Context: an optimization exercise on an open-source flow, tuned for small area. The choices shown serve that exercise and are no tape-out recipe. RTL that was checked went through simulation tests only; none was proved equivalent to the original. Some runs may be left out. An edit can pass the tests and still lose a function that they never use. Only the layout flow was run in run 2; the RTL was not checked for function there. Power figures rest on the tool's default switching activity, not on a simulated workload.

--- flow/config.mk ---
export PLATFORM = sky130hd
export DESIGN_NAME = cpu
export DESIGN_NICKNAME = cpu
export VERILOG_FILES = /design/flow/design.v
export SDC_FILE = /design/flow/constraint.sdc
export NUM_CORES = 4
export LEC_CHECK = 0
export CAP_MARGIN = 20
export CORE_MARGIN = 2
export CORE_UTILIZATION = 40
export SLEW_MARGIN = 20
--- flow/constraint.sdc ---
create_clock -name core_clock -period 7.0 [get_ports {CLK}]
set_input_delay 1.4000 -clock core_clock [delete_from_list [all_inputs] [get_ports {CLK}]]
set_output_delay 1.4000 -clock core_clock [all_outputs]
set_load 0.01 [all_outputs]
--- flow/design.v ---
module ALU(
  OP,
  FLGIN,
  A,
  B,
  flgOut,
  out,
  shouldWriteBack
  );
input [3:0] OP;
input [7:0] FLGIN;
input [15:0] A;
input [15:0] B;
output [7:0] flgOut;
output [15:0] out;
output shouldWriteBack;
wire [15:0] nopWire;
wire [16:0] addWire;
wire [16:0] addcWire;
wire [15:0] subWire;
wire [15:0] subcWire;
wire [15:0] bslWire;
wire [15:0] bsrWire;
wire [15:0] andWire;
wire [15:0] orWire;
wire [15:0] invWire;
wire [15:0] xorWire;
wire [15:0] outputMuxWire[15:0];
assign nopWire=0;
assign addWire=A+B;
assign addcWire=A+B+FLGIN[1];
assign subWire=A-B;
assign subcWire=A-B-FLGIN[1];
assign bslWire=A<<B;
assign bsrWire=A>>B;
assign andWire=A&B;
assign orWire=A|B;
assign invWire=~A;
assign xorWire=A^B;
assign outputMuxWire[0]=nopWire;
assign outputMuxWire[1]=addWire[15:0];
assign outputMuxWire[2]=addcWire[15:0];
assign outputMuxWire[3]=subWire;
assign outputMuxWire[4]=subcWire;
assign outputMuxWire[5]=bslWire;
assign outputMuxWire[6]=bsrWire;
assign outputMuxWire[7]=andWire;
assign outputMuxWire[8]=orWire;
assign outputMuxWire[9]=invWire;
assign outputMuxWire[10]=xorWire;
assign outputMuxWire[11]=nopWire;
assign outputMuxWire[12]=nopWire;
assign outputMuxWire[13]=nopWire;
assign outputMuxWire[14]=nopWire;
assign outputMuxWire[15]=nopWire;
assign out=outputMuxWire[OP];
assign shouldWriteBack=OP>0&&OP<11;  
wire zero, carry, overflow, negative;
wire zeroMuxWire[15:0];
assign zeroMuxWire[0]=nopWire==0;
assign zeroMuxWire[1]=addWire==0;
assign zeroMuxWire[2]=addcWire==0;
assign zeroMuxWire[3]=subWire==0;
assign zeroMuxWire[4]=subcWire==0;
assign zeroMuxWire[5]=bslWire==0;
assign zeroMuxWire[6]=bsrWire==0;
assign zeroMuxWire[7]=andWire==0;
assign zeroMuxWire[8]=orWire==0;
assign zeroMuxWire[9]=invWire==0;
assign zeroMuxWire[10]=xorWire==0;
assign zeroMuxWire[11]=nopWire==0;  
assign zeroMuxWire[12]=nopWire==0;
assign zeroMuxWire[13]=nopWire==0;
assign zeroMuxWire[14]=nopWire==0;
assign zeroMuxWire[15]=nopWire==0;
assign zero=zeroMuxWire[OP];
assign carry=addWire[16]&&(OP==1)||addcWire[16]&&(OP==2);
assign overflow=0;
assign negative=subWire<0&&(OP==3)||subcWire<0&&(OP==4);
assign flgOut[0]=zero;
assign flgOut[1]=carry;
assign flgOut[2]=overflow;
assign flgOut[3]=negative;
assign flgOut[7:4]=0;
endmodule
module aluOpU(
  OP1,
  OP2,
  OP3,
  OP4,
  OP5,
  aluOp
  );
input [6:0] OP1;
input [6:0] OP2;
input [6:0] OP3;
input [6:0] OP4;
input [6:0] OP5;
output [4:0] aluOp;
assign aluOp[0]=OP1<11&&(OP1!=0);  
assign aluOp[1]=OP2<11&&OP2!=0;
assign aluOp[2]=OP3<11&&OP3!=0;
assign aluOp[3]=OP4<11&&OP4!=0;
assign aluOp[4]=OP5<11&&OP5!=0;
endmodule
module comparator(
  A,
  B,
  greater,
  less,
  same
  );
input [15:0] A;
input [15:0] B;
output greater;
output less;
output same;
assign greater=A>B;
assign same=A==B;
assign less=~(greater||same);  
endmodule
module pipeBlockedU(
  DAT1,
  DAT2,
  DAT3,
  DAT4,
  DAT5,
  blocked
  );
input [15:0] DAT1;
input [15:0] DAT2;
input [15:0] DAT3;
input [15:0] DAT4;
input [15:0] DAT5;
output blocked;
wire [6:0] o1;
wire [6:0] o2;
wire [6:0] o3;
wire [6:0] o4;
wire [6:0] o5;
assign o1=DAT1[15:9];
assign o2=DAT2[15:9];
assign o3=DAT3[15:9];
assign o4=DAT4[15:9];
assign o5=DAT5[15:9];
wire blocked1, blocked2, blocked3, blocked4, blocked5;
assign blocked1=(o1>41 && o1<46) || (o1>50 && o1<55) || o1==60 || o1==61; 
assign blocked2=(o2>41 && o2<46) || (o2>50 && o2<55) || o2==60 || o2==61 || o2==41;  
assign blocked3=(o3>41 && o3<46) || (o3>50 && o3<55) || o3==60 || o3==61 || o3==41;
assign blocked4=(o4>41 && o4<46) || (o4>50 && o4<55) || o4==60 || o4==61; 
assign blocked5=(o5==44 || o5==45); 
assign blocked=blocked1||blocked2||blocked3||blocked4||blocked5;
endmodule
module pipeBreakU(
  OS1,
  OS2,
  OS3,
  OS4,
  OS5,
  op1,
  op2,
  op3,
  op4,
  op5,
  aSel2,
  aSel3,
  aSel4,
  bSel2,
  bSel3,
  bSel4,
  cSel2,
  cSel3,
  cSel4,
  literalV
  );
input [15:0] OS1;
input [15:0] OS2;
input [15:0] OS3;
input [15:0] OS4;
input [15:0] OS5;
output [6:0] op1;
output [6:0] op2;
output [6:0] op3;
output [6:0] op4;
output [6:0] op5;
output [2:0] aSel2;
output [2:0] aSel3;
output [2:0] aSel4;
output [2:0] bSel2;
output [2:0] bSel3;
output [2:0] bSel4;
output [2:0] cSel2;
output [2:0] cSel3;
output [2:0] cSel4;
output [14:0] literalV;
assign literalV=OS2[14:0];
assign op1=OS1[15:9];
assign op2=OS2[15:9];
assign op3=OS3[15:9];
assign op4=OS4[15:9];
assign op5=OS5[15:9];
assign aSel2=OS2[8:6];
assign aSel3=OS3[8:6];
assign aSel4=OS4[8:6];
assign bSel2=OS2[5:3];
assign bSel3=OS3[5:3];
assign bSel4=OS4[5:3];
assign cSel2=OS2[2:0];
assign cSel3=OS3[2:0];
assign cSel4=OS4[2:0];
endmodule
module cpu(
  CLK,
  rst,
  MEMD,
  MEMRDY,
  addr,
  memDat,
  memWrite,
  halted
  );
input CLK;
input rst;  
input [15:0] MEMD;
input MEMRDY;
output [31:0] addr;
output [15:0] memDat;
output memWrite;
output halted;
reg halt;
assign halted=halt;
reg [15:0] memOut;
assign memDat=memOut;
reg memW;
assign memWrite=memW;
reg [15:0] opShifter[4:0];  
wire [6:0] op1;
wire [6:0] op2;
wire [6:0] op3;
wire [6:0] op4;
wire [6:0] op5;
wire [2:0] aSel2;
wire [2:0] aSel3;
wire [2:0] aSel4;
wire [2:0] bSel2;
wire [2:0] bSel3;
wire [2:0] bSel4;
wire [2:0] cSel2;
wire [2:0] cSel3;
wire [2:0] cSel4;
wire [14:0] literalValue;
pipeBreakU pbru(opShifter[0], opShifter[1], opShifter[2], opShifter[3], opShifter[4], op1, op2, op3, op4, op5, aSel2, aSel3, aSel4, bSel2, bSel3, bSel4, cSel2, cSel3, cSel4, literalValue);
reg [14:0] literalValueIntermediary;
wire [4:0] aluOp;
aluOpU aou(op1, op2, op3, op4, op5, aluOp);
wire [7:0] procFlags;  
reg [15:0] registers[7:0];  
wire [15:0] r0;
assign r0=registers[0];
wire [15:0] r1;
assign r1=registers[1];
wire [15:0] r2;
assign r2=registers[2];
wire [15:0] r3;
assign r3=registers[3];
wire [15:0] r4;
assign r4=registers[4];
wire [15:0] r5;
assign r5=registers[5];
wire [15:0] r6;
assign r6=registers[6];
wire [15:0] r7;
assign r7=registers[7];
reg [15:0] aShifter[0:3];  
reg [15:0] bShifter[0:3];
wire [15:0] as3;
assign as3=aShifter[3];
wire [15:0] as2;
assign as2=aShifter[2];
wire [15:0] as1;
assign as1=aShifter[1];
wire [15:0] as0;
assign as0=aShifter[0];
wire [15:0] bs3;
assign bs3=bShifter[3];
wire [15:0] bs2;
assign bs2=bShifter[2];
wire [15:0] bs1;
assign bs1=bShifter[1];
wire [15:0] bs0;
assign bs0=bShifter[0];
reg [31:0] abCombined;
wire [7:0] flagsOut;  
reg [7:0] flags;
assign procFlags=flags;  
wire [15:0] aluOut;
wire aluShouldWriteBack;
ALU alu(op3[3:0], procFlags, aShifter[0], bShifter[0], flagsOut, aluOut, aluShouldWriteBack); 
reg [15:0] intermediateResult;
wire z, c, o, n;
assign z=flags[0];
assign c=flags[1];
assign o=flags[2];
assign n=flags[3];
wire greater, less, same;
reg g, l, s;
comparator cmp(aShifter[0], bShifter[0], greater, less, same);
reg [31:0] pCtr;
reg [31:0] stackPointer;
reg [1:0] addrMuxSelector;
wire [31:0] addrMux[2:0];
assign addrMux[0]=pCtr;
assign addrMux[1]=stackPointer;
assign addrMux[2]=abCombined;
assign addr=addrMux[addrMuxSelector];
wire pipeBlocked;
pipeBlockedU pbu(opShifter[0], opShifter[1], opShifter[2], opShifter[3], opShifter[4], pipeBlocked);
reg [31:0] shadowPc;  
wire [15:0] aDataMux[4:0];
assign aDataMux[0]=registers[aSel2];
assign aDataMux[1]=aluOut;
assign aDataMux[2]=literalValueIntermediary;
assign aDataMux[3]=stackPointer[15:0];
assign aDataMux[4][7:0]=flags;
assign aDataMux[4][15:8]=0;
integer ri;
always@(posedge CLK) begin
if(rst) begin
  addrMuxSelector<=0;
  abCombined<=0;
  halt<=0;
  pCtr<=0;
  stackPointer<=0;
  for(ri=0; ri<8; ri=ri+1) begin
    registers[ri]<=0;
  end
  memW<=0;
  for(ri=0; ri<5; ri=ri+1) begin
    opShifter[ri]<=0;
  end
  for(ri=0; ri<4; ri=ri+1) begin
    aShifter[ri]<=0;
    bShifter[ri]<=0;
  end
  memOut<=0;
  flags<=0;
  g<=0;
  l<=0;
  s<=0;
  intermediateResult<=0;
  literalValueIntermediary<=0;
  shadowPc<=0;
end
else if(~halt) begin
  if(pipeBlocked) begin
    opShifter[0]<=0;  
  end
  else begin
    opShifter[0]<=MEMD;  
    pCtr<=pCtr+1;
  end
  opShifter[1]<=opShifter[0];
  opShifter[2]<=opShifter[1];
  opShifter[3]<=opShifter[2];
  opShifter[4]<=opShifter[3];
  if(op3>63&&aSel2==7) begin  
    aShifter[0]<=aDataMux[2];
  end
  else if(op3==40&&cSel3==aSel2) begin
    aShifter[0]<=aDataMux[3];
  end
  else if(op3==63&&cSel3==aSel2) begin
    aShifter[0]<=aDataMux[4];
  end
  else if(cSel3==aSel2&&(op3>0&&op3<11)) begin  
    aShifter[0]<=aDataMux[1];
  end
  else if(cSel4==aSel2&&(op4>0&&op4<11)) begin  
    aShifter[0]<=intermediateResult;
  end
  else if((op4>63) && (aSel2==7)) begin
    aShifter[0]<=aDataMux[2];
  end
  else begin
    aShifter[0]<=registers[aSel2]; 
  end
  aShifter[1]<=aShifter[0];
  aShifter[2]<=aShifter[1];
  aShifter[3]<=aShifter[2];
  if((op3>63)&&bSel2==7) begin  
    bShifter[0]<=aDataMux[2];
  end
  else if(op3==40&&cSel3==bSel2) begin
    bShifter[0]<=aDataMux[3];
  end
  else if(op3==63&&cSel3==bSel2) begin
    bShifter[0]<=aDataMux[4];
  end
  else if(cSel3==bSel2&&(op3>0&&op3<11)) begin  
    bShifter[0]<=aDataMux[1];
  end
  else if(cSel4==bSel2&&(op4>0&&op4<11)) begin  
    bShifter[0]<=intermediateResult;
  end
  else if((op4>63) && (bSel2==7)) begin
    bShifter[0]<=aDataMux[2];
  end
  else begin
    bShifter[0]<=registers[bSel2];
  end
  bShifter[1]<=bShifter[0];
  bShifter[2]<=bShifter[1];
  bShifter[3]<=bShifter[2];
  if(op4<11 && op4>0) begin
    registers[cSel4]<=intermediateResult; 
    flags<=flagsOut;
  end
  if(op3<11 && op3>0) begin
    intermediateResult<=aluOut;
  end
    if(op2>63) begin  
      literalValueIntermediary<=literalValue;
    end
    else if(op2==40) begin  
    end
    else if(op2==41) begin  
    end
    else if(op2==42) begin  
      addrMuxSelector<=1;
      stackPointer<=stackPointer-1;
    end
    else if(op2==43) begin  
      addrMuxSelector<=1;
    end
    else if(op2==44) begin  
      addrMuxSelector<=1;
      abCombined[31:16]<=aShifter[0]; 
      abCombined[15:0]<=bShifter[0]; 
    end
    else if(op2==45) begin  
      addrMuxSelector<=1;
    end
    else if(op2==50) begin  
    end
    else if(op2>=51&&op2<=54) begin  
      abCombined[31:16]<=aShifter[0]; 
      abCombined[15:0]<=bShifter[0]; 
    end
    else if(op2==60) begin  
      abCombined[31:16]<=aShifter[0]; 
      abCombined[15:0]<=bShifter[0]; 
      addrMuxSelector<=2;
    end
    else if(op2==61) begin  
      abCombined[31:16]<=aShifter[0]; 
      abCombined[15:0]<=bShifter[0]; 
      addrMuxSelector<=2;
      memOut<=registers[cSel2]; 
    end
    else if(op2==62) begin  
    end
    else if(op2==63) begin  
    end
    if(op3>63) begin  
    end
    else if(op3==40) begin  
    end
    else if(op3==41) begin  
    end
    else if(op3==42) begin  
      memW<=1;
      memOut<=aShifter[0];
    end
    else if(op3==43) begin  
      registers[cSel3]<=MEMD;
    end
    else if(op3==44) begin  
      memOut<=pCtr[31:16];
      memW<=1;
      stackPointer<=stackPointer-1;
    end
    else if(op3==45) begin  
      pCtr[15:0]<=MEMD;
      stackPointer<=stackPointer+1;
    end
    else if(op3==50) begin  
      g<=greater;
      l<=less;
      s<=same;
    end
    else if(op3>=51&&op3<=54) begin  
      abCombined[31:16]<=aShifter[0]; 
      abCombined[15:0]<=bShifter[0]; 
    end
    else if(op3==60) begin  
      abCombined[31:16]<=aShifter[0]; 
      abCombined[15:0]<=bShifter[0]; 
      addrMuxSelector<=2;
    end
    else if(op3==61) begin  
      abCombined[31:16]<=aShifter[0]; 
      abCombined[15:0]<=bShifter[0]; 
      addrMuxSelector<=2;
      if(op4>63&&cSel3==7) begin
	memOut[14:0]<=literalValueIntermediary;
	memOut[15]<=0;
      end
      else if(cSel4==cSel3) begin  
	if(op4>0&&op4<11) begin
	  memOut<=intermediateResult;
	end
	else if(op4==41) begin
	  memOut<=stackPointer[15:0];
	end
	else begin  
	  memOut<=registers[cSel3];
	end
      end
      else begin
	memOut<=registers[cSel3];
      end
      memW<=1;
    end
    else if(op3==62) begin  
    end
    else if(op3==63) begin  
    end
    if(op4>63) begin  
      registers[7][14:0]<=literalValueIntermediary;
      registers[7][15]<=1'b0;
    end
    else if(op4==40) begin  
      registers[cSel4]<=stackPointer[15:0];
    end
    else if(op4==41) begin  
      stackPointer[31:16]<=aShifter[1];
      stackPointer[15:0]<=bShifter[1];
    end
    else if(op4==42) begin  
      memW<=0;
      addrMuxSelector<=0;
    end
    else if(op4==43) begin  
      stackPointer<=stackPointer+1;
      addrMuxSelector<=0;
    end
    else if(op4==44) begin  
      memOut<=pCtr[15:0];
      stackPointer<=stackPointer-1;
      shadowPc[31:16]<=registers[aSel4];
      shadowPc[15:0]<=registers[bSel4];
    end
    else if(op4==45) begin  
      pCtr[31:16]<=MEMD;
      stackPointer<=stackPointer+1;
    end
    else if(op4==50) begin  
      flags[7]<=g;  
      flags[6]<=l;
      flags[5]<=s;
    end
    else if(op4==59) begin  
      halt<=1;
    end
    else if(op4==60) begin  
      registers[cSel4]<=MEMD;
      addrMuxSelector<=0;
    end
    else if(op4==51) begin  
      pCtr<=abCombined;
    end
    else if(op4==52) begin  
      if(s) begin
	pCtr<=abCombined;
      end
     end
     else if(op4==53) begin  
      if(g) begin
	pCtr[31:16]<=aShifter[2]; 
	pCtr[15:0]<=bShifter[2]; 
      end
    end
    else if(op4==54) begin  
      if(n) begin
	pCtr[31:16]<=registers[aSel4]; 
	pCtr[15:0]<=registers[bSel4]; 
      end
    end
    else if(op4==61) begin  
      memW<=0;
      addrMuxSelector<=0;
    end
    else if(op4==62) begin  
      flags<=aShifter[2][7:0];
    end
    else if(op4==63) begin  
      registers[cSel4][7:0]<=flags;
    end
    if(op5==44) begin  
      pCtr<=shadowPc;
      memW<=0;  
      addrMuxSelector<=0;  
    end
    else if(op5==45) begin  
      addrMuxSelector<=0;
    end
end
end
endmodule
--- flow/run.sh ---
#!/bin/bash
# synth_recipe.tcl (not shown) runs the flow's synth.tcl, then flattens the netlist and writes it again
# the make line also repeats each setting of config.mk as NAME=value (left out here)
make -C /OpenROAD-flow-scripts/flow DESIGN_CONFIG=/design/flow/config.mk WORK_HOME=/design/flow/orfs CLKGATE_MAP_FILE= SYNTH_SCRIPT=/design/flow/synth_recipe.tcl finish
==> flow_metrics.tcl, run 1 <==
set metrics [dict create \
    synth_ff_type "dfxtp_1" \
    clkTransAtPathRegs_ns 0.06 \
    final_antenna_net_count 0 \
    post-cts-setup-buffers 0 \
    core.rowCount 117 \
    busiest_layer "met2" \
    final_design_area_no_fill_um2 44400 \
    mappedNetlistNets 4918 \
    synth_edf_count 128 \
    h_tree_levels 2 \
    cp-end-kind "register" \
    die_area_um2 104000 \
    route.detailed.drc 0 \
    max-clock-path-buffers 3 \
    gr-usage-met3_pct 12.5 \
    crit_path_max_fanout 17 \
    maxClockFrequency_ghz 0.201 \
    final_max_slew_viol_count 0 \
    worst_ir_drop_vdd_v 0.000155 \
    antenna_violations_before_repair 8 \
    finalHoldViolCount 0 \
    worst_hold_path_type "register to register" \
    grt_overflow 0 \
    power.density_nw_per_um2 194 \
    grt_setup_unrepaired "no" \
    critical_path.startpoint_type "register" \
    outcome "complete, no violations" \
    globalRouteMet1Util_pct 51.3 \
    drv.max_cap_violation_count 0 \
    cts.root.buffer_cell "clkbuf_16" \
]
run 1: power by group:
part	switching, mW	internal (mW)	total (mW)
logic	1.44	0.756	2.20
registers	0.210	3.08	3.29
clock network	1.37	1.76	3.13
run 1: cells in the mapped netlist (112+ instances only):
cell type | instances | share of area, %
nor2_1 | 530 | 4.9
nand2_1 | 504 | 4.6
dfxtp_1 | 375 | 18
clkbuf_1 | 371 | 3.4
a21oi_1 | 332 | 4.1
mux2i_1 | 247 | 6.1
o21ai_0 | 244 | 3.0
mux4_2 | 218 | 12
edfxtp_1 | 128 | 9.4
o31ai_1 | 124 | 2.3
a211oi_1 | 121 | 2.2
nand3_1 | 118 | 1.4
nor3_1 | 112 | 1.4
run 1: registers in the layout (all words and copies together) (netlist names), 2 cells and up, named ones only:
signal                    cells
aShifter                     48
abCombined                   32
memOut                       16
bShifter                     48
shadowPc                     32
addrMuxSelector               2
opShifter                    71
flags                         8
intermediateResult           16
pCtr                         32
stackPointer                 32
literalValueIntermediary     15
registers                   128
run 1: per-layer routing:
layer	vias up	routed length (um)
met5	-	79
met1	20560	79100
met4	10	16100
met2	3363	80700
li1	18066	-
met3	639	29500
run 1: worst paths after layout:
| check | to | start | slack (ns) | depth (start not counted) |
|---|---|---|---|---|
| setup reg to reg | aShifter[0][11]$_SDFFE_PP0N_ | bShifter[0][5]$_SDFFE_PP0N_ | 2.04 | 12 |
| setup / recovery | aShifter[0][11]$_SDFFE_PP0N_ | bShifter[0][5]$_SDFFE_PP0N_ | 2.04 | 12 |
| hold reg to reg | memOut[10]$_SDFFE_PP0N_ | memOut[10]$_SDFFE_PP0N_ | 0.45 | 2 |
| hold / removal | memOut[10]$_SDFFE_PP0N_ | memOut[10]$_SDFFE_PP0N_ | 0.45 | 2 |
run 1: area by class of cell:
class / instances / area, um2
Fill cell: 10083 / 57100
Multi-Input combinational cell: 3780 / 27400
Sequential cell: 503 / 11400
Timing Repair Buffer: 209 / 1750
Tap cell: 1368 / 1710
Clock buffer: 81 / 1630
Inverter: 77 / 289
Clock inverter: 21 / 240
Antenna cell: 6 / 15.0
run 1: worst max-delay path: stages, from the launching register on:
cell,delay (ns)
dfxtp_1,0.71
inv_1,0.24
ha_1,0.72
or3b_2,0.22
nand4_1,0.11
a211oi_2,0.42
nand4_1,0.26
nor3_1,0.61
nand3_1,0.17
xor2_1,0.30
a221o_1,0.21
o21ai_0,0.34
o31ai_1,0.46
run 1: cells by family after synthesis:
logic type | Yosys count | share of synthesized area, %
DFF | 503 | 27.9
adders and majority gates | 59 | 1.85
buffers and inverters | 557 | 5.31
and+or+nand+nor | 1639 | 18.9
AOI/OAI and AO/OA | 1476 | 24.8
xor gates and xnor gates | 120 | 2.58
muxes | 486 | 18.7
run 1: cell usage in the layout, fill, tap and decap left out, types with 102 or more instances in the layout:
cell type / n
mux4_2: 218
edfxtp_1: 128
nand2_1: 503
o31ai_1: 124
nand3_1: 118
dfxtp_1: 365
a21oi_1: 332
o21ai_0: 244
nor3_1: 104
nor2_1: 524
a221oi_1: 102
buf_4: 141
mux2i_1: 247
a211oi_1: 121
run 1: metrics by stage:
stage	total power [mW]	setup slack [ns]	cells
final	8.62	2.04	6045
after detailed placement	5.44	1.61	5937
after global routing	8.83	1.89	6039
after CTS	8.51	2.27	6039
after global placement	5.43	1.67	5937
after floorplan	4.67	2.98	4840
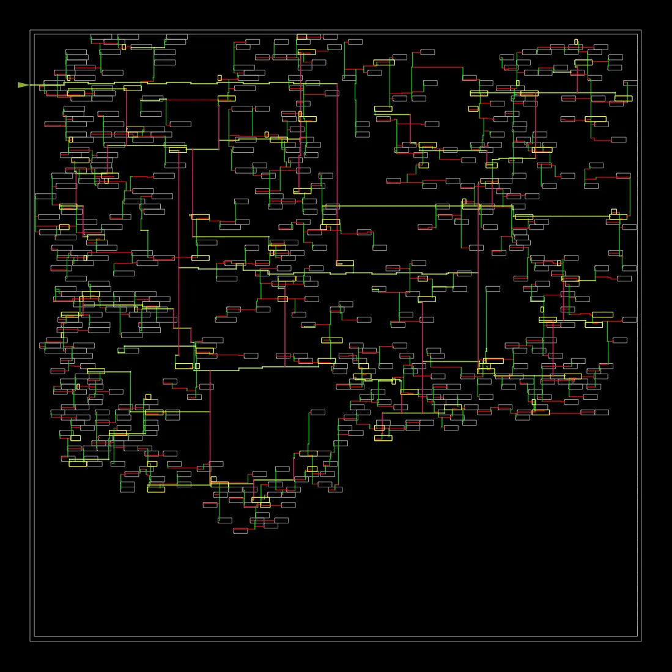
Fig. 1. Clock wiring as the flow saved it (run 1).
clk latency of the worst-skew pair: 0.68 ns
Num CTS Buffers: 55
clk sinks: 503
reported clock group power: 3.13 mW
CLK BUF: 81

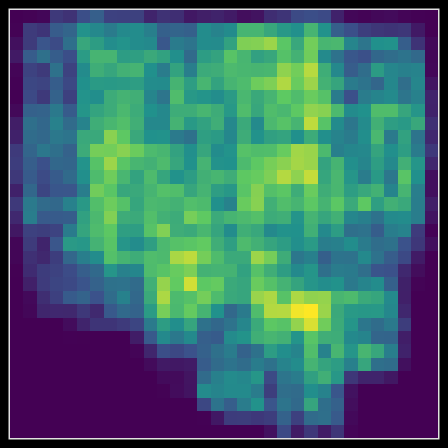
Fig. 2. Wiring heat map (run 1).
32 x 32 tiles, from dark purple (low) to yellow (high), scaled to the fullest tile. Values are wire area over tile area, all layers added.
- mean over tiles: 0.36
- tiles over half the peak: 40%
- emptiest ninth of the die: south-west
- nearly empty tiles: 17%
- densest ninth of the die: centre
- fullest tile: 0.90

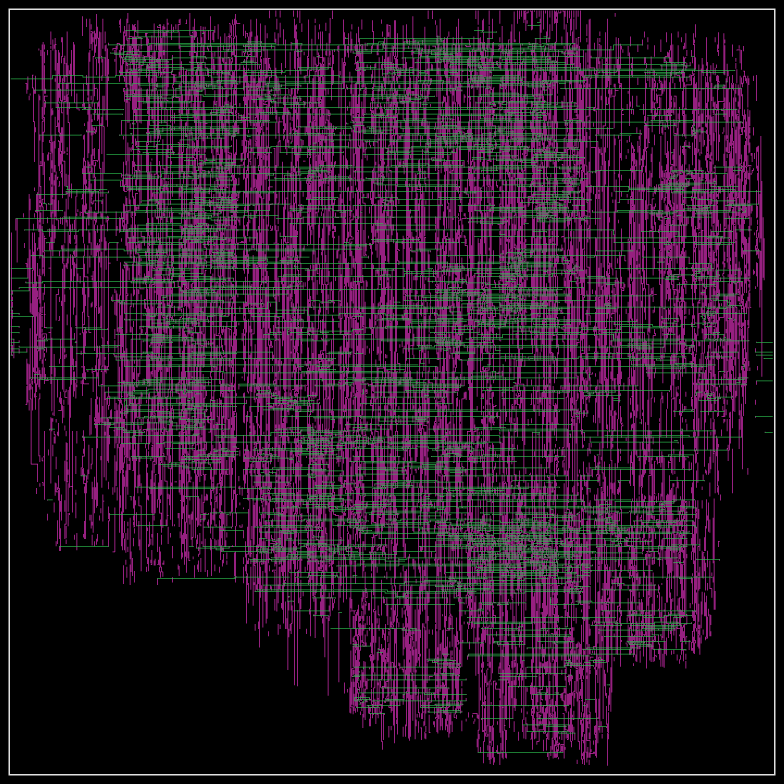
Fig. 3. Signal wires by layer (run 1).
Two of the layers only.
- met3: green (wire length 29.5 mm)
- met2: magenta (wire length 80.7 mm)

Fig. 4: run 1, register map, names as in the netlist
Scale bar: 100 um.
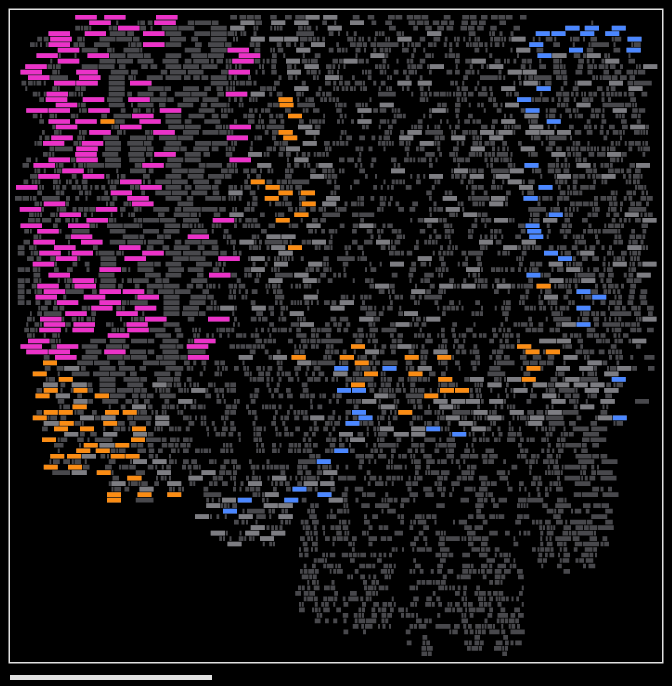

--- run 2 (changed files replaced; the others as in run 1) ---
==> flow/design.v <==
module ALU(
  input  [3:0]  OP,
  input         CIN,
  input  [15:0] A,
  input  [15:0] B,
  output [1:0]  flgOut,
  output [15:0] out
  );
wire isAdd  = OP==4'd1;
wire isAddc = OP==4'd2;
wire isSub  = OP==4'd3;
wire isSubc = OP==4'd4;
wire sub    = isSub | isSubc;
wire cin    = isAddc ? CIN : isSub ? 1'b1 : isSubc ? ~CIN : 1'b0;
wire [16:0] sum = {1'b0, A} + {1'b0, B ^ {16{sub}}} + {16'b0, cin};
wire big = |B[15:4];
function [15:0] rev;
  input [15:0] x;
  integer i;
  for (i = 0; i < 16; i = i + 1) rev[i] = x[15 - i];
endfunction
wire right = OP[1];
wire [15:0] shIn = right ? rev(A) : A;
wire [15:0] shl = big ? 16'd0 : (shIn << B[3:0]);
wire [15:0] shr = rev(shl);
reg [15:0] r;
always @(*) begin
  case (OP)
    4'd1, 4'd2, 4'd3, 4'd4: r = sum[15:0];
    4'd5:  r = shl;
    4'd6:  r = shr;
    4'd7:  r = A & B;
    4'd8:  r = A | B;
    4'd9:  r = ~A;
    4'd10: r = A ^ B;
    default: r = 16'd0;
  endcase
end
assign out = r;
wire carry = (isAdd | isAddc) & sum[16];
assign flgOut = {carry, (r == 16'd0) & ~carry};
endmodule
module cpu(
  CLK,
  rst,
  MEMD,
  MEMRDY,
  addr,
  memDat,
  memWrite,
  halted
  );
input CLK;
input rst;
input [15:0] MEMD;
input MEMRDY;
output [31:0] addr;
output [15:0] memDat;
output memWrite;
output halted;
reg halt;
reg [15:0] os0, os1, os2, os3;  
reg c5, r5;                     
reg [5:0] ab5;                  
reg [15:0] registers[7:0];
reg [15:0] aS0, bS0;            
reg [31:0] abCombined;
reg [15:0] intermediateResult;
reg [15:0] memOut;
reg memW;
reg [7:0] flags;
reg g, s;
reg [31:0] pCtr;
reg [31:0] stackPointer;
reg [1:0] addrMuxSelector;
reg popHi, popLo;               
assign halted = halt;
assign memDat = memOut;
assign memWrite = memW;
assign addr = addrMuxSelector == 2'd0 ? pCtr :
              addrMuxSelector == 2'd1 ? stackPointer : abCombined;
wire [6:0] op1 = os0[15:9];
wire [6:0] op2 = os1[15:9];
wire [6:0] op3 = os2[15:9];
wire [6:0] op4 = os3[15:9];
wire [2:0] aSel2 = os1[8:6];
wire [2:0] bSel2 = os1[5:3];
wire [2:0] cSel3 = os2[2:0];
wire [2:0] aSel4 = os3[8:6];
wire [2:0] bSel4 = os3[5:3];
wire [2:0] cSel4 = os3[2:0];
function blk;
  input [6:0] op;
  blk = (op >= 7'd42 && op <= 7'd45) || (op >= 7'd51 && op <= 7'd54) || op == 7'd60 || op == 7'd61;
endfunction
function isAlu;
  input [6:0] op;
  isAlu = op >= 7'd1 && op <= 7'd10;
endfunction
wire l3 = os2[15];
wire l4 = os3[15];
wire alu3 = isAlu(op3);
wire alu4 = isAlu(op4);
wire st3 = op3 == 7'd61;
wire jn4 = op4 == 7'd54;
wire cl4 = op4 == 7'd44;
wire pipeBlocked = halt || blk(op1) || blk(op2) || op2 == 7'd41 ||
                   blk(op3) || op3 == 7'd41 || blk(op4) || c5 || r5;
wire [2:0] pa = aSel2 | ({3{st3}} & cSel3) | ({3{jn4}} & aSel4) | ({3{c5}} & ab5[5:3]);
wire [2:0] pb = bSel2 | ({3{jn4}} & bSel4) | ({3{c5}} & ab5[2:0]);
wire [15:0] rA = registers[pa];
wire [15:0] rB = registers[pb];
wire [15:0] aluOut;
wire [1:0] aluFlags;
ALU alu(op3[3:0], flags[1], aS0, bS0, aluFlags, aluOut);
wire greater = aS0 > bS0;
wire same = aS0 == bS0;
wire [15:0] lit4 = {1'b0, l3 ? os2[14:0] : os3[14:0]};
reg [15:0] aNext, bNext;
always @(*) begin
  if (l3 && aSel2 == 3'd7) aNext = {1'b0, os2[14:0]};
  else if (op3 == 7'd40 && cSel3 == aSel2) aNext = stackPointer[15:0];
  else if (op3 == 7'd63 && cSel3 == aSel2) aNext = {8'd0, flags};
  else if (cSel3 == aSel2 && alu3) aNext = aluOut;
  else if (cSel4 == aSel2 && alu4) aNext = intermediateResult;
  else if (l4 && aSel2 == 3'd7) aNext = {1'b0, os3[14:0]};
  else aNext = rA;
  if (l3 && bSel2 == 3'd7) bNext = {1'b0, os2[14:0]};
  else if (op3 == 7'd40 && cSel3 == bSel2) bNext = stackPointer[15:0];
  else if (op3 == 7'd63 && cSel3 == bSel2) bNext = {8'd0, flags};
  else if (cSel3 == bSel2 && alu3) bNext = aluOut;
  else if (cSel4 == bSel2 && alu4) bNext = intermediateResult;
  else if (l4 && bSel2 == 3'd7) bNext = {1'b0, os3[14:0]};
  else bNext = rB;
end
reg [15:0] storeVal;
always @(*) begin
  if (l4 && cSel3 == 3'd7) storeVal = {1'b0, os3[14:0]};
  else if (cSel4 == cSel3 && alu4) storeVal = intermediateResult;
  else if (cSel4 == cSel3 && op4 == 7'd41) storeVal = stackPointer[15:0];
  else storeVal = rA;
end
wire popW = op4 == 7'd43;
wire weHi = alu4 || l4 || op4 == 7'd40 || op4 == 7'd60 || (popW && popHi);
wire weLo = alu4 || l4 || op4 == 7'd40 || op4 == 7'd60 || op4 == 7'd63 || (popW && popLo);
wire [2:0] wSel = l4 ? 3'd7 : cSel4;
reg [15:0] wData;
always @(*) begin
  if (alu4) wData = intermediateResult;
  else if (l4) wData = lit4;
  else if (op4 == 7'd40) wData = stackPointer[15:0];
  else if (op4 == 7'd60) wData = MEMD;
  else if (op4 == 7'd63) wData = {8'd0, flags};
  else wData = memOut;
end
wire spInc = op4 == 7'd43 || op4 == 7'd45 || op3 == 7'd45;
wire spDec = cl4 || op3 == 7'd44 || op2 == 7'd42;
reg [31:0] spStep;
reg spCarry;
integer si;
always @(*) begin
  spCarry = 1'b1;
  for (si = 0; si < 32; si = si + 1) begin
    spStep[si] = stackPointer[si] ^ spCarry;
    spCarry = spCarry & (stackPointer[si] ^ ~spInc);
  end
end
integer ri;
always @(posedge CLK) begin
  for (ri = 0; ri < 8; ri = ri + 1) begin
    if (rst || (weHi && wSel == ri)) registers[ri][15:8] <= rst ? 8'd0 : wData[15:8];
    if (rst || (weLo && wSel == ri)) registers[ri][7:0] <= rst ? 8'd0 : wData[7:0];
  end
end
always @(posedge CLK) begin
  aS0 <= aNext;
  bS0 <= bNext;
  intermediateResult <= aluOut;
  if (!halt && op3 != 7'd53) abCombined <= {aS0, bS0};
  if (!halt) begin
    if (st3) memOut <= storeVal;
    else if (op3 == 7'd44) memOut <= pCtr[31:16];
    else if (cl4) memOut <= pCtr[15:0];
    else if (op3 == 7'd43) memOut <= MEMD;
    else if (op3 == 7'd62) memOut <= abCombined[31:16];
    else memOut <= aS0;
  end
  if (op3 == 7'd43) begin
    popHi <= !((l4 && cSel3 == 3'd7) || (op4 == 7'd40 && cSel4 == cSel3));
    popLo <= !((l4 && cSel3 == 3'd7) || ((op4 == 7'd40 || op4 == 7'd63) && cSel4 == cSel3));
  end
  ab5 <= os3[8:3];
end
always @(posedge CLK) begin
  if (rst) begin
    halt <= 1'b0;
    os0 <= 16'd0; os1 <= 16'd0; os2 <= 16'd0; os3 <= 16'd0;
    c5 <= 1'b0; r5 <= 1'b0;
    memW <= 1'b0;
    flags <= 8'd0;
    g <= 1'b0; s <= 1'b0;
    pCtr <= 32'd0;
    stackPointer <= 32'd0;
    addrMuxSelector <= 2'd0;
  end else begin
    if (op4 == 7'd59) begin
      halt <= 1'b1;
      os0 <= 16'd0; os1 <= 16'd0; os2 <= 16'd0; os3 <= 16'd0;
      c5 <= 1'b0; r5 <= 1'b0;
    end else begin
      os0 <= pipeBlocked ? 16'd0 : MEMD;
      os1 <= os0; os2 <= os1; os3 <= os2;
      c5 <= cl4; r5 <= op4 == 7'd45;
    end
    if (op3 == 7'd42 || op3 == 7'd44 || st3) memW <= 1'b1;
    else if (op4 == 7'd42 || op4 == 7'd61 || c5) memW <= 1'b0;
    if (alu4) flags <= {6'd0, aluFlags};
    else if (op4 == 7'd50) flags[7:5] <= {g, ~(g | s), s};
    else if (op4 == 7'd62) flags <= memOut[7:0];
    if (op3 == 7'd50) begin
      g <= greater;
      s <= same;
    end
    if (c5 || (jn4 && flags[3])) pCtr <= {rA, rB};
    else if (op4 == 7'd51 || (op4 == 7'd52 && s) || (op4 == 7'd53 && g)) pCtr <= abCombined;
    else if (op4 == 7'd45) pCtr[31:16] <= MEMD;
    else if (op3 == 7'd45) pCtr[15:0] <= MEMD;
    else if (!pipeBlocked) pCtr <= pCtr + 32'd1;
    if (op4 == 7'd41) stackPointer <= abCombined;
    else if (spInc || spDec) stackPointer <= spStep;
    if (c5 || r5 || op4 == 7'd42 || op4 == 7'd43 || op4 == 7'd60 || op4 == 7'd61) addrMuxSelector <= 2'd0;
    else if (op3 == 7'd60 || op3 == 7'd61 || op2 == 7'd60 || op2 == 7'd61) addrMuxSelector <= 2'd2;
    else if (op2 >= 7'd42 && op2 <= 7'd45) addrMuxSelector <= 2'd1;
  end
end
endmodule
==> flow/config.mk <==
export PLATFORM = sky130hd
export DESIGN_NAME = cpu
export DESIGN_NICKNAME = cpu
export VERILOG_FILES = /design/flow/design.v
export SDC_FILE = /design/flow/constraint.sdc
export NUM_CORES = 4
export LEC_CHECK = 0
export CAP_MARGIN = 20
export CORE_MARGIN = 2
export CORE_UTILIZATION = 55
export CTS_BUF_LIST = sky130_fd_sc_hd__clkbuf_4
export SLEW_MARGIN = 20
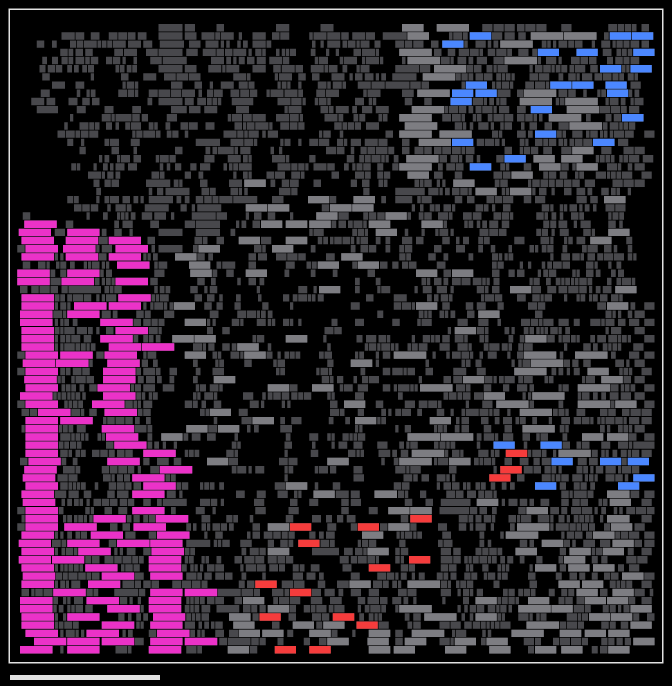
Fig. 5. Register map, names as in the netlist (run 2).
Scale bar: 50 um.
- os3: red (placed flops 16; where south)
- stackPointer: blue (placed flops 32)
- registers: magenta (placed flops 128)
- not coloured: 200

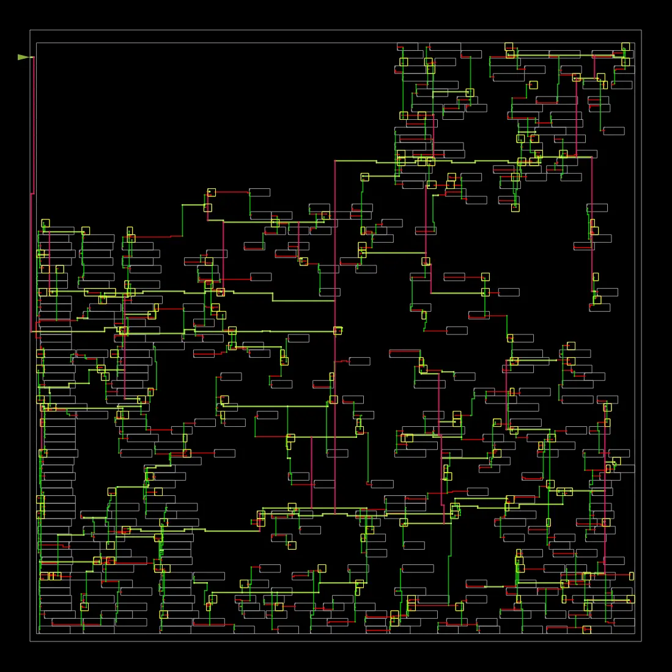
Fig. 6. Clock wiring as the flow saved it (run 2).
reported clock group power: 1.93 mW
CLK BUF: 134

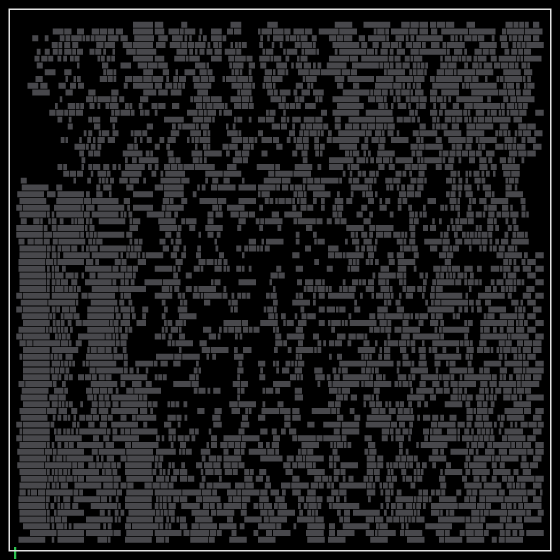
Fig. 7. Nets reached from selected ports (run 2).
- MEMRDY: green (bits 1; direction input; end cells 0; buffers 0)

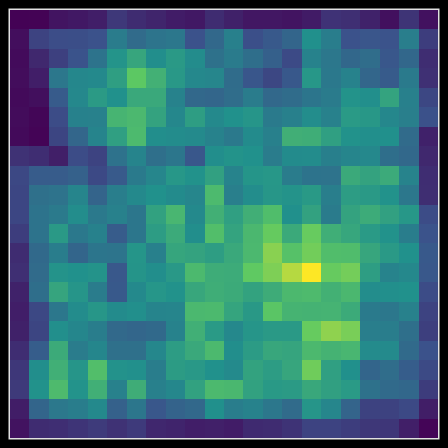
Fig. 8. Wiring heat map (run 2).
22 x 22 tiles, from dark purple (low) to yellow (high), scaled to the fullest tile. Values are wire area over tile area, all layers added.
- nearly empty tiles: 1.0%
- densest ninth of the die: centre
- fullest tile: 1.1
- emptiest ninth of the die: north-west
- tiles over half the peak: 34%

==> flow_metrics.tcl, run 2 <==
set metrics [dict create \
    synth_largest_area_cell "edfxtp_1" \
    final_antenna_net_count 0 \
    clk-insertion-delay-late_ns 0.93 \
    largest_register_ffs 128 \
    synth_top_cell_area_share_pct 21.5 \
    cp.required_ns 7.74 \
    crit_family "compound AO/OA/AOI/OAI gates" \
    final_cell_count_no_fill 3543 \
    grt_setup_unrepaired "no" \
    max_flop_register "registers" \
    final_cell_mix "nand2_1, nor2_1, dfxtp_1" \
    mostFrequentLayoutCell "nand2_1" \
    cts_inserted_buffers 99 \
    core.rowCount 77 \
    synth.yosys.seq_area_share_pct 37.4 \
    numClockSinks 376 \
    critical_path.slowest_cell "a211oi_1" \
    post-place-cells 3357 \
    route.detailed.drc 0 \
    h_tree_levels 3 \
    outcome "complete, no violations" \
    grt_first_pass_wirelength_mm 163 \
    cts_resized 0 \
    worst_hold_path_type "register to register" \
    worst_ir_drop_vdd_v 0.000232 \
    crit_path_max_fanout 19 \
    maxClockFrequency_ghz 0.192 \
    max-clock-path-buffers 3 \
    synth.area.top_cells "edfxtp_1, dfxtp_1, mux2i_1" \
    synth_edf_count 178 \
    mappedNetlistNets 2955 \
    final_max_slew_viol_count 0 \
    clkTransAtPathRegs_ns 0.07 \
    design.final.nets 2955 \
    tns_ns 0 \
    hpwlAfterDp_mm 81.2 \
    synth_ff_type "dfxtp_1" \
    ys.warnings.count 3 \
    finalHoldViolCount 0 \
    critical_path.startpoint_type "register" \
    grt_overflow 0 \
    dominant_cell_type_by_count_on_the_critical_path "o21ai_0" \
    post_cts_hold_buffer_count 0 \
    power.density_nw_per_um2 259 \
    cp-end-kind "register" \
    timing.final.crit_share_pct 74.3 \
    slowest_delay_ns 0.69 \
    gp_routability_congestion 1.07 \
    die_area_um2 47000 \
    post-cts-setup-buffers 0 \
    antenna_violations_before_repair 11 \
    synth.most_common_cell "nand2_1" \
    cts.root.buffer_cell "clkbuf_4" \
    crit_chain "buf_4, nor2b_1, a22oi_1, nor2_2, xnor2_1, fa_1, fa_1, a211oi_1, o21ai_0, a211oi_1, o21ai_0, mux2i_1, a221oi_1, inv_1, nor2_1, o21ai_0" \
    drv.max_cap_violation_count 0 \
    synth.top_cells.by_count "nand2_1, nor2_1, dfxtp_1" \
    worstPathBufferInverterCount 2 \
]
-- run 2: worst paths after layout --
check	start	cells after the start	slack (ns)	to
setup / recovery	os2[11]$_SDFF_PP0_	16	1.80	aS0[14]$_DFF_P_
hold / removal	os0[2]$_SDFF_PP0_	1	0.42	os1[2]$_SDFF_PP0_
setup reg to reg	os2[11]$_SDFF_PP0_	16	1.80	aS0[14]$_DFF_P_
hold reg to reg	os0[2]$_SDFF_PP0_	1	0.42	os1[2]$_SDFF_PP0_
-- run 2: where the power goes --
group	leakage [nW]	switching, mW	internal, mW
Clock	0.716	0.997	0.930
Sequential	3.47	0.379	2.62
Combinational	5.86	1.38	0.778
Total	10.0	2.75	4.33
-- run 2: layout make-up --
| type | count | area [um2] |
|---|---|---|
| inverters | 85 | 319 |
| fillers | 3820 | 17100 |
| repair buffers | 141 | 1260 |
| well taps | 592 | 741 |
| multi-input cells | 2167 | 14400 |
| flip-flops and latches | 376 | 9310 |
| clock buffers | 134 | 1010 |
| clock inverters | 42 | 214 |
| diodes | 6 | 15.0 |
-- run 2: worst reg2reg max path: stages, from the launching register on --
cell      delay, ns
dfxtp_1        0.30
buf_4          0.20
nor2b_1        0.42
a22oi_1        0.18
nor2_2         0.32
xnor2_1        0.15
fa_1           0.51
fa_1           0.46
a211oi_1       0.36
o21ai_0        0.22
a211oi_1       0.69
o21ai_0        0.27
mux2i_1        0.18
a221oi_1       0.46
inv_1          0.12
nor2_1         0.12
o21ai_0        0.09
-- run 2: cell families after synthesis --
| family | count (synthesis) | share of synthesized area [%] |
|---|---|---|
| AOI/OAI and AO/OA | 857 | 23.6 |
| buffers and inverters | 327 | 5.15 |
| and+or+nand+nor | 979 | 18.9 |
| adders and majority gates | 66 | 3.38 |
| DFF | 376 | 37.4 |
| muxes | 166 | 8.13 |
| xor gates and xnor gates | 99 | 3.48 |
-- run 2: routing by layer --
metal	vias up	wire length (um)	global-route usage (%)	share of wire, %
li1	10792	-	-	-
met5	-	53	0	0.046
met1	12350	41700	60.9	37
met2	2327	47100	69.7	41
met3	541	17000	16.9	15
met4	8	8390	27.6	7.4
-- run 2: stage by stage --
stage | util [%] | setup WS [ns] | cell area [um2] | total power [mW] | hold WS (ns)
floorplan | - | 1.90 | 24900 | 4.11 | 0.387
global placement | 58.5 | 2.04 | 26000 | 5.01 | 0.414
detailed placement | 58.5 | 2.02 | 26000 | 5.03 | 0.421
CTS | 61.3 | 2.03 | 27200 | 6.92 | 0.431
global route | 61.4 | 1.61 | 27300 | 7.28 | 0.455
finish | 61.5 | 1.80 | 27300 | 7.08 | 0.425
Fig. 9: run 2, the routed nets
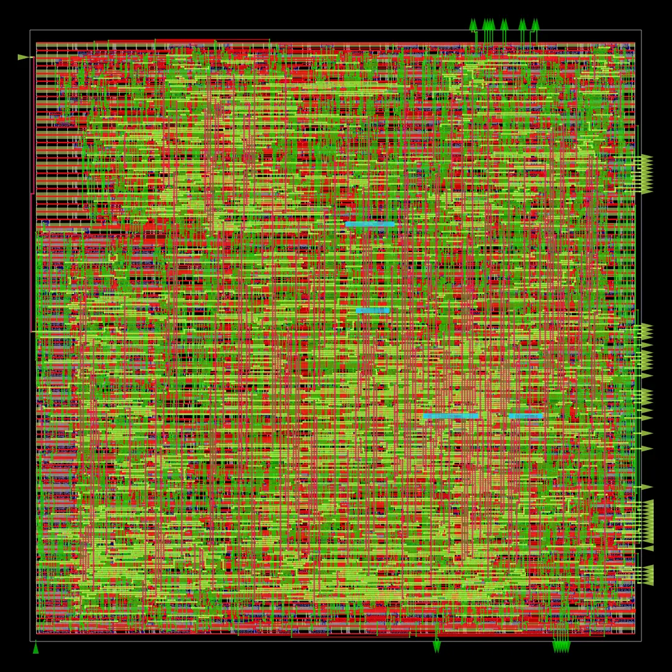

## Run 3: what changed since run 2
--- a/flow/design.v
+++ b/flow/design.v
@@ -16,11 +16,4 @@
 wire big = |B[15:4];
-function [15:0] rev;
-  input [15:0] x;
-  integer i;
-  for (i = 0; i < 16; i = i + 1) rev[i] = x[15 - i];
-endfunction
-wire right = OP[1];
-wire [15:0] shIn = right ? rev(A) : A;
-wire [15:0] shl = big ? 16'd0 : (shIn << B[3:0]);
-wire [15:0] shr = rev(shl);
+wire [15:0] shl = big ? 16'd0 : (A << B[3:0]);
+wire [15:0] shr = big ? 16'd0 : (A >> B[3:0]);
 reg [15:0] r;
@@ -155,14 +148,2 @@
 end
-wire spInc = op4 == 7'd43 || op4 == 7'd45 || op3 == 7'd45;
-wire spDec = cl4 || op3 == 7'd44 || op2 == 7'd42;
-reg [31:0] spStep;
-reg spCarry;
-integer si;
-always @(*) begin
-  spCarry = 1'b1;
-  for (si = 0; si < 32; si = si + 1) begin
-    spStep[si] = stackPointer[si] ^ spCarry;
-    spCarry = spCarry & (stackPointer[si] ^ ~spInc);
-  end
-end
 integer ri;
@@ -229,3 +210,4 @@
     if (op4 == 7'd41) stackPointer <= abCombined;
-    else if (spInc || spDec) stackPointer <= spStep;
+    else if (op4 == 7'd43 || op4 == 7'd45 || op3 == 7'd45) stackPointer <= stackPointer + 32'd1;
+    else if (cl4 || op3 == 7'd44 || op2 == 7'd42) stackPointer <= stackPointer - 32'd1;
     if (c5 || r5 || op4 == 7'd42 || op4 == 7'd43 || op4 == 7'd60 || op4 == 7'd61) addrMuxSelector <= 2'd0;
--- a/flow/config.mk
+++ b/flow/config.mk
@@ -9,4 +9,3 @@
 export CORE_MARGIN = 2
-export CORE_UTILIZATION = 55
-export CTS_BUF_LIST = sky130_fd_sc_hd__clkbuf_4
+export CORE_UTILIZATION = 40
 export SLEW_MARGIN = 20
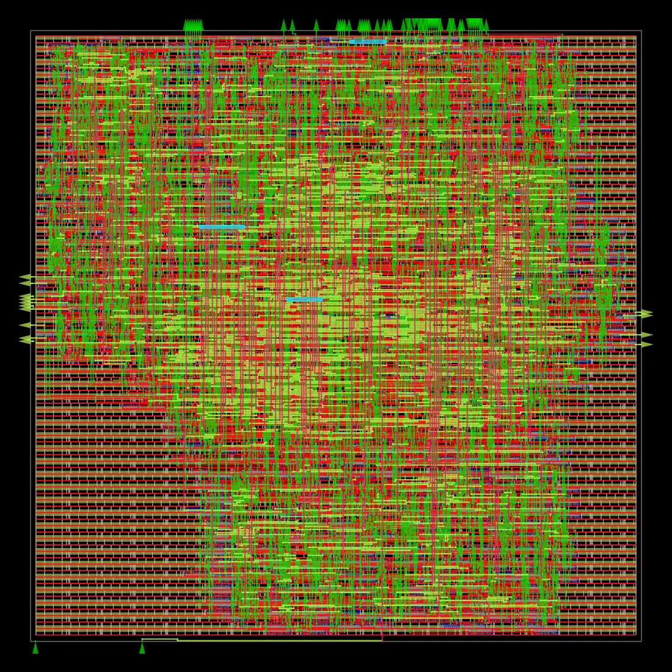
Fig. 10. The routed nets (run 3).
uppermost routed layer: met5
GRT Util Overall: 34.8%
average wire per standard cell: 31.0 um

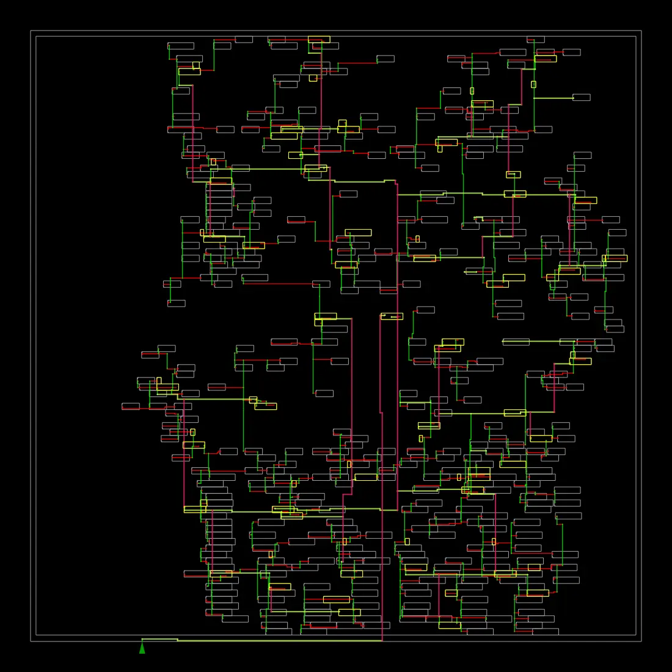
Fig. 11. Clock wiring as the flow saved it (run 3).
clk sinks: 376
clk latency of the worst-skew pair: 0.61 ns
reported clock group power: 2.37 mW
Seq Cell Count: 376

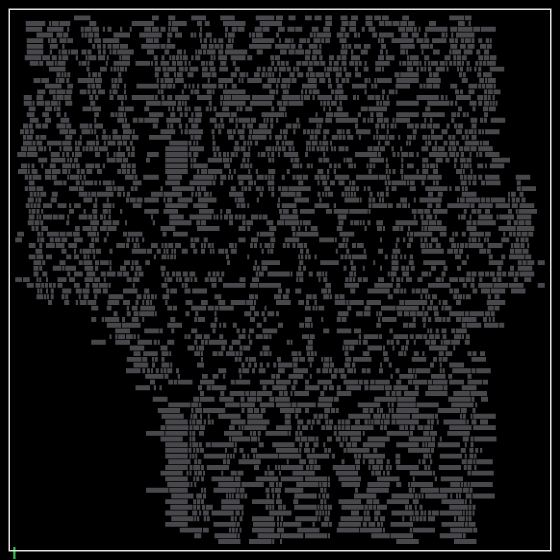
Fig. 12. Nets reached from selected ports (run 3).
- MEMRDY: green (bits 1; direction input; end cells 0; buffers 0)

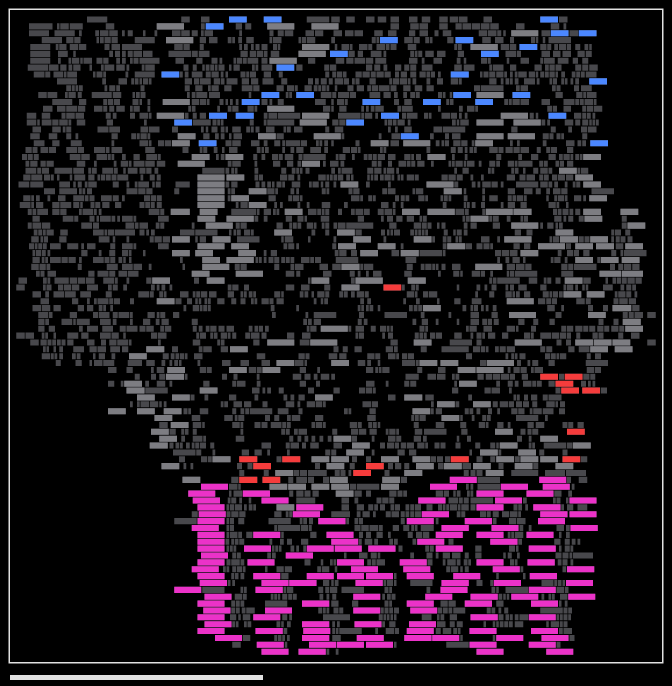
Fig. 13. Register map, names as in the netlist (run 3).
Scale bar: 100 um.
- registers: magenta (placed flops 128)
- stackPointer: blue (placed flops 32)
- os3: red (placed flops 16)

==> flow_metrics.tcl, run 3 <==
set metrics [dict create \
    antenna_violations_before_repair 7 \
    synth.area.top_cells "edfxtp_1, dfxtp_1, nand2_1" \
    route.detailed.drc 0 \
    final_cell_count_no_fill 3870 \
    power.density_nw_per_um2 256 \
    cts_inserted_buffers 42 \
    r2r_setup_slack_ns 1.08 \
    fin_util_pct 44.9 \
    worst_hold_check_slack_ns 0.426 \
    cp.required_ns 7.51 \
    multiInputGateArea_um2 15300 \
    drv.max_cap_violation_count 0 \
    synth.most_common_cell "nand2_1" \
    synth_top_cell_area_share_pct 20.7 \
    synth_ff_type "dfxtp_1" \
    max-clock-path-buffers 3 \
    main_combinational_cell_family_by_area_after_synthesis "compound AO/OA/AOI/OAI gates" \
    critical_path.startpoint_type "register" \
    regArea_um2 9320 \
    clkTransAtPathRegs_ns 0.06 \
    final_antenna_net_count 0 \
    core.rowCount 93 \
    synth.area.mux_share_pct 7.19 \
    timing.final.crit_share_pct 84.6 \
    mappedNetlistNets 3131 \
    power_switching_mw 2.68 \
    largest_register_ffs 128 \
    outcome "complete, no violations" \
    placedInstanceArea_um2 27300 \
]
run 3: cell count changes in the layout (fill, tap and decap cells not counted), sizes merged, moves of 13 or more:
cell    before  now
a21o        18   34
a21oi      185  234
a222oi       8   26
and2        51   79
clkbuf     136   54
clkinv      41   17
ha          64   95
nand2      294  331
nor3        45   59
o21ai      143  196
o22ai       43   30
or3         25   11
xnor2       66   53
run 3: worst max path at each step:
stage,slack [ns],to,cells after the start,from
after floorplan,2.06,flags[0]$_SDFFE_PP0P_,20,os2[9]$_SDFF_PP0_
after global placement,1.58,stackPointer[28]$_SDFFE_PP0P_,15,os2[14]$_SDFF_PP0_
after detailed placement,1.50,stackPointer[28]$_SDFFE_PP0P_,15,os2[14]$_SDFF_PP0_
after CTS,1.46,stackPointer[28]$_SDFFE_PP0P_,15,os2[14]$_SDFF_PP0_
after global routing,0.98,stackPointer[28]$_SDFFE_PP0P_,16,os2[9]$_SDFF_PP0_
final,1.08,stackPointer[28]$_SDFFE_PP0P_,16,os2[9]$_SDFF_PP0_
run 3: layout make-up:
| class | count | share of cell area (%) |
|---|---|---|
| Timing Repair Buffer | 150 | 4.57 |
| Clock inverter | 24 | 0.987 |
| Multi-Input combinational cell | 2324 | 53.2 |
| Inverter | 84 | 1.10 |
| Sequential cell | 376 | 32.4 |
| Tap cell | 855 | 3.72 |
| Clock buffer | 54 | 4.06 |
| Antenna cell | 3 | 0.0261 |
run 3: metal layers:
layer | GRT usage [%] | wire length, um | vias to the layer above
met1 | 45.5 | 46700 | 12733
met4 | 20.5 | 8570 | 6
met2 | 51.2 | 50200 | 1903
met5 | 0 | 44 | -
li1 | - | - | 11226
met3 | 9.70 | 14500 | 464
run 3: critical path, cell delays in order (launching register included):
cell and delay [ns]:
dfxtp_1 0.82, nor2b_1 0.21, buf_4 0.28, nand3_1 0.14
buf_4 0.29, nand2_1 0.45, inv_1 0.40, ha_1 0.46
nor2b_1 0.22, o2111ai_1 0.17, a211oi_1 0.58, a21oi_1 0.21
o21ai_0 0.61, a221o_1 0.30, a31oi_1 0.15, or4_1 0.42
o211ai_1 0.11
run 3: kinds of logic after synthesis:
kind of cell               after synthesis
buffers and inverters                  314
adders and majority gates               98
DFF                                    376
muxes                                  158
AOI/OAI and AO/OA                      964
and+or+nand+nor                       1014
xor gates and xnor gates                90
run 3: power by group through the flow:
stage	combinational (mW)	sequential [mW]	clock [mW]
after CTS	1.90	3.00	2.38
final	1.97	3.04	2.37
after detailed placement	1.89	3.04	0
after global placement	1.86	3.04	0
after floorplan	1.25	2.81	0
after global routing	2.09	3.03	2.47
Fig. 14: run 3, signal wires by layer
Two of the layers only.
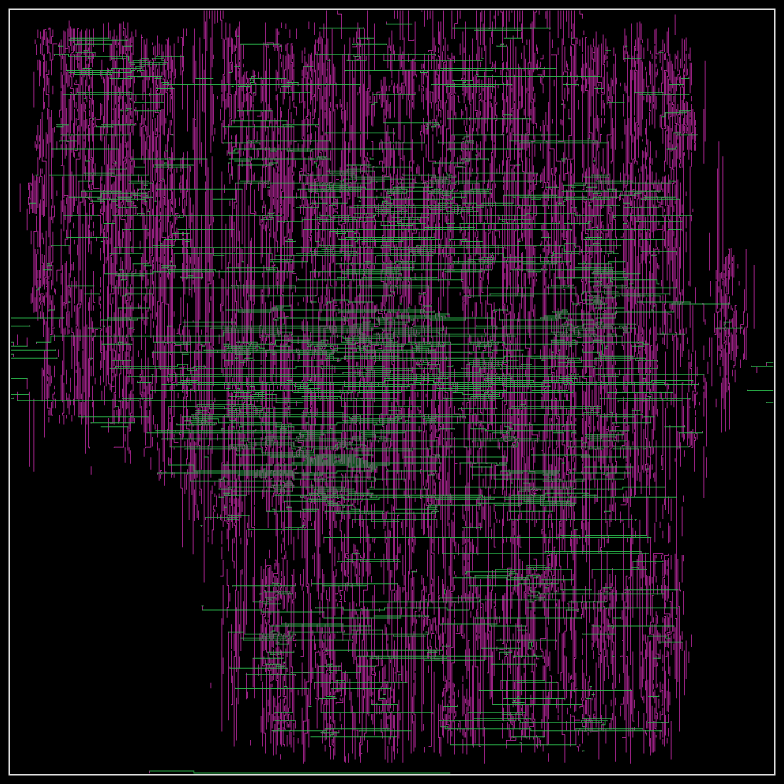

--- run 4 (changed files replaced; the others as in run 3) ---
removed: flow/run.sh
==> flow/design.v <==
module ALU(
  input  [3:0]  OP,
  input         CIN,
  input  [15:0] A,
  input  [15:0] B,
  input  [15:0] M,
  output [1:0]  flgOut,
  output [15:0] out
  );
wire isAdd  = OP==4'd1;
wire isAddc = OP==4'd2;
wire isSub  = OP==4'd3;
wire isSubc = OP==4'd4;
wire sub    = isSub | isSubc;
wire cin    = isAddc ? CIN : isSub ? 1'b1 : isSubc ? ~CIN : 1'b0;
wire [16:0] sum = {1'b0, A} + {1'b0, B ^ {16{sub}}} + {16'b0, cin};
wire big = |B[15:4];
function [15:0] rev;
  input [15:0] x;
  integer i;
  for (i = 0; i < 16; i = i + 1) rev[i] = x[15 - i];
endfunction
wire right = OP[1];
wire [15:0] shIn = right ? rev(A) : A;
wire [15:0] shl = big ? 16'd0 : (shIn << B[3:0]);
wire [15:0] shr = rev(shl);
reg [15:0] r;
always @(*) begin
  case (OP)
    4'd1, 4'd2, 4'd3, 4'd4: r = sum[15:0];
    4'd5:  r = shl;
    4'd6:  r = shr;
    4'd7:  r = A & B;
    4'd8:  r = A | B;
    4'd9:  r = ~A;
    4'd10: r = A ^ B;
    4'd11: r = M;
    default: r = 16'd0;
  endcase
end
assign out = r;
wire carry = (isAdd | isAddc) & sum[16];
assign flgOut = {carry, ((r == 16'd0) | OP == 4'd11) & ~carry};
endmodule
module cpu(
  CLK,
  rst,
  MEMD,
  MEMRDY,
  addr,
  memDat,
  memWrite,
  halted
  );
input CLK;
input rst;
input [15:0] MEMD;
input MEMRDY;
output [31:0] addr;
output [15:0] memDat;
output memWrite;
output halted;
reg halt;
reg [15:0] os0, os1, os2, os3;  
reg c5, r5;                     
reg [5:0] ab5;                  
reg [15:0] registers[7:0];
reg [15:0] aS0, bS0;            
reg [31:0] abCombined;
reg [15:0] intermediateResult;
reg [15:0] memOut;
reg memW;
reg [7:0] flags;
reg g, s;
reg [31:0] pCtr;
reg [31:0] stackPointer;
reg [1:0] addrMuxSelector;
reg popHi, popLo;               
assign halted = halt;
assign memDat = memOut;
assign memWrite = memW;
assign addr = addrMuxSelector == 2'd0 ? pCtr :
              addrMuxSelector == 2'd1 ? stackPointer : abCombined;
wire [6:0] op1 = os0[15:9];
wire [6:0] op2 = os1[15:9];
wire [6:0] op3 = os2[15:9];
wire [6:0] op4 = os3[15:9];
wire [2:0] aSel2 = os1[8:6];
wire [2:0] bSel2 = os1[5:3];
wire [2:0] cSel3 = os2[2:0];
wire [2:0] aSel4 = os3[8:6];
wire [2:0] bSel4 = os3[5:3];
wire [2:0] cSel4 = os3[2:0];
function blk;
  input [6:0] op;
  blk = (op >= 7'd42 && op <= 7'd45) || (op >= 7'd51 && op <= 7'd54) || op == 7'd60 || op == 7'd61;
endfunction
function isAlu;
  input [6:0] op;
  isAlu = op >= 7'd1 && op <= 7'd10;
endfunction
wire l3 = os2[15];
wire l4 = os3[15];
wire alu3 = isAlu(op3);
wire alu4 = isAlu(op4);
wire st3 = op3 == 7'd61;
wire jn4 = op4 == 7'd54;
wire cl4 = op4 == 7'd44;
wire pipeBlocked = halt || blk(op1) || blk(op2) || op2 == 7'd41 ||
                   blk(op3) || op3 == 7'd41 || blk(op4) || c5 || r5;
wire [2:0] pa = aSel2 | ({3{st3}} & cSel3) | ({3{jn4}} & aSel4) | ({3{c5}} & ab5[5:3]);
wire [2:0] pb = bSel2 | ({3{jn4}} & bSel4) | ({3{c5}} & ab5[2:0]);
wire [15:0] rA = registers[pa];
wire [15:0] rB = registers[pb];
wire [15:0] aluOut;
wire [1:0] aluFlags;
ALU alu(op3[3:0], flags[1], aS0, bS0, MEMD, aluFlags, aluOut);
wire greater = aS0 > bS0;
wire same = aS0 == bS0;
wire [15:0] lit4 = {1'b0, l3 ? os2[14:0] : os3[14:0]};
wire fw3 = op3 == 7'd40 || op3 == 7'd63 || alu3;
wire [15:0] x3 = l3 ? lit4 : alu3 ? aluOut : op3 == 7'd63 ? {8'd0, flags} : stackPointer[15:0];
wire [15:0] x4 = l4 ? lit4 : intermediateResult;
wire aHit3 = (l3 && aSel2 == 3'd7) || (fw3 && cSel3 == aSel2);
wire aHit4 = (l4 && aSel2 == 3'd7) || (alu4 && cSel4 == aSel2);
wire bHit3 = (l3 && bSel2 == 3'd7) || (fw3 && cSel3 == bSel2);
wire bHit4 = (l4 && bSel2 == 3'd7) || (alu4 && cSel4 == bSel2);
wire [15:0] aNext = aHit3 ? x3 : aHit4 ? x4 : rA;
wire [15:0] bNext = bHit3 ? x3 : bHit4 ? x4 : rB;
wire sHit4 = (l4 && cSel3 == 3'd7) || (alu4 && cSel4 == cSel3);
wire [15:0] storeVal = sHit4 ? x4 : (op4 == 7'd41 && cSel4 == cSel3) ? stackPointer[15:0] : rA;
wire popW = op4 == 7'd43;
wire weHi = alu4 || l4 || op4 == 7'd40 || op4 == 7'd60 || (popW && popHi);
wire weLo = alu4 || l4 || op4 == 7'd40 || op4 == 7'd60 || op4 == 7'd63 || (popW && popLo);
wire [2:0] wSel = l4 ? 3'd7 : cSel4;
reg [15:0] wData;
always @(*) begin
  if (alu4 || l4 || popW) wData = x4;
  else if (op4 == 7'd40) wData = stackPointer[15:0];
  else if (op4 == 7'd60) wData = MEMD;
  else wData = {8'd0, flags};
end
wire spInc = op4 == 7'd43 || op4 == 7'd45 || op3 == 7'd45;
wire spDec = cl4 || op3 == 7'd44 || op2 == 7'd42;
reg [31:0] spStep;
reg spCarry;
integer si;
always @(*) begin
  spCarry = 1'b1;
  for (si = 0; si < 32; si = si + 1) begin
    spStep[si] = stackPointer[si] ^ spCarry;
    spCarry = spCarry & (stackPointer[si] ^ ~spInc);
  end
end
integer ri;
always @(posedge CLK) begin
  for (ri = 0; ri < 8; ri = ri + 1) begin
    if (rst || (weHi && wSel == ri)) registers[ri][15:8] <= rst ? 8'd0 : wData[15:8];
    if (rst || (weLo && wSel == ri)) registers[ri][7:0] <= rst ? 8'd0 : wData[7:0];
  end
end
always @(posedge CLK) begin
  aS0 <= aNext;
  bS0 <= bNext;
  intermediateResult <= aluOut;
  if (!halt && op3 != 7'd53) abCombined <= {aS0, bS0};
  if (!halt) begin
    if (st3) memOut <= storeVal;
    else if (op3 == 7'd44) memOut <= pCtr[31:16];
    else if (cl4) memOut <= pCtr[15:0];
    else if (op3 == 7'd62) memOut <= abCombined[31:16];
    else memOut <= aS0;
  end
  if (op3 == 7'd43) begin
    popHi <= !((l4 && cSel3 == 3'd7) || (op4 == 7'd40 && cSel4 == cSel3));
    popLo <= !((l4 && cSel3 == 3'd7) || ((op4 == 7'd40 || op4 == 7'd63) && cSel4 == cSel3));
  end
  ab5 <= os3[8:3];
end
always @(posedge CLK) begin
  if (rst) begin
    halt <= 1'b0;
    os0 <= 16'd0; os1 <= 16'd0; os2 <= 16'd0; os3 <= 16'd0;
    c5 <= 1'b0; r5 <= 1'b0;
    memW <= 1'b0;
    flags <= 8'd0;
    g <= 1'b0; s <= 1'b0;
    pCtr <= 32'd0;
    stackPointer <= 32'd0;
    addrMuxSelector <= 2'd0;
  end else begin
    if (op4 == 7'd59) begin
      halt <= 1'b1;
      os0 <= 16'd0; os1 <= 16'd0; os2 <= 16'd0; os3 <= 16'd0;
      c5 <= 1'b0; r5 <= 1'b0;
    end else begin
      os0 <= pipeBlocked ? 16'd0 : MEMD;
      os1 <= os0; os2 <= os1; os3 <= os2;
      c5 <= cl4; r5 <= op4 == 7'd45;
    end
    if (op3 == 7'd42 || op3 == 7'd44 || st3) memW <= 1'b1;
    else if (op4 == 7'd42 || op4 == 7'd61 || c5) memW <= 1'b0;
    if (alu4) flags <= {6'd0, aluFlags};
    else if (op4 == 7'd50) flags[7:5] <= {g, ~(g | s), s};
    else if (op4 == 7'd62) flags <= memOut[7:0];
    if (op3 == 7'd50) begin
      g <= greater;
      s <= same;
    end
    if (c5 || (jn4 && flags[3])) pCtr <= {rA, rB};
    else if (op4 == 7'd51 || (op4 == 7'd52 && s) || (op4 == 7'd53 && g)) pCtr <= abCombined;
    else if (op4 == 7'd45) pCtr[31:16] <= MEMD;
    else if (op3 == 7'd45) pCtr[15:0] <= MEMD;
    else if (!pipeBlocked) pCtr <= pCtr + 32'd1;
    if (op4 == 7'd41) stackPointer <= abCombined;
    else if (spInc || spDec) stackPointer <= spStep;
    if (c5 || r5 || op4 == 7'd42 || op4 == 7'd43 || op4 == 7'd60 || op4 == 7'd61) addrMuxSelector <= 2'd0;
    else if (op3 == 7'd60 || op3 == 7'd61 || op2 == 7'd60 || op2 == 7'd61) addrMuxSelector <= 2'd2;
    else if (op2 >= 7'd42 && op2 <= 7'd45) addrMuxSelector <= 2'd1;
  end
end
endmodule
==> flow/flow/run.sh <==
#!/bin/bash
# Layout flow for this design: the standard layout (standard.sh) with
#  - synthesis as standard.sh runs it, except that ABC maps the logic with
#    flow/abc.script (delay-optimal mapping with extra area recovery, without
#    the gate upsizing and buffering of ORFS's speed script; the resizer
#    buffers and sizes after placement). Registers are mapped before ABC
#    runs, so they are the standard synthesis's, with the same names and cells.
#  - buf_1 port buffers,
#  - a clock tree of clkbuf_8 clusters of at most 12 sinks, without dummy loads.
# Each tool's output goes to synth.log and layout.log in this folder; ORFS's
# per-step logs are under orfs/logs.
set -euo pipefail
here=$(pwd)
mkdir -p synth_scripts
for f in "$FLOW_HOME"/scripts/*; do ln -s "$f" synth_scripts/; done
rm synth_scripts/abc_speed.script
cp flow/abc.script synth_scripts/abc_speed.script
SCRIPTS_DIR=$here/synth_scripts bash standard.sh synth > synth.log 2>&1
export BUFFER_PORTS_ARGS="-buffer_cell sky130_fd_sc_hd__buf_1"
export CTS_ARGS="-sink_clustering_enable -repair_clock_nets -dont_use_dummy_load -buf_list sky130_fd_sc_hd__clkbuf_8 -sink_clustering_size 12 -sink_clustering_max_diameter 60"
bash standard.sh > layout.log 2>&1
==> flow/flow/abc.script <==
&get -n
&st
&dch
&nf -F 10 -A 4
&put
topo
==> flow/standard.sh <==
#!/bin/bash
# synth_recipe.tcl (not shown) runs the flow's synth.tcl, then flattens the netlist and writes it again
# the make line also repeats each setting of config.mk as NAME=value (left out here)
make -C /OpenROAD-flow-scripts/flow DESIGN_CONFIG=/design/flow/config.mk WORK_HOME=/design/flow/orfs CLKGATE_MAP_FILE= SYNTH_SCRIPT=/design/flow/synth_recipe.tcl "${@:-finish}"
==> flow/config.mk <==
export PLATFORM = sky130hd
export DESIGN_NAME = cpu
export DESIGN_NICKNAME = cpu
export VERILOG_FILES = /design/flow/design.v
export SDC_FILE = /design/flow/constraint.sdc
export NUM_CORES = 4
export LEC_CHECK = 0
export CAP_MARGIN = 20
export CORE_MARGIN = 2
export CORE_UTILIZATION = 55
export SLEW_MARGIN = 20
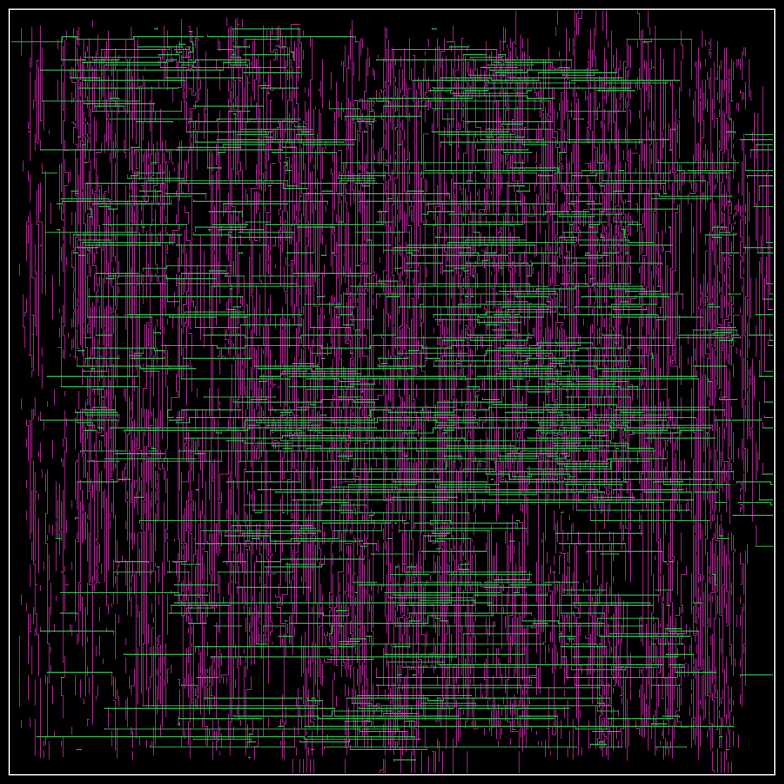
Fig. 15. Signal wires by layer (run 4).
Two of the layers only.
- met3: green (wire length 12500 um)
- met2: magenta (wire length 37.2 mm)

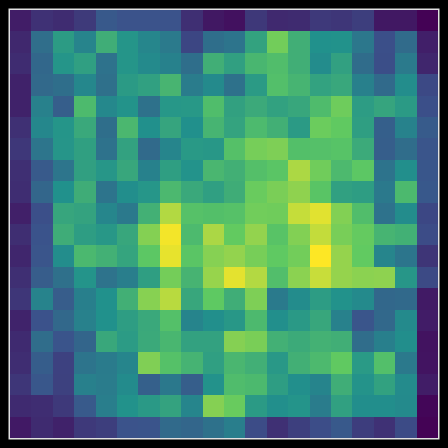
Fig. 16. Wiring heat map (run 4).
20 x 20 tiles, from dark purple (low) to yellow (high), scaled to the fullest tile. Values are wire area over tile area, all layers added.
- fullest tile: 0.82
- tiles over half the peak: 51%
- mean over tiles: 0.40
- nearly empty tiles: 0.70%

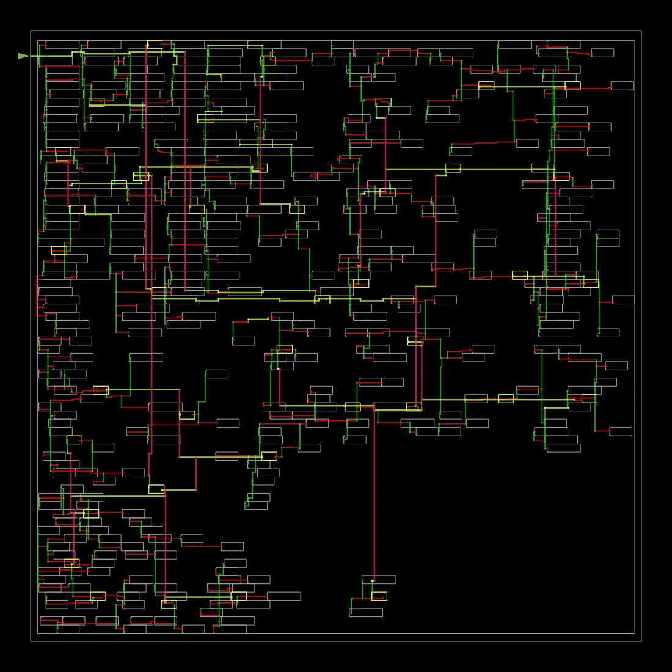
Fig. 17. Clock wiring as the flow saved it (run 4).
CLK BUF: 40
Num CTS Buffers: 40
reported clock group power: 1.26 mW
Clock Skew: 0.108 ns

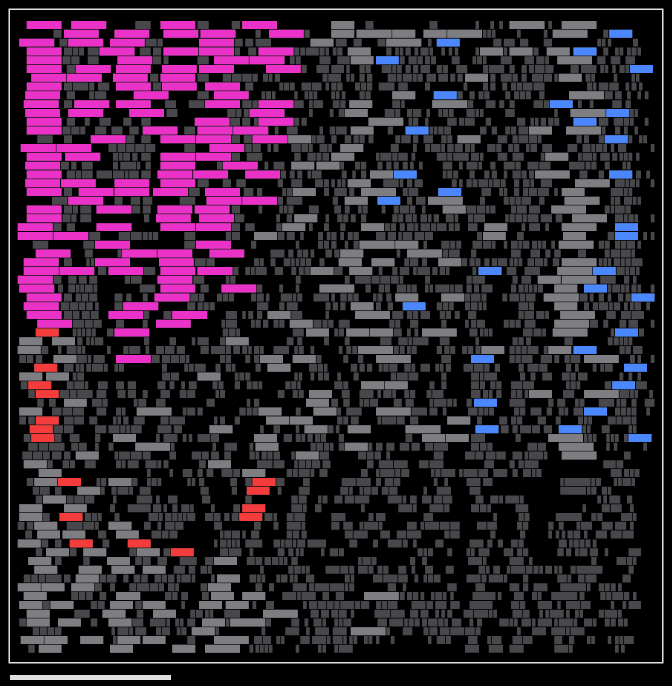
Fig. 18. Register map, names as in the netlist (run 4).
Scale bar: 50 um.
- stackPointer: blue (placed flops 32)
- registers: magenta (placed flops 128)
- os3: red (placed flops 16)
- not coloured: 200

==> flow_metrics.tcl, run 4 <==
set metrics [dict create \
    gp_routability_congestion 1.02 \
    ys.warnings.count 3 \
    synth_top_cell_area_share_pct 24.8 \
    cp-end-kind "register" \
    synth.top_cells.by_count "a21oi_1, nor2_1, o21ai_0" \
    maxClockFrequency_ghz 0.188 \
    outcome "complete, no violations" \
    global_route.usage.total_pct 43.7 \
    max_flop_register "registers" \
    clkTransAtPathRegs_ns 0.08 \
    cts.root.buffer_cell "clkbuf_8" \
    synth.most_common_cell "a21oi_1" \
    design.final.nets 2642 \
    largest_register_ffs 128 \
    r2r_setup_slack_ns 1.68 \
    synth.area.top_cells "edfxtp_1, dfxtp_1, a21oi_1" \
    setup.worst_path.start "os2[12]$_SDFF_PP0_" \
    slowest_delay_ns 0.61 \
    core.rowCount 72 \
    pre_cts_worst_setup_slack_ns 1.80 \
    h_tree_levels 2 \
    mostFrequentLayoutCell "a21oi_1" \
    die_area_um2 40700 \
    synth_ff_type "dfxtp_1" \
    hold-path-endpoint "ab5[1]$_DFF_P_" \
    cp.required_ns 7.52 \
    r2r_cells 18 \
    fin_ws_ns 1.68 \
    hold_path_startpoint "os3[4]$_SDFF_PP0_" \
    pwr-share-seq_pct 53.4 \
    internal_power_mw 3.37 \
]
## run 4: routing by layer
metal	up-vias	track usage [%]	share of wire (%)
met3	317	10.5	14
met4	6	24.8	7.0
met2	1619	63.3	41
met5	-	0	0.041
li1	9397	-	-
met1	10119	59.7	38
## run 4: cell families (layout without fill, tap and decap cells)
| logic type | count (synthesis) | in the layout | share of synthesized area [%] |
|---|---|---|---|
| multiplexers | 99 | 99 | 5.03 |
| adder cells (fa/ha/maj) | 66 | 66 | 3.90 |
| flip-flops | 376 | 376 | 43.2 |
| buffers and inverters | 51 | 232 | 0.889 |
| other | 0 | 1 | 0 |
| AO/OA/AOI/OAI | 859 | 859 | 24.8 |
| XOR/XNOR | 114 | 114 | 4.64 |
| AND/OR/NAND/NOR | 809 | 809 | 17.5 |
## run 4: how the worst max path moves through the flow
| stage | end | cells past startpoint |
|---|---|---|
| finish | flags[0]$_SDFFE_PP0P_ | 18 |
| global route | flags[0]$_SDFFE_PP0P_ | 18 |
| CTS | flags[0]$_SDFFE_PP0P_ | 18 |
| detailed placement | flags[0]$_SDFFE_PP0P_ | 18 |
| global placement | flags[0]$_SDFFE_PP0P_ | 18 |
| floorplan | flags[0]$_SDFFE_PP0P_ | 19 |
## run 4: cell type report
| cell class | count | area [um2] |
|---|---|---|
| diodes | 1 | 2.50 |
| clock buffers | 40 | 551 |
| fillers | 3377 | 15000 |
| inverters | 51 | 191 |
| multi-input cells | 1947 | 12200 |
| flip-flops and latches | 376 | 9310 |
| well taps | 518 | 648 |
| repair buffers | 141 | 811 |
## run 4: per-stage QoR
stage	cells	util, %	hold slack (ns)	total power, mW	instance area [um2]
6_report	3074	61.3	0.374	5.10	23700
5_1_grt	3073	61.3	0.382	5.26	23700
3_5_place_dp	3033	59.8	0.364	3.82	23100
2_1_floorplan	2374	-	0.350	3.33	21500
4_1_cts	3073	61.2	0.374	5.03	23700
3_3_place_gp	3033	59.8	0.357	3.80	23100
## run 4: power by group through the flow
| stage | registers (mW) | clock network, mW | logic, mW |
|---|---|---|---|
| after global routing | 2.73 | 1.33 | 1.20 |
| after detailed placement | 2.75 | 0 | 1.07 |
| after CTS | 2.70 | 1.26 | 1.07 |
| after floorplan | 2.67 | 0 | 0.663 |
| final | 2.72 | 1.26 | 1.12 |
| after global placement | 2.75 | 0 | 1.05 |
Fig. 19: run 4, nets reached from selected ports
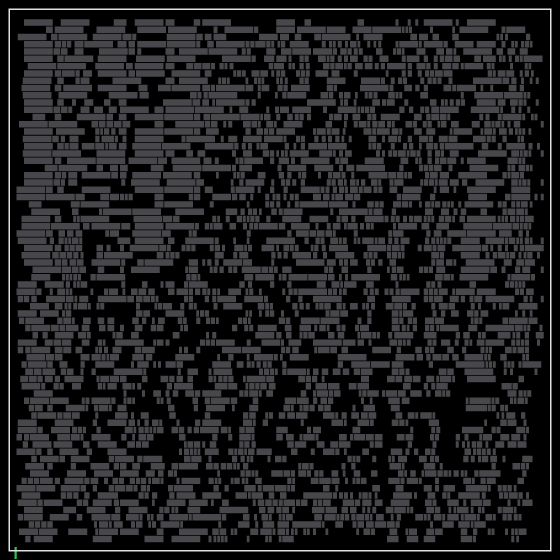

## Run 5: what changed since run 4
--- a/flow/design.v
+++ b/flow/design.v
@@ -123,10 +123,9 @@
 wire [15:0] x4 = l4 ? lit4 : intermediateResult;
-wire aHit3 = (l3 && aSel2 == 3'd7) || (fw3 && cSel3 == aSel2);
-wire aHit4 = (l4 && aSel2 == 3'd7) || (alu4 && cSel4 == aSel2);
+wire aHit3 = (l3 && pa == 3'd7) || (fw3 && cSel3 == pa);
+wire aHit4 = (l4 && pa == 3'd7) || (alu4 && cSel4 == pa);
+wire aLsr = st3 && op4 == 7'd41 && cSel4 == pa;
 wire bHit3 = (l3 && bSel2 == 3'd7) || (fw3 && cSel3 == bSel2);
 wire bHit4 = (l4 && bSel2 == 3'd7) || (alu4 && cSel4 == bSel2);
-wire [15:0] aNext = aHit3 ? x3 : aHit4 ? x4 : rA;
+wire [15:0] aNext = aHit3 ? x3 : aHit4 ? x4 : aLsr ? stackPointer[15:0] : rA;
 wire [15:0] bNext = bHit3 ? x3 : bHit4 ? x4 : rB;
-wire sHit4 = (l4 && cSel3 == 3'd7) || (alu4 && cSel4 == cSel3);
-wire [15:0] storeVal = sHit4 ? x4 : (op4 == 7'd41 && cSel4 == cSel3) ? stackPointer[15:0] : rA;
 wire popW = op4 == 7'd43;
@@ -167,3 +166,3 @@
   if (!halt) begin
-    if (st3) memOut <= storeVal;
+    if (st3) memOut <= aNext;
     else if (op3 == 7'd44) memOut <= pCtr[31:16];
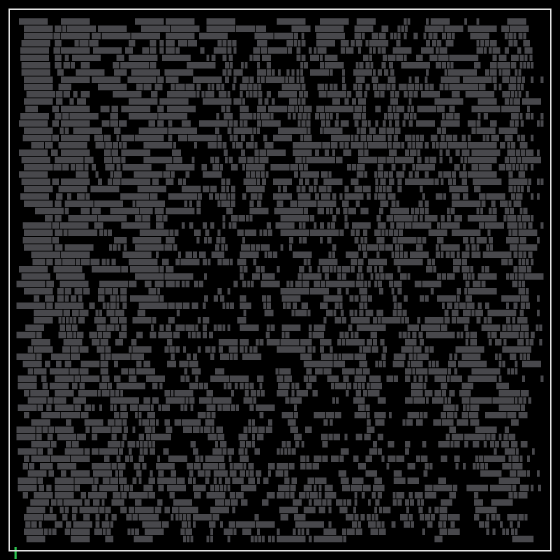
Fig. 20. Nets reached from selected ports (run 5).
- MEMRDY: green (bits 1; direction input; end cells 0; buffers 0)

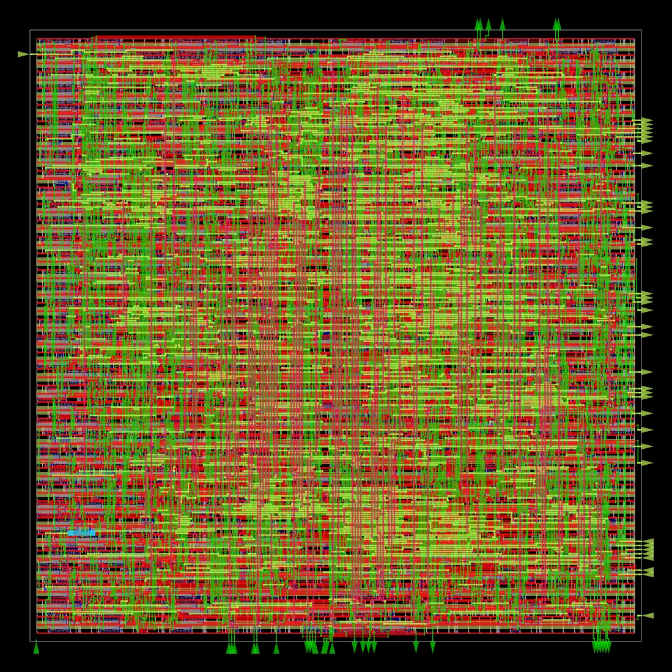
Fig. 21. The routed nets (run 5).
vias after detailed routing: 21556
routed length on met1: 33.9 mm

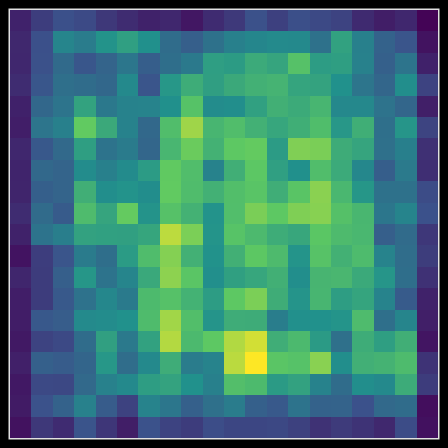
Fig. 22. Wiring heat map (run 5).
20 x 20 tiles, from dark purple (low) to yellow (high), scaled to the fullest tile. Values are wire area over tile area, all layers added.
- tiles over half the peak: 43%
- mean over tiles: 0.41
- densest ninth of the die: centre
- nearly empty tiles: 0.30%
- fullest tile: 0.91

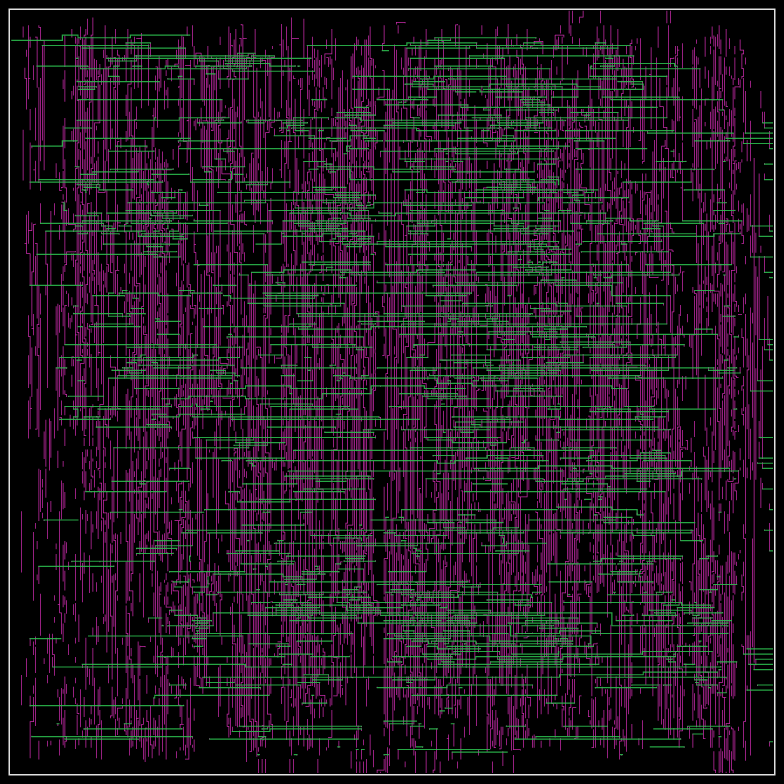
Fig. 23. Signal wires by layer (run 5).
Two of the layers only.
- met2: magenta (wire length 37.0 mm)
- met3: green (wire length 12800 um)

==> flow_metrics.tcl, run 5 <==
set metrics [dict create \
    outcome "complete, no violations" \
    crit_chain "or3b_1, nor3_2, o21ai_0, mux2i_1, nand4_1, nor4_1, nand4_1, or3b_1, nor3_1, nand3_1, nor4_1, xnor2_1, a21o_1, a21oi_1" \
    power_frac_comb_pct 22.1 \
    critical_path.reg2reg.endpoint "stackPointer[31]$_SDFFE_PP0P_" \
    synth_largest_area_cell "edfxtp_1" \
    hpwlAfterDp_mm 64.8 \
    synth.yosys.seq_area_share_pct 43.4 \
    final_antenna_net_count 0 \
    route.detailed.drc 0 \
    h_tree_levels 2 \
    die_area_um2 40600 \
    grt_first_pass_wirelength_mm 132 \
    power_switching_mw 1.78 \
    mostFrequentLayoutCell "a21oi_1" \
    design.final.nets 2628 \
    min_delay_path_depth 0 \
    critical_path.slowest_cell "nor3_2" \
    synth.area.top_cells "edfxtp_1, dfxtp_1, a21oi_1" \
    synth_top_cell_area_share_pct 24.9 \
    slowest_delay_ns 0.71 \
    critical_path.startpoint_type "register" \
    crit-reg2reg-launch "os2[14]$_SDFF_PP0_" \
    worst_ir_drop_vdd_v 0.000196 \
    grt_setup_unrepaired "no" \
    global_route.usage.total_pct 44.2 \
    final_cell_mix "a21oi_1, nor2_1, nand2_1" \
    cp.required_ns 7.49 \
    total_power_mw 5.17 \
    power.clock.fraction_pct 24.9 \
    finalHoldViolCount 0 \
    largest_register_ffs 128 \
    tns_ns 0 \
    max_flop_register "registers" \
    synth_edf_count 178 \
    power.share.switching_pct 34.4 \
    cts_resized 0 \
    r2r_setup_slack_ns 1.01 \
    routed_wire_length_per_instance_um 29.6 \
    max-clock-path-buffers 3 \
    antenna_violations_before_repair 10 \
    mappedNetlistNets 2452 \
    post-cts-setup-buffers 0 \
]
==> run 5: changes by cell type in the layout (fill, tap and decap cells not counted), moves of 7 or more <==
cell and delta:
a31oi_1 +8, a22o_1 +9, a21oi_1 -16, clkinv_1 +18
nor2b_1 -19, mux2i_1 -32, o211ai_1 +16, nand2_1 +28
a22oi_1 -14, nand2b_1 -7, nor3_1 -10, mux4_2 +9
buf_4 -8
==> run 5: cell type report <==
class                           count  area (um2)  area share (%)
Antenna cell                        6        15.0          0.0638
Clock buffer                       41         564            2.40
Inverter                           69         259            1.10
Multi-Input combinational cell   1922       12000            51.0
Sequential cell                   376        9310            39.5
Tap cell                          518         648            2.75
Timing Repair Buffer              133         751            3.19
==> run 5: logic make-up (layout without fill, tap and decap cells) <==
group / Yosys count / count (layout) / synth area share [%]
other cells: 0 / 6 / 0
mux: 70 / 70 / 4.19
flops: 376 / 376 / 43.4
buf+inv: 69 / 243 / 1.21
fa+ha+maj: 66 / 66 / 3.92
xor+xnor: 114 / 114 / 4.66
compound gates: 852 / 852 / 25.0
simple gates: 820 / 820 / 17.6
==> run 5: power by group through the flow <==
| stage | sequential, mW | combinational (mW) | clock, mW |
|---|---|---|---|
| 4_1_cts | 2.72 | 1.09 | 1.29 |
| 3_3_place_gp | 2.77 | 1.07 | 0 |
| 3_5_place_dp | 2.77 | 1.08 | 0 |
| 5_1_grt | 2.74 | 1.21 | 1.36 |
| 6_report | 2.74 | 1.14 | 1.29 |
| 2_1_floorplan | 2.66 | 0.679 | 0 |
==> run 5: through the flow <==
step | setup WS [ns] | instance area (um2) | utilization (%) | hold slack, ns | std cells
finish | 1.01 | 23500 | 61.1 | 0.363 | 3065
global route | 0.634 | 23500 | 61.0 | 0.368 | 3060
CTS | 1.19 | 23500 | 61.0 | 0.358 | 3059
detailed placement | 1.19 | 22900 | 59.5 | 0.361 | 3018
global placement | 1.32 | 22900 | 59.5 | 0.361 | 3018
floorplan | 0.371 | 21400 | - | 0.350 | 2367
==> run 5: worst max path at each step <==
stage                             from                       endpoint  depth (start not counted)
floorplan           os3[15]$_SDFF_PP0_           pCtr[0]$_SDFFE_PP0P_                          7
global placement    os2[14]$_SDFF_PP0_  stackPointer[31]$_SDFFE_PP0P_                         14
detailed placement  os2[14]$_SDFF_PP0_  stackPointer[31]$_SDFFE_PP0P_                         14
CTS                 os2[14]$_SDFF_PP0_  stackPointer[31]$_SDFFE_PP0P_                         14
global route        os2[14]$_SDFF_PP0_  stackPointer[31]$_SDFFE_PP0P_                         14
finish              os2[14]$_SDFF_PP0_  stackPointer[31]$_SDFFE_PP0P_                         14
==> run 5: worst reg2reg max path, stage by stage, from the launching register on <==
cell and delay, ns:
dfxtp_1 0.45, or3b_1 0.50, nor3_2 0.71, o21ai_0 0.31
mux2i_1 0.40, nand4_1 0.26, nor4_1 0.71, nand4_1 0.31
or3b_1 0.56, nor3_1 0.47, nand3_1 0.41, nor4_1 0.44
xnor2_1 0.16, a21o_1 0.13, a21oi_1 0.06
==> run 5: metal layers <==
metal | GRT usage, % | vias up | wire length [um]
li1 | - | 9364 | -
met1 | 59.1 | 10168 | 33900
met2 | 62.8 | 1703 | 37000
met3 | 11.5 | 319 | 12800
met4 | 30.0 | 2 | 7170
met5 | 0 | - | 7
Fig. 24: run 5, register map, names as in the netlist
Scale bar: 50 um.
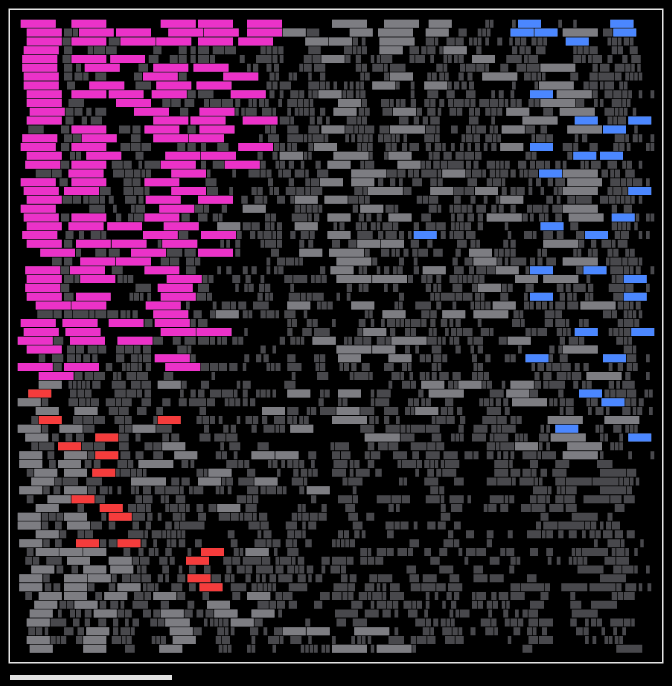

## Run 6: what changed since run 5
--- a/flow/design.v
+++ b/flow/design.v
@@ -7,3 +7,4 @@
   output [1:0]  flgOut,
-  output [15:0] out
+  output [15:0] out,
+  output [15:0] P
   );
@@ -15,3 +16,5 @@
 wire cin    = isAddc ? CIN : isSub ? 1'b1 : isSubc ? ~CIN : 1'b0;
-wire [16:0] sum = {1'b0, A} + {1'b0, B ^ {16{sub}}} + {16'b0, cin};
+wire [15:0] bx = B ^ {16{sub}};
+assign P = A ^ bx;
+wire [16:0] sum = {1'b0, A} + {1'b0, bx} + {16'b0, cin};
 wire big = |B[15:4];
@@ -26,2 +29,7 @@
 wire [15:0] shr = rev(shl);
+wire [3:0] tt = OP == 4'd7 ? 4'b1000 : OP == 4'd8 ? 4'b1110 : OP == 4'd9 ? 4'b0011 : 4'b0110;
+reg [15:0] lg;
+integer li;
+always @(*)
+  for (li = 0; li < 16; li = li + 1) lg[li] = tt[{A[li], B[li]}];
 reg [15:0] r;
@@ -32,6 +40,3 @@
     4'd6:  r = shr;
-    4'd7:  r = A & B;
-    4'd8:  r = A | B;
-    4'd9:  r = ~A;
-    4'd10: r = A ^ B;
+    4'd7, 4'd8, 4'd9, 4'd10: r = lg;
     4'd11: r = M;
@@ -69,3 +74,2 @@
 reg [31:0] abCombined;
-reg [15:0] intermediateResult;
 reg [15:0] memOut;
@@ -116,5 +120,12 @@
 wire [1:0] aluFlags;
-ALU alu(op3[3:0], flags[1], aS0, bS0, MEMD, aluFlags, aluOut);
-wire greater = aS0 > bS0;
-wire same = aS0 == bS0;
+wire [15:0] aluP;
+ALU alu(op3[3:0], flags[1], aS0, bS0, MEMD, aluFlags, aluOut, aluP);
+wire same = ~|aluP;
+reg greater;
+integer gi;
+always @(*) begin
+  greater = 1'b0;
+  for (gi = 0; gi < 16; gi = gi + 1)
+    greater = aluP[gi] ? aS0[gi] : greater;
+end
 wire [15:0] lit4 = {1'b0, l3 ? os2[14:0] : os3[14:0]};
@@ -122,3 +133,3 @@
 wire [15:0] x3 = l3 ? lit4 : alu3 ? aluOut : op3 == 7'd63 ? {8'd0, flags} : stackPointer[15:0];
-wire [15:0] x4 = l4 ? lit4 : intermediateResult;
+wire [15:0] x4 = l4 ? lit4 : memOut;
 wire aHit3 = (l3 && pa == 3'd7) || (fw3 && cSel3 == pa);
@@ -163,3 +174,2 @@
   bS0 <= bNext;
-  intermediateResult <= aluOut;
   if (!halt && op3 != 7'd53) abCombined <= {aS0, bS0};
@@ -170,3 +180,4 @@
     else if (op3 == 7'd62) memOut <= abCombined[31:16];
-    else memOut <= aS0;
+    else if (op3 == 7'd42) memOut <= aS0;
+    else memOut <= aluOut;
   end
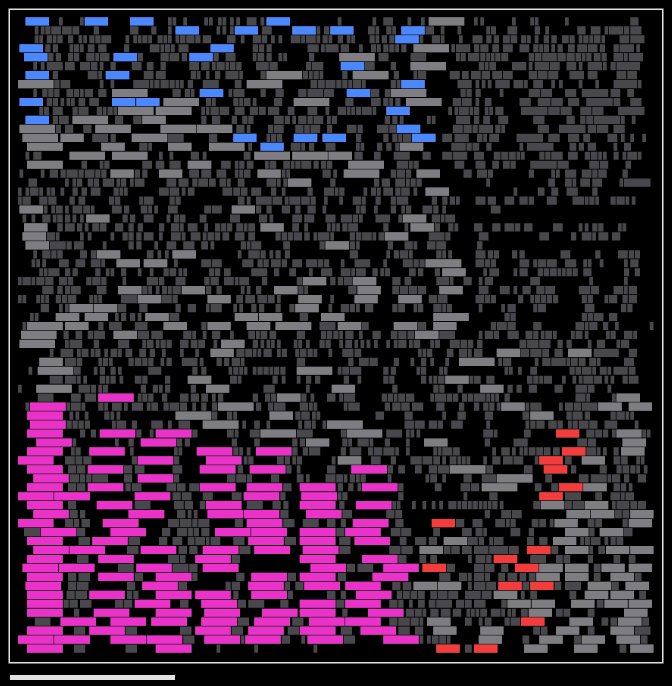
Fig. 25. Register map, names as in the netlist (run 6).
Scale bar: 50 um.
- os3: red (placed flops 16; where south-east)
- registers: magenta (placed flops 128)
- stackPointer: blue (placed flops 32)
- not coloured: 184

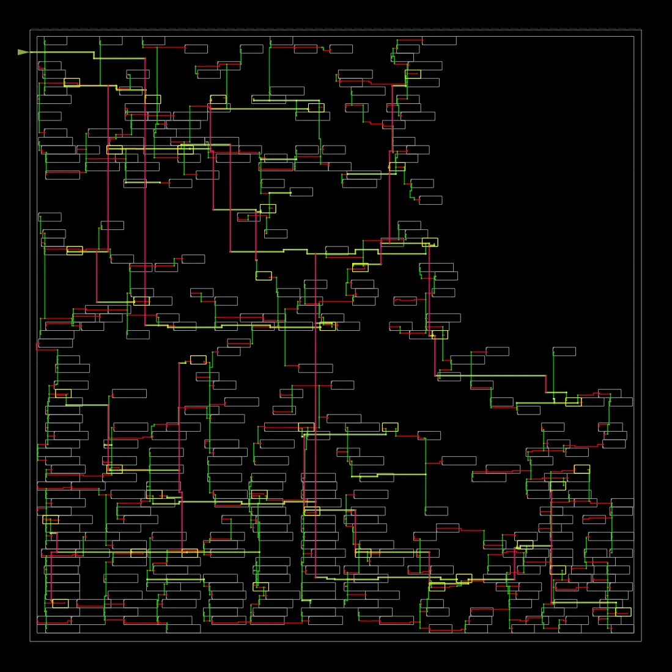
Fig. 26. Clock wiring as the flow saved it (run 6).
CLK BUF: 38
clk latency of the worst-skew pair: 0.64 ns
reported clock group power: 1.21 mW

==> flow_metrics.tcl, run 6 <==
set metrics [dict create \
    outcome "complete, no violations" \
    post_synth_fa_ha_maj_area_fraction_pct 1.28 \
    vias 21363 \
    worstPathBufferInverterCount 2 \
    cp.required_ns 7.49 \
    drv.max_cap_violation_count 0 \
    synth_ff_type "dfxtp_1" \
    finalHoldViolCount 0 \
    crit_path_max_fanout 12 \
    dr_wl_met2_mm 36.9 \
    cts.root.buffer_cell "clkbuf_8" \
    r2r_cells 16 \
    maxClockFrequency_ghz 0.166 \
    final_max_slew_viol_count 0 \
    crit_chain "or3b_1, nor3_2, buf_4, o21ai_0, mux2i_1, nand4_1, or4_1, nor4_1, buf_4, and4b_1, and3_1, nand3_1, nor4_1, xnor2_1, a21o_1, a21oi_1" \
    power.density_nw_per_um2 215 \
    synth_xor_area_share_pct 4.74 \
    compound_gate_portion_of_the_synthesized_area_pct 25.8 \
    highest_layer "met5" \
    finClkSkew_ns 0.0643 \
    ys.warnings.count 3 \
    synth.area.top_cells "edfxtp_1, dfxtp_1, a21oi_1" \
    number_of_fillers_in_the_final_layout 3341 \
    synth_top_cell_area_share_pct 25.8 \
    cts_inserted_buffers 38 \
    gp_routability_congestion 1.03 \
    cts_resized 0 \
    critical_path.slowest_cell "or4_1" \
    routed_wire_length_per_instance_um 30.0 \
    global_route.usage.total_pct 45.1 \
    main_combinational_cell_family_by_area_after_synthesis "compound AO/OA/AOI/OAI gates" \
    final_design_area_no_fill_um2 22700 \
    grt_first_pass_wirelength_mm 128 \
    synth_simple_gate_area_share_pct 19.6 \
    core.rowCount 71 \
    hpwlAfterDp_mm 62.3 \
    route.detailed.drc 0 \
    min_delay_path_depth 0 \
    final_antenna_net_count 0 \
    crit_family "simple AND/OR/NAND/NOR gates" \
    placedInstanceArea_um2 22200 \
    numClockSinks 360 \
    clkTransAtPathRegs_ns 0.08 \
    die_area_um2 39200 \
    synth_edf_count 178 \
    cp-end-kind "register" \
    critical_path.startpoint_type "register" \
    final_cell_count_no_fill 2959 \
    met1Wirelength_mm 32.1 \
    tns_ns 0 \
    dr_wl_met3_mm 12.9 \
    post_cts_hold_buffer_count 0 \
    max-clock-path-buffers 3 \
    synth_largest_area_cell "edfxtp_1" \
    worst_ir_drop_vdd_v 0.000189 \
    total_power_mw 4.89 \
    antenna_violations_before_repair 8 \
    hold_path_startpoint "os3[3]$_SDFF_PP0_" \
    crit-reg2reg-launch "os2[13]$_SDFF_PP0_" \
]
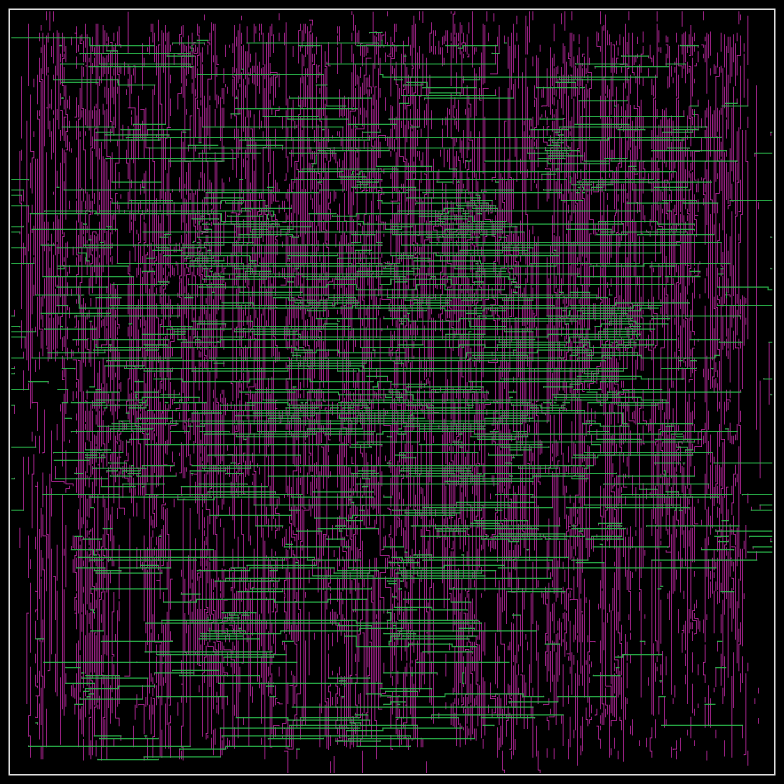
Fig. 27. Signal wires by layer (run 6).
Two of the layers only.
- met3: green (wire length 12900 um)
- met2: magenta (wire length 36.9 mm)

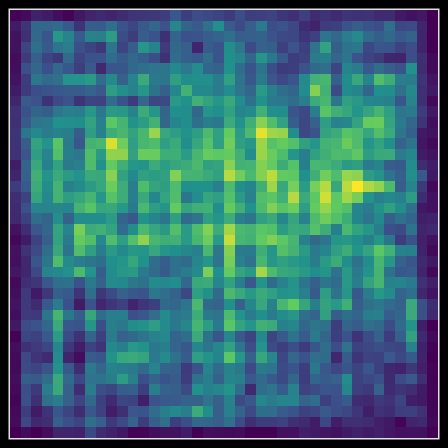
Fig. 28. Wiring heat map (run 6).
40 x 40 tiles, from dark purple (low) to yellow (high), scaled to the fullest tile. Values are wire area over tile area, all layers added.
- tiles over half the peak: 29%
- mean over tiles: 0.41
- densest ninth of the die: centre
- fullest tile: 1.1
- nearly empty tiles: 1.6%

==> run 6: cell types whose count changed after synthesis, sizes merged, moves of 15 or more <==
| cell | change |
|---|---|
| nand2 | +58 |
| a22o | -15 |
| a32oi | +15 |
| nor2 | -31 |
| clkinv | -46 |
| a21oi | -40 |
| mux2i | +17 |
| ha | -46 |
| dfxtp | -16 |
==> run 6: kinds of logic after synthesis <==
| logic type | count (synthesis) |
|---|---|
| xor gates and xnor gates | 112 |
| and+or+nand+nor | 875 |
| buffers and inverters | 23 |
| AOI/OAI and AO/OA | 831 |
| adders and majority gates | 20 |
| DFF | 360 |
| muxes | 83 |
==> run 6: worst max path at each step <==
stage	startpoint	end	slack, ns	depth (start not counted)
after floorplan	os2[10]$_SDFF_PP0_	flags[0]$_SDFFE_PP0P_	1.09	19
after global placement	os2[10]$_SDFF_PP0_	stackPointer[31]$_SDFFE_PP0P_	1.25	16
after detailed placement	os2[10]$_SDFF_PP0_	stackPointer[31]$_SDFFE_PP0P_	1.13	16
after CTS	os2[13]$_SDFF_PP0_	stackPointer[31]$_SDFFE_PP0P_	1.15	16
after global routing	os2[13]$_SDFF_PP0_	stackPointer[31]$_SDFFE_PP0P_	0.59	16
final	os2[13]$_SDFF_PP0_	stackPointer[31]$_SDFFE_PP0P_	0.97	16
==> run 6: where the power goes <==
group          leakage [nW]  switching (mW)  internal, mW
registers              3.39           0.267          2.36
clock network         0.273           0.725         0.485
logic                  4.51           0.675         0.372
==> run 6: per-layer routing <==
metal	track usage [%]	vias up
met5	0	-
met4	28.2	6
met2	64.9	1634
met3	15.0	402
met1	58.5	10088
li1	-	9233
==> run 6: metrics by stage <==
stage | hold WS (ns) | setup WS (ns) | utilization [%]
after global placement | 0.368 | 1.25 | 59.4
after global routing | 0.379 | 0.594 | 60.9
after CTS | 0.372 | 1.15 | 60.9
after detailed placement | 0.379 | 1.13 | 59.5
final | 0.373 | 0.973 | 60.9
after floorplan | 0.350 | 1.09 | -
==> run 6: layout make-up <==
type	count	area, um2	area share (%)
antenna	5	12.5	0.0550
clock buffer	38	523	2.30
inverter	23	86.3	0.380
multi-input combinational	1921	11700	51.6
sequential	360	8990	39.5
tap	474	593	2.61
timing repair buffer	138	788	3.47
Fig. 29: run 6, nets reached from selected ports
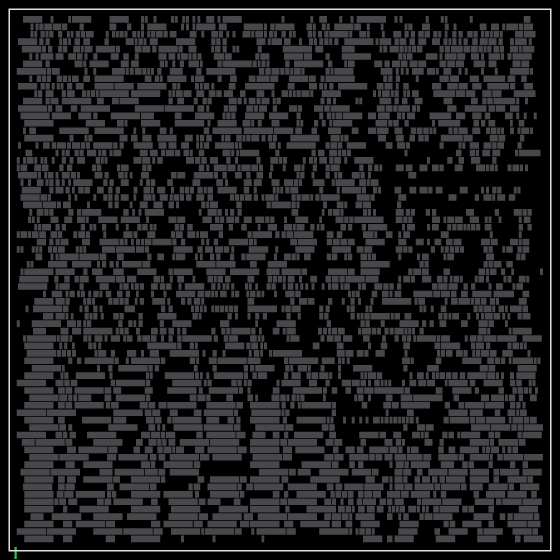

## Run 7: what changed since run 6
--- a/flow/design.v
+++ b/flow/design.v
@@ -134,9 +134,10 @@
 wire [15:0] x4 = l4 ? lit4 : memOut;
-wire aHit3 = (l3 && pa == 3'd7) || (fw3 && cSel3 == pa);
-wire aHit4 = (l4 && pa == 3'd7) || (alu4 && cSel4 == pa);
-wire aLsr = st3 && op4 == 7'd41 && cSel4 == pa;
+wire aHit3 = (l3 && aSel2 == 3'd7) || (fw3 && cSel3 == aSel2);
+wire aHit4 = (l4 && aSel2 == 3'd7) || (alu4 && cSel4 == aSel2);
 wire bHit3 = (l3 && bSel2 == 3'd7) || (fw3 && cSel3 == bSel2);
 wire bHit4 = (l4 && bSel2 == 3'd7) || (alu4 && cSel4 == bSel2);
-wire [15:0] aNext = aHit3 ? x3 : aHit4 ? x4 : aLsr ? stackPointer[15:0] : rA;
+wire [15:0] aNext = aHit3 ? x3 : aHit4 ? x4 : rA;
 wire [15:0] bNext = bHit3 ? x3 : bHit4 ? x4 : rB;
+wire sHit4 = (l4 && cSel3 == 3'd7) || (alu4 && cSel4 == cSel3);
+wire [15:0] storeVal = sHit4 ? x4 : (op4 == 7'd41 && cSel4 == cSel3) ? stackPointer[15:0] : rA;
 wire popW = op4 == 7'd43;
@@ -176,3 +177,3 @@
   if (!halt) begin
-    if (st3) memOut <= aNext;
+    if (st3) memOut <= storeVal;
     else if (op3 == 7'd44) memOut <= pCtr[31:16];
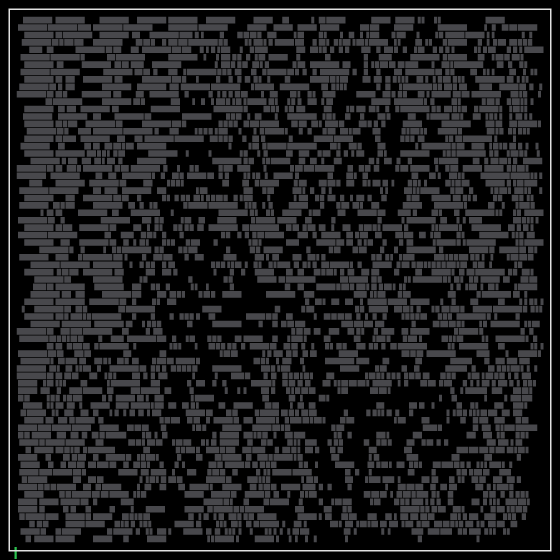
Fig. 30. Nets reached from selected ports (run 7).
- MEMRDY: green (bits 1; direction input; end cells 0; buffers 0)

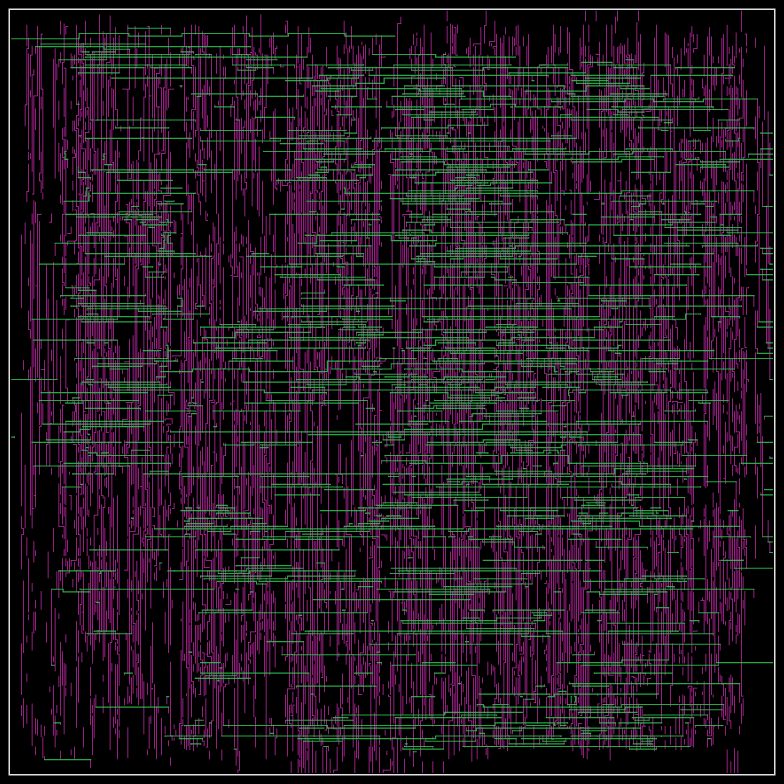
Fig. 31. Signal wires by layer (run 7).
Two of the layers only.
- met3: green (wire length 12400 um)
- met2: magenta (wire length 36.4 mm)

==> flow_metrics.tcl, run 7 <==
set metrics [dict create \
    design.final.nets 2513 \
    slowest_delay_ns 0.78 \
    synth_ff_type "dfxtp_1" \
    synth.top_cells.by_count "a21oi_1, nand2_1, nor2_1" \
    ys.warnings.count 3 \
    grt_first_pass_wirelength_mm 129 \
    route.detailed.drc 0 \
    internal_power_mw 3.25 \
    synth_edf_count 178 \
    outcome "complete, no violations" \
    numClockSinks 360 \
    synth_top_cell_area_share_pct 25.8 \
    max_flop_register "registers" \
    power_frac_comb_pct 22.2 \
    max-clock-path-buffers 3 \
    crit_path_max_fanout 13 \
    fin_util_pct 61.2 \
    die_area_um2 39300 \
    synth_simple_gate_area_share_pct 17.9 \
    tns_ns 0 \
    synth.most_common_cell "a21oi_1" \
    gp_routability_congestion 1.03 \
    maxClockFrequency_ghz 0.171 \
    timing.final.crit_share_pct 83.6 \
    clk-insertion-delay-late_ns 0.64 \
    cts.root.buffer_cell "clkbuf_8" \
    dominant_cell_type_by_count_on_the_critical_path "nor4_1" \
    synth_xor_area_share_pct 4.77 \
    power_switching_mw 1.75 \
    pre_cts_worst_setup_slack_ns 1.33 \
    crit_chain "nand2_1, nor3_1, buf_4, o21ai_0, mux2i_1, nand4_1, nor4_1, nand4_1, or4b_1, nor4_1, buf_4, nand3_1, nor4_1, xor2_1, o21ai_0, a21oi_1" \
    critical_path.slowest_cell "nor4_1" \
    final_design_area_no_fill_um2 22900 \
    antenna_violations_before_repair 10 \
    total_power_mw 5.00 \
    power.clock.fraction_pct 25.2 \
    power.density_nw_per_um2 219 \
    synth.area.top_cells "edfxtp_1, dfxtp_1, a21oi_1" \
    compound_gate_portion_of_the_synthesized_area_pct 27.3 \
    largest_register_ffs 128 \
    worst_hold_path_type "register to register" \
    cts_resized 0 \
    final_antenna_net_count 0 \
    synth_largest_area_cell "edfxtp_1" \
    main_combinational_cell_family_by_area_after_synthesis "compound AO/OA/AOI/OAI gates" \
    grt_setup_unrepaired "no" \
    post_synth_fa_ha_maj_area_fraction_pct 1.28 \
    final_cell_mix "a21oi_1, nand2_1, nor2_1" \
    cts_inserted_buffers 40 \
    finalHoldViolCount 0 \
    synth.yosys.seq_area_share_pct 43.3 \
    pwr-share-seq_pct 52.6 \
    post_cts_hold_buffer_count 0 \
    clkTransAtPathRegs_ns 0.09 \
    mostFrequentLayoutCell "a21oi_1" \
]
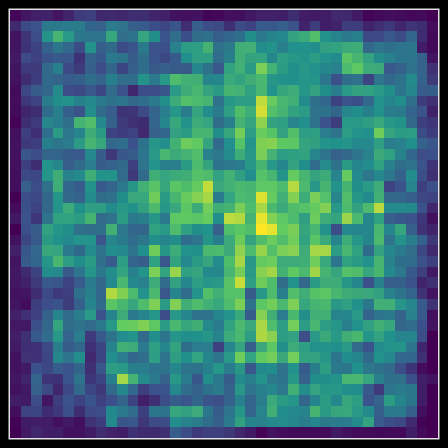
Fig. 32. Wiring heat map (run 7).
40 x 40 tiles, from dark purple (low) to yellow (high), scaled to the fullest tile. Values are wire area over tile area, all layers added.
- mean over tiles: 0.41
- fullest tile: 0.99
- densest ninth of the die: centre

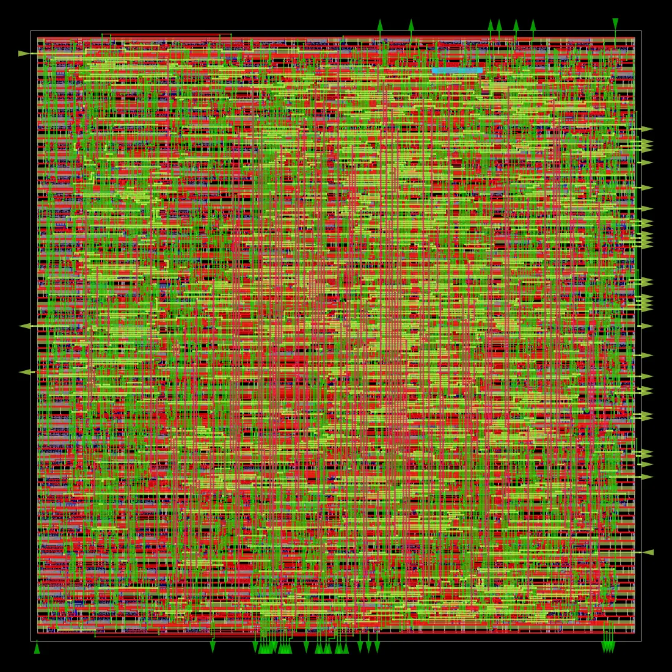
Fig. 33. The routed nets (run 7).
average wire per standard cell: 30.1 um
GRT Util Overall: 45.6%
vias after detailed routing: 21146
Total Wirelength: 89.9 mm

run 7: cell count changes in the layout (fill, tap and decap cells not counted), moves of 14 or more:
| cell | change |
|---|---|
| a31oi_1 | -18 |
| xor2_1 | +14 |
| a211oi_1 | +17 |
| nor2_1 | -18 |
| a21oi_1 | +32 |
| nand2_1 | -50 |
run 7: final timing paths:
path                                          from  depth (start not counted)                            end  slack (ns)
worst min-delay path             os3[4]$_SDFF_PP0_                          0                 ab5[1]$_DFF_P_        0.36
worst min register to register   os3[4]$_SDFF_PP0_                          0                 ab5[1]$_DFF_P_        0.36
worst max-delay path            os2[12]$_SDFF_PP0_                         16  stackPointer[31]$_SDFFE_PP0P_        1.14
worst max register to register  os2[12]$_SDFF_PP0_                         16  stackPointer[31]$_SDFFE_PP0P_        1.14
run 7: cells by family after synthesis:
group | Yosys count
multiplexers | 95
flip-flops | 360
AO/OA/AOI/OAI | 883
buffers and inverters | 29
AND/OR/NAND/NOR | 793
XOR/XNOR | 113
adder cells (fa/ha/maj) | 20
run 7: routing by layer:
metal / vias up / wire (um) / track usage (%)
li1: 9254 / - / -
met1: 10003 / 34100 / 61.6
met2: 1558 / 36400 / 64.1
met3: 329 / 12400 / 11.8
met4: 2 / 6970 / 30.2
met5: - / 14 / 0
run 7: final cells by class:
cell class	instances	area (um2)
Fill cell	3293	14500
Tap cell	511	639
Multi-Input combinational cell	1904	11800
Clock buffer	40	551
Antenna cell	4	10.0
Inverter	29	109
Timing Repair Buffer	139	796
Sequential cell	360	8990
run 7: per-stage QoR:
step / std cells / hold slack (ns)
3_3_place_gp: 2943 / 0.357
3_5_place_dp: 2943 / 0.363
6_report: 2987 / 0.355
5_1_grt: 2983 / 0.362
2_1_floorplan: 2293 / 0.350
4_1_cts: 2983 / 0.350
run 7: power by group through the flow:
stage / combinational (mW) / clock, mW / sequential [mW]
4_1_cts: 1.06 / 1.26 / 2.60
6_report: 1.11 / 1.26 / 2.63
5_1_grt: 1.17 / 1.32 / 2.62
3_5_place_dp: 1.05 / 0 / 2.65
2_1_floorplan: 0.650 / 0 / 2.54
3_3_place_gp: 1.04 / 0 / 2.64

==> notes/layouts.md <==
Pictures saved along the way, in no particular order.

The routed nets.
picture 1
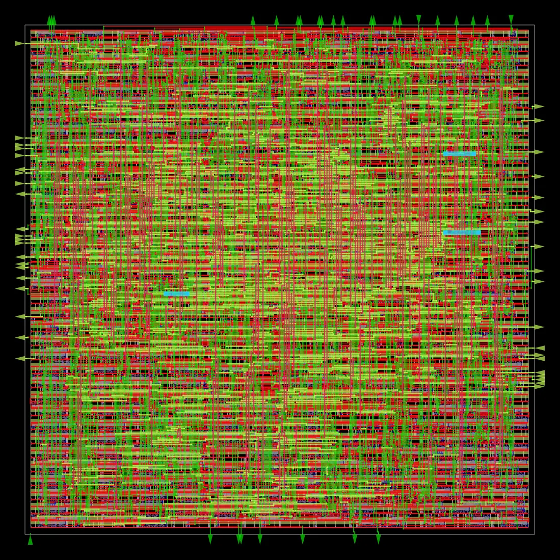
picture 2
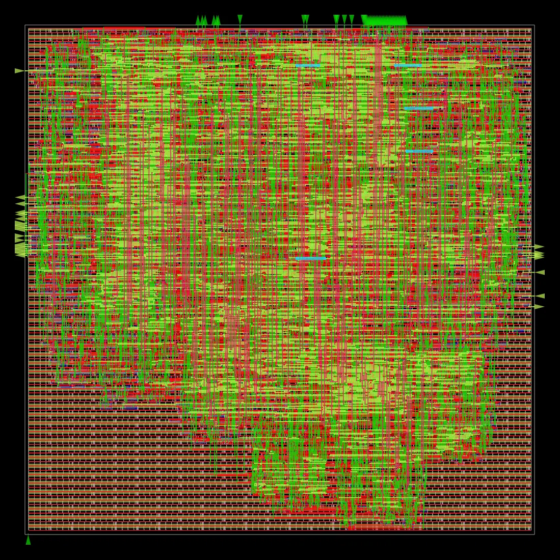
picture 3
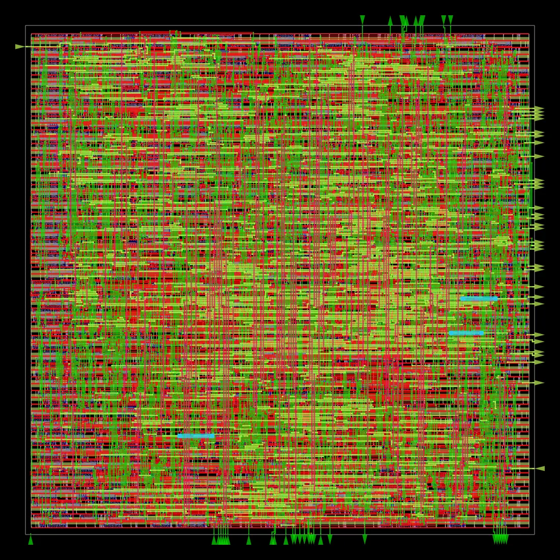
| picture | from |
|---|---|
| picture 2 | run 1 |
| picture 3 | run 4 |
| picture 1 | run 6 |

==> static timing again, ports no longer ideal <==
Ports are ideal in the flow. The routed layouts listed here were re-timed in OpenROAD.
Step 1 (the two cells are an assumption about what drives the block):
set clk [get_ports {CLK}]
set_driving_cell -lib_cell sky130_fd_sc_hd__clkbuf_16 $clk
set_driving_cell -lib_cell sky130_fd_sc_hd__buf_2 [delete_from_list [all_inputs] $clk]
Step 2 times the ports against the registers' clock, not the clock port: input delays grow and output delays shrink by t, the midpoint of the rising clock arrivals with the driver on.
Slacks: no drivers / after step 1 / after step 2; pairs: no drivers / after step 1.
| run | shift t [ns] | setup WS [ns] | latest minus earliest clock arrival (ns) | worst slew at a driven data input, ns |
|---|---|---|---|---|
| run 1 | 0.723 | 2.035 / 2.035 / 1.420 | 0.057 / 0.056 | 0.05 |
| run 2 | 0.934 | 1.797 / 1.797 / 1.797 | 0.106 / 0.107 | 0.04 |
| run 3 | 0.652 | 1.079 / 1.079 / 1.079 | 0.032 / 0.032 | 0.04 |
| run 4 | 0.649 | 1.676 / 1.676 / 1.676 | 0.110 / 0.110 | 0.03 |
| run 5 | 0.665 | 1.011 / 1.011 / 1.011 | 0.075 / 0.075 | 0.08 |
| run 6 | 0.662 | 0.973 / 0.973 / 0.973 | 0.067 / 0.067 | 0.04 |
| run 7 | 0.667 | 1.145 / 1.145 / 1.145 | 0.059 / 0.058 | 0.04 |
After both steps setup and hold are still met in every run listed. The setup slack of run 1, which loses most, moves by 0.000 ns with the drivers and by -0.615 ns with both steps.
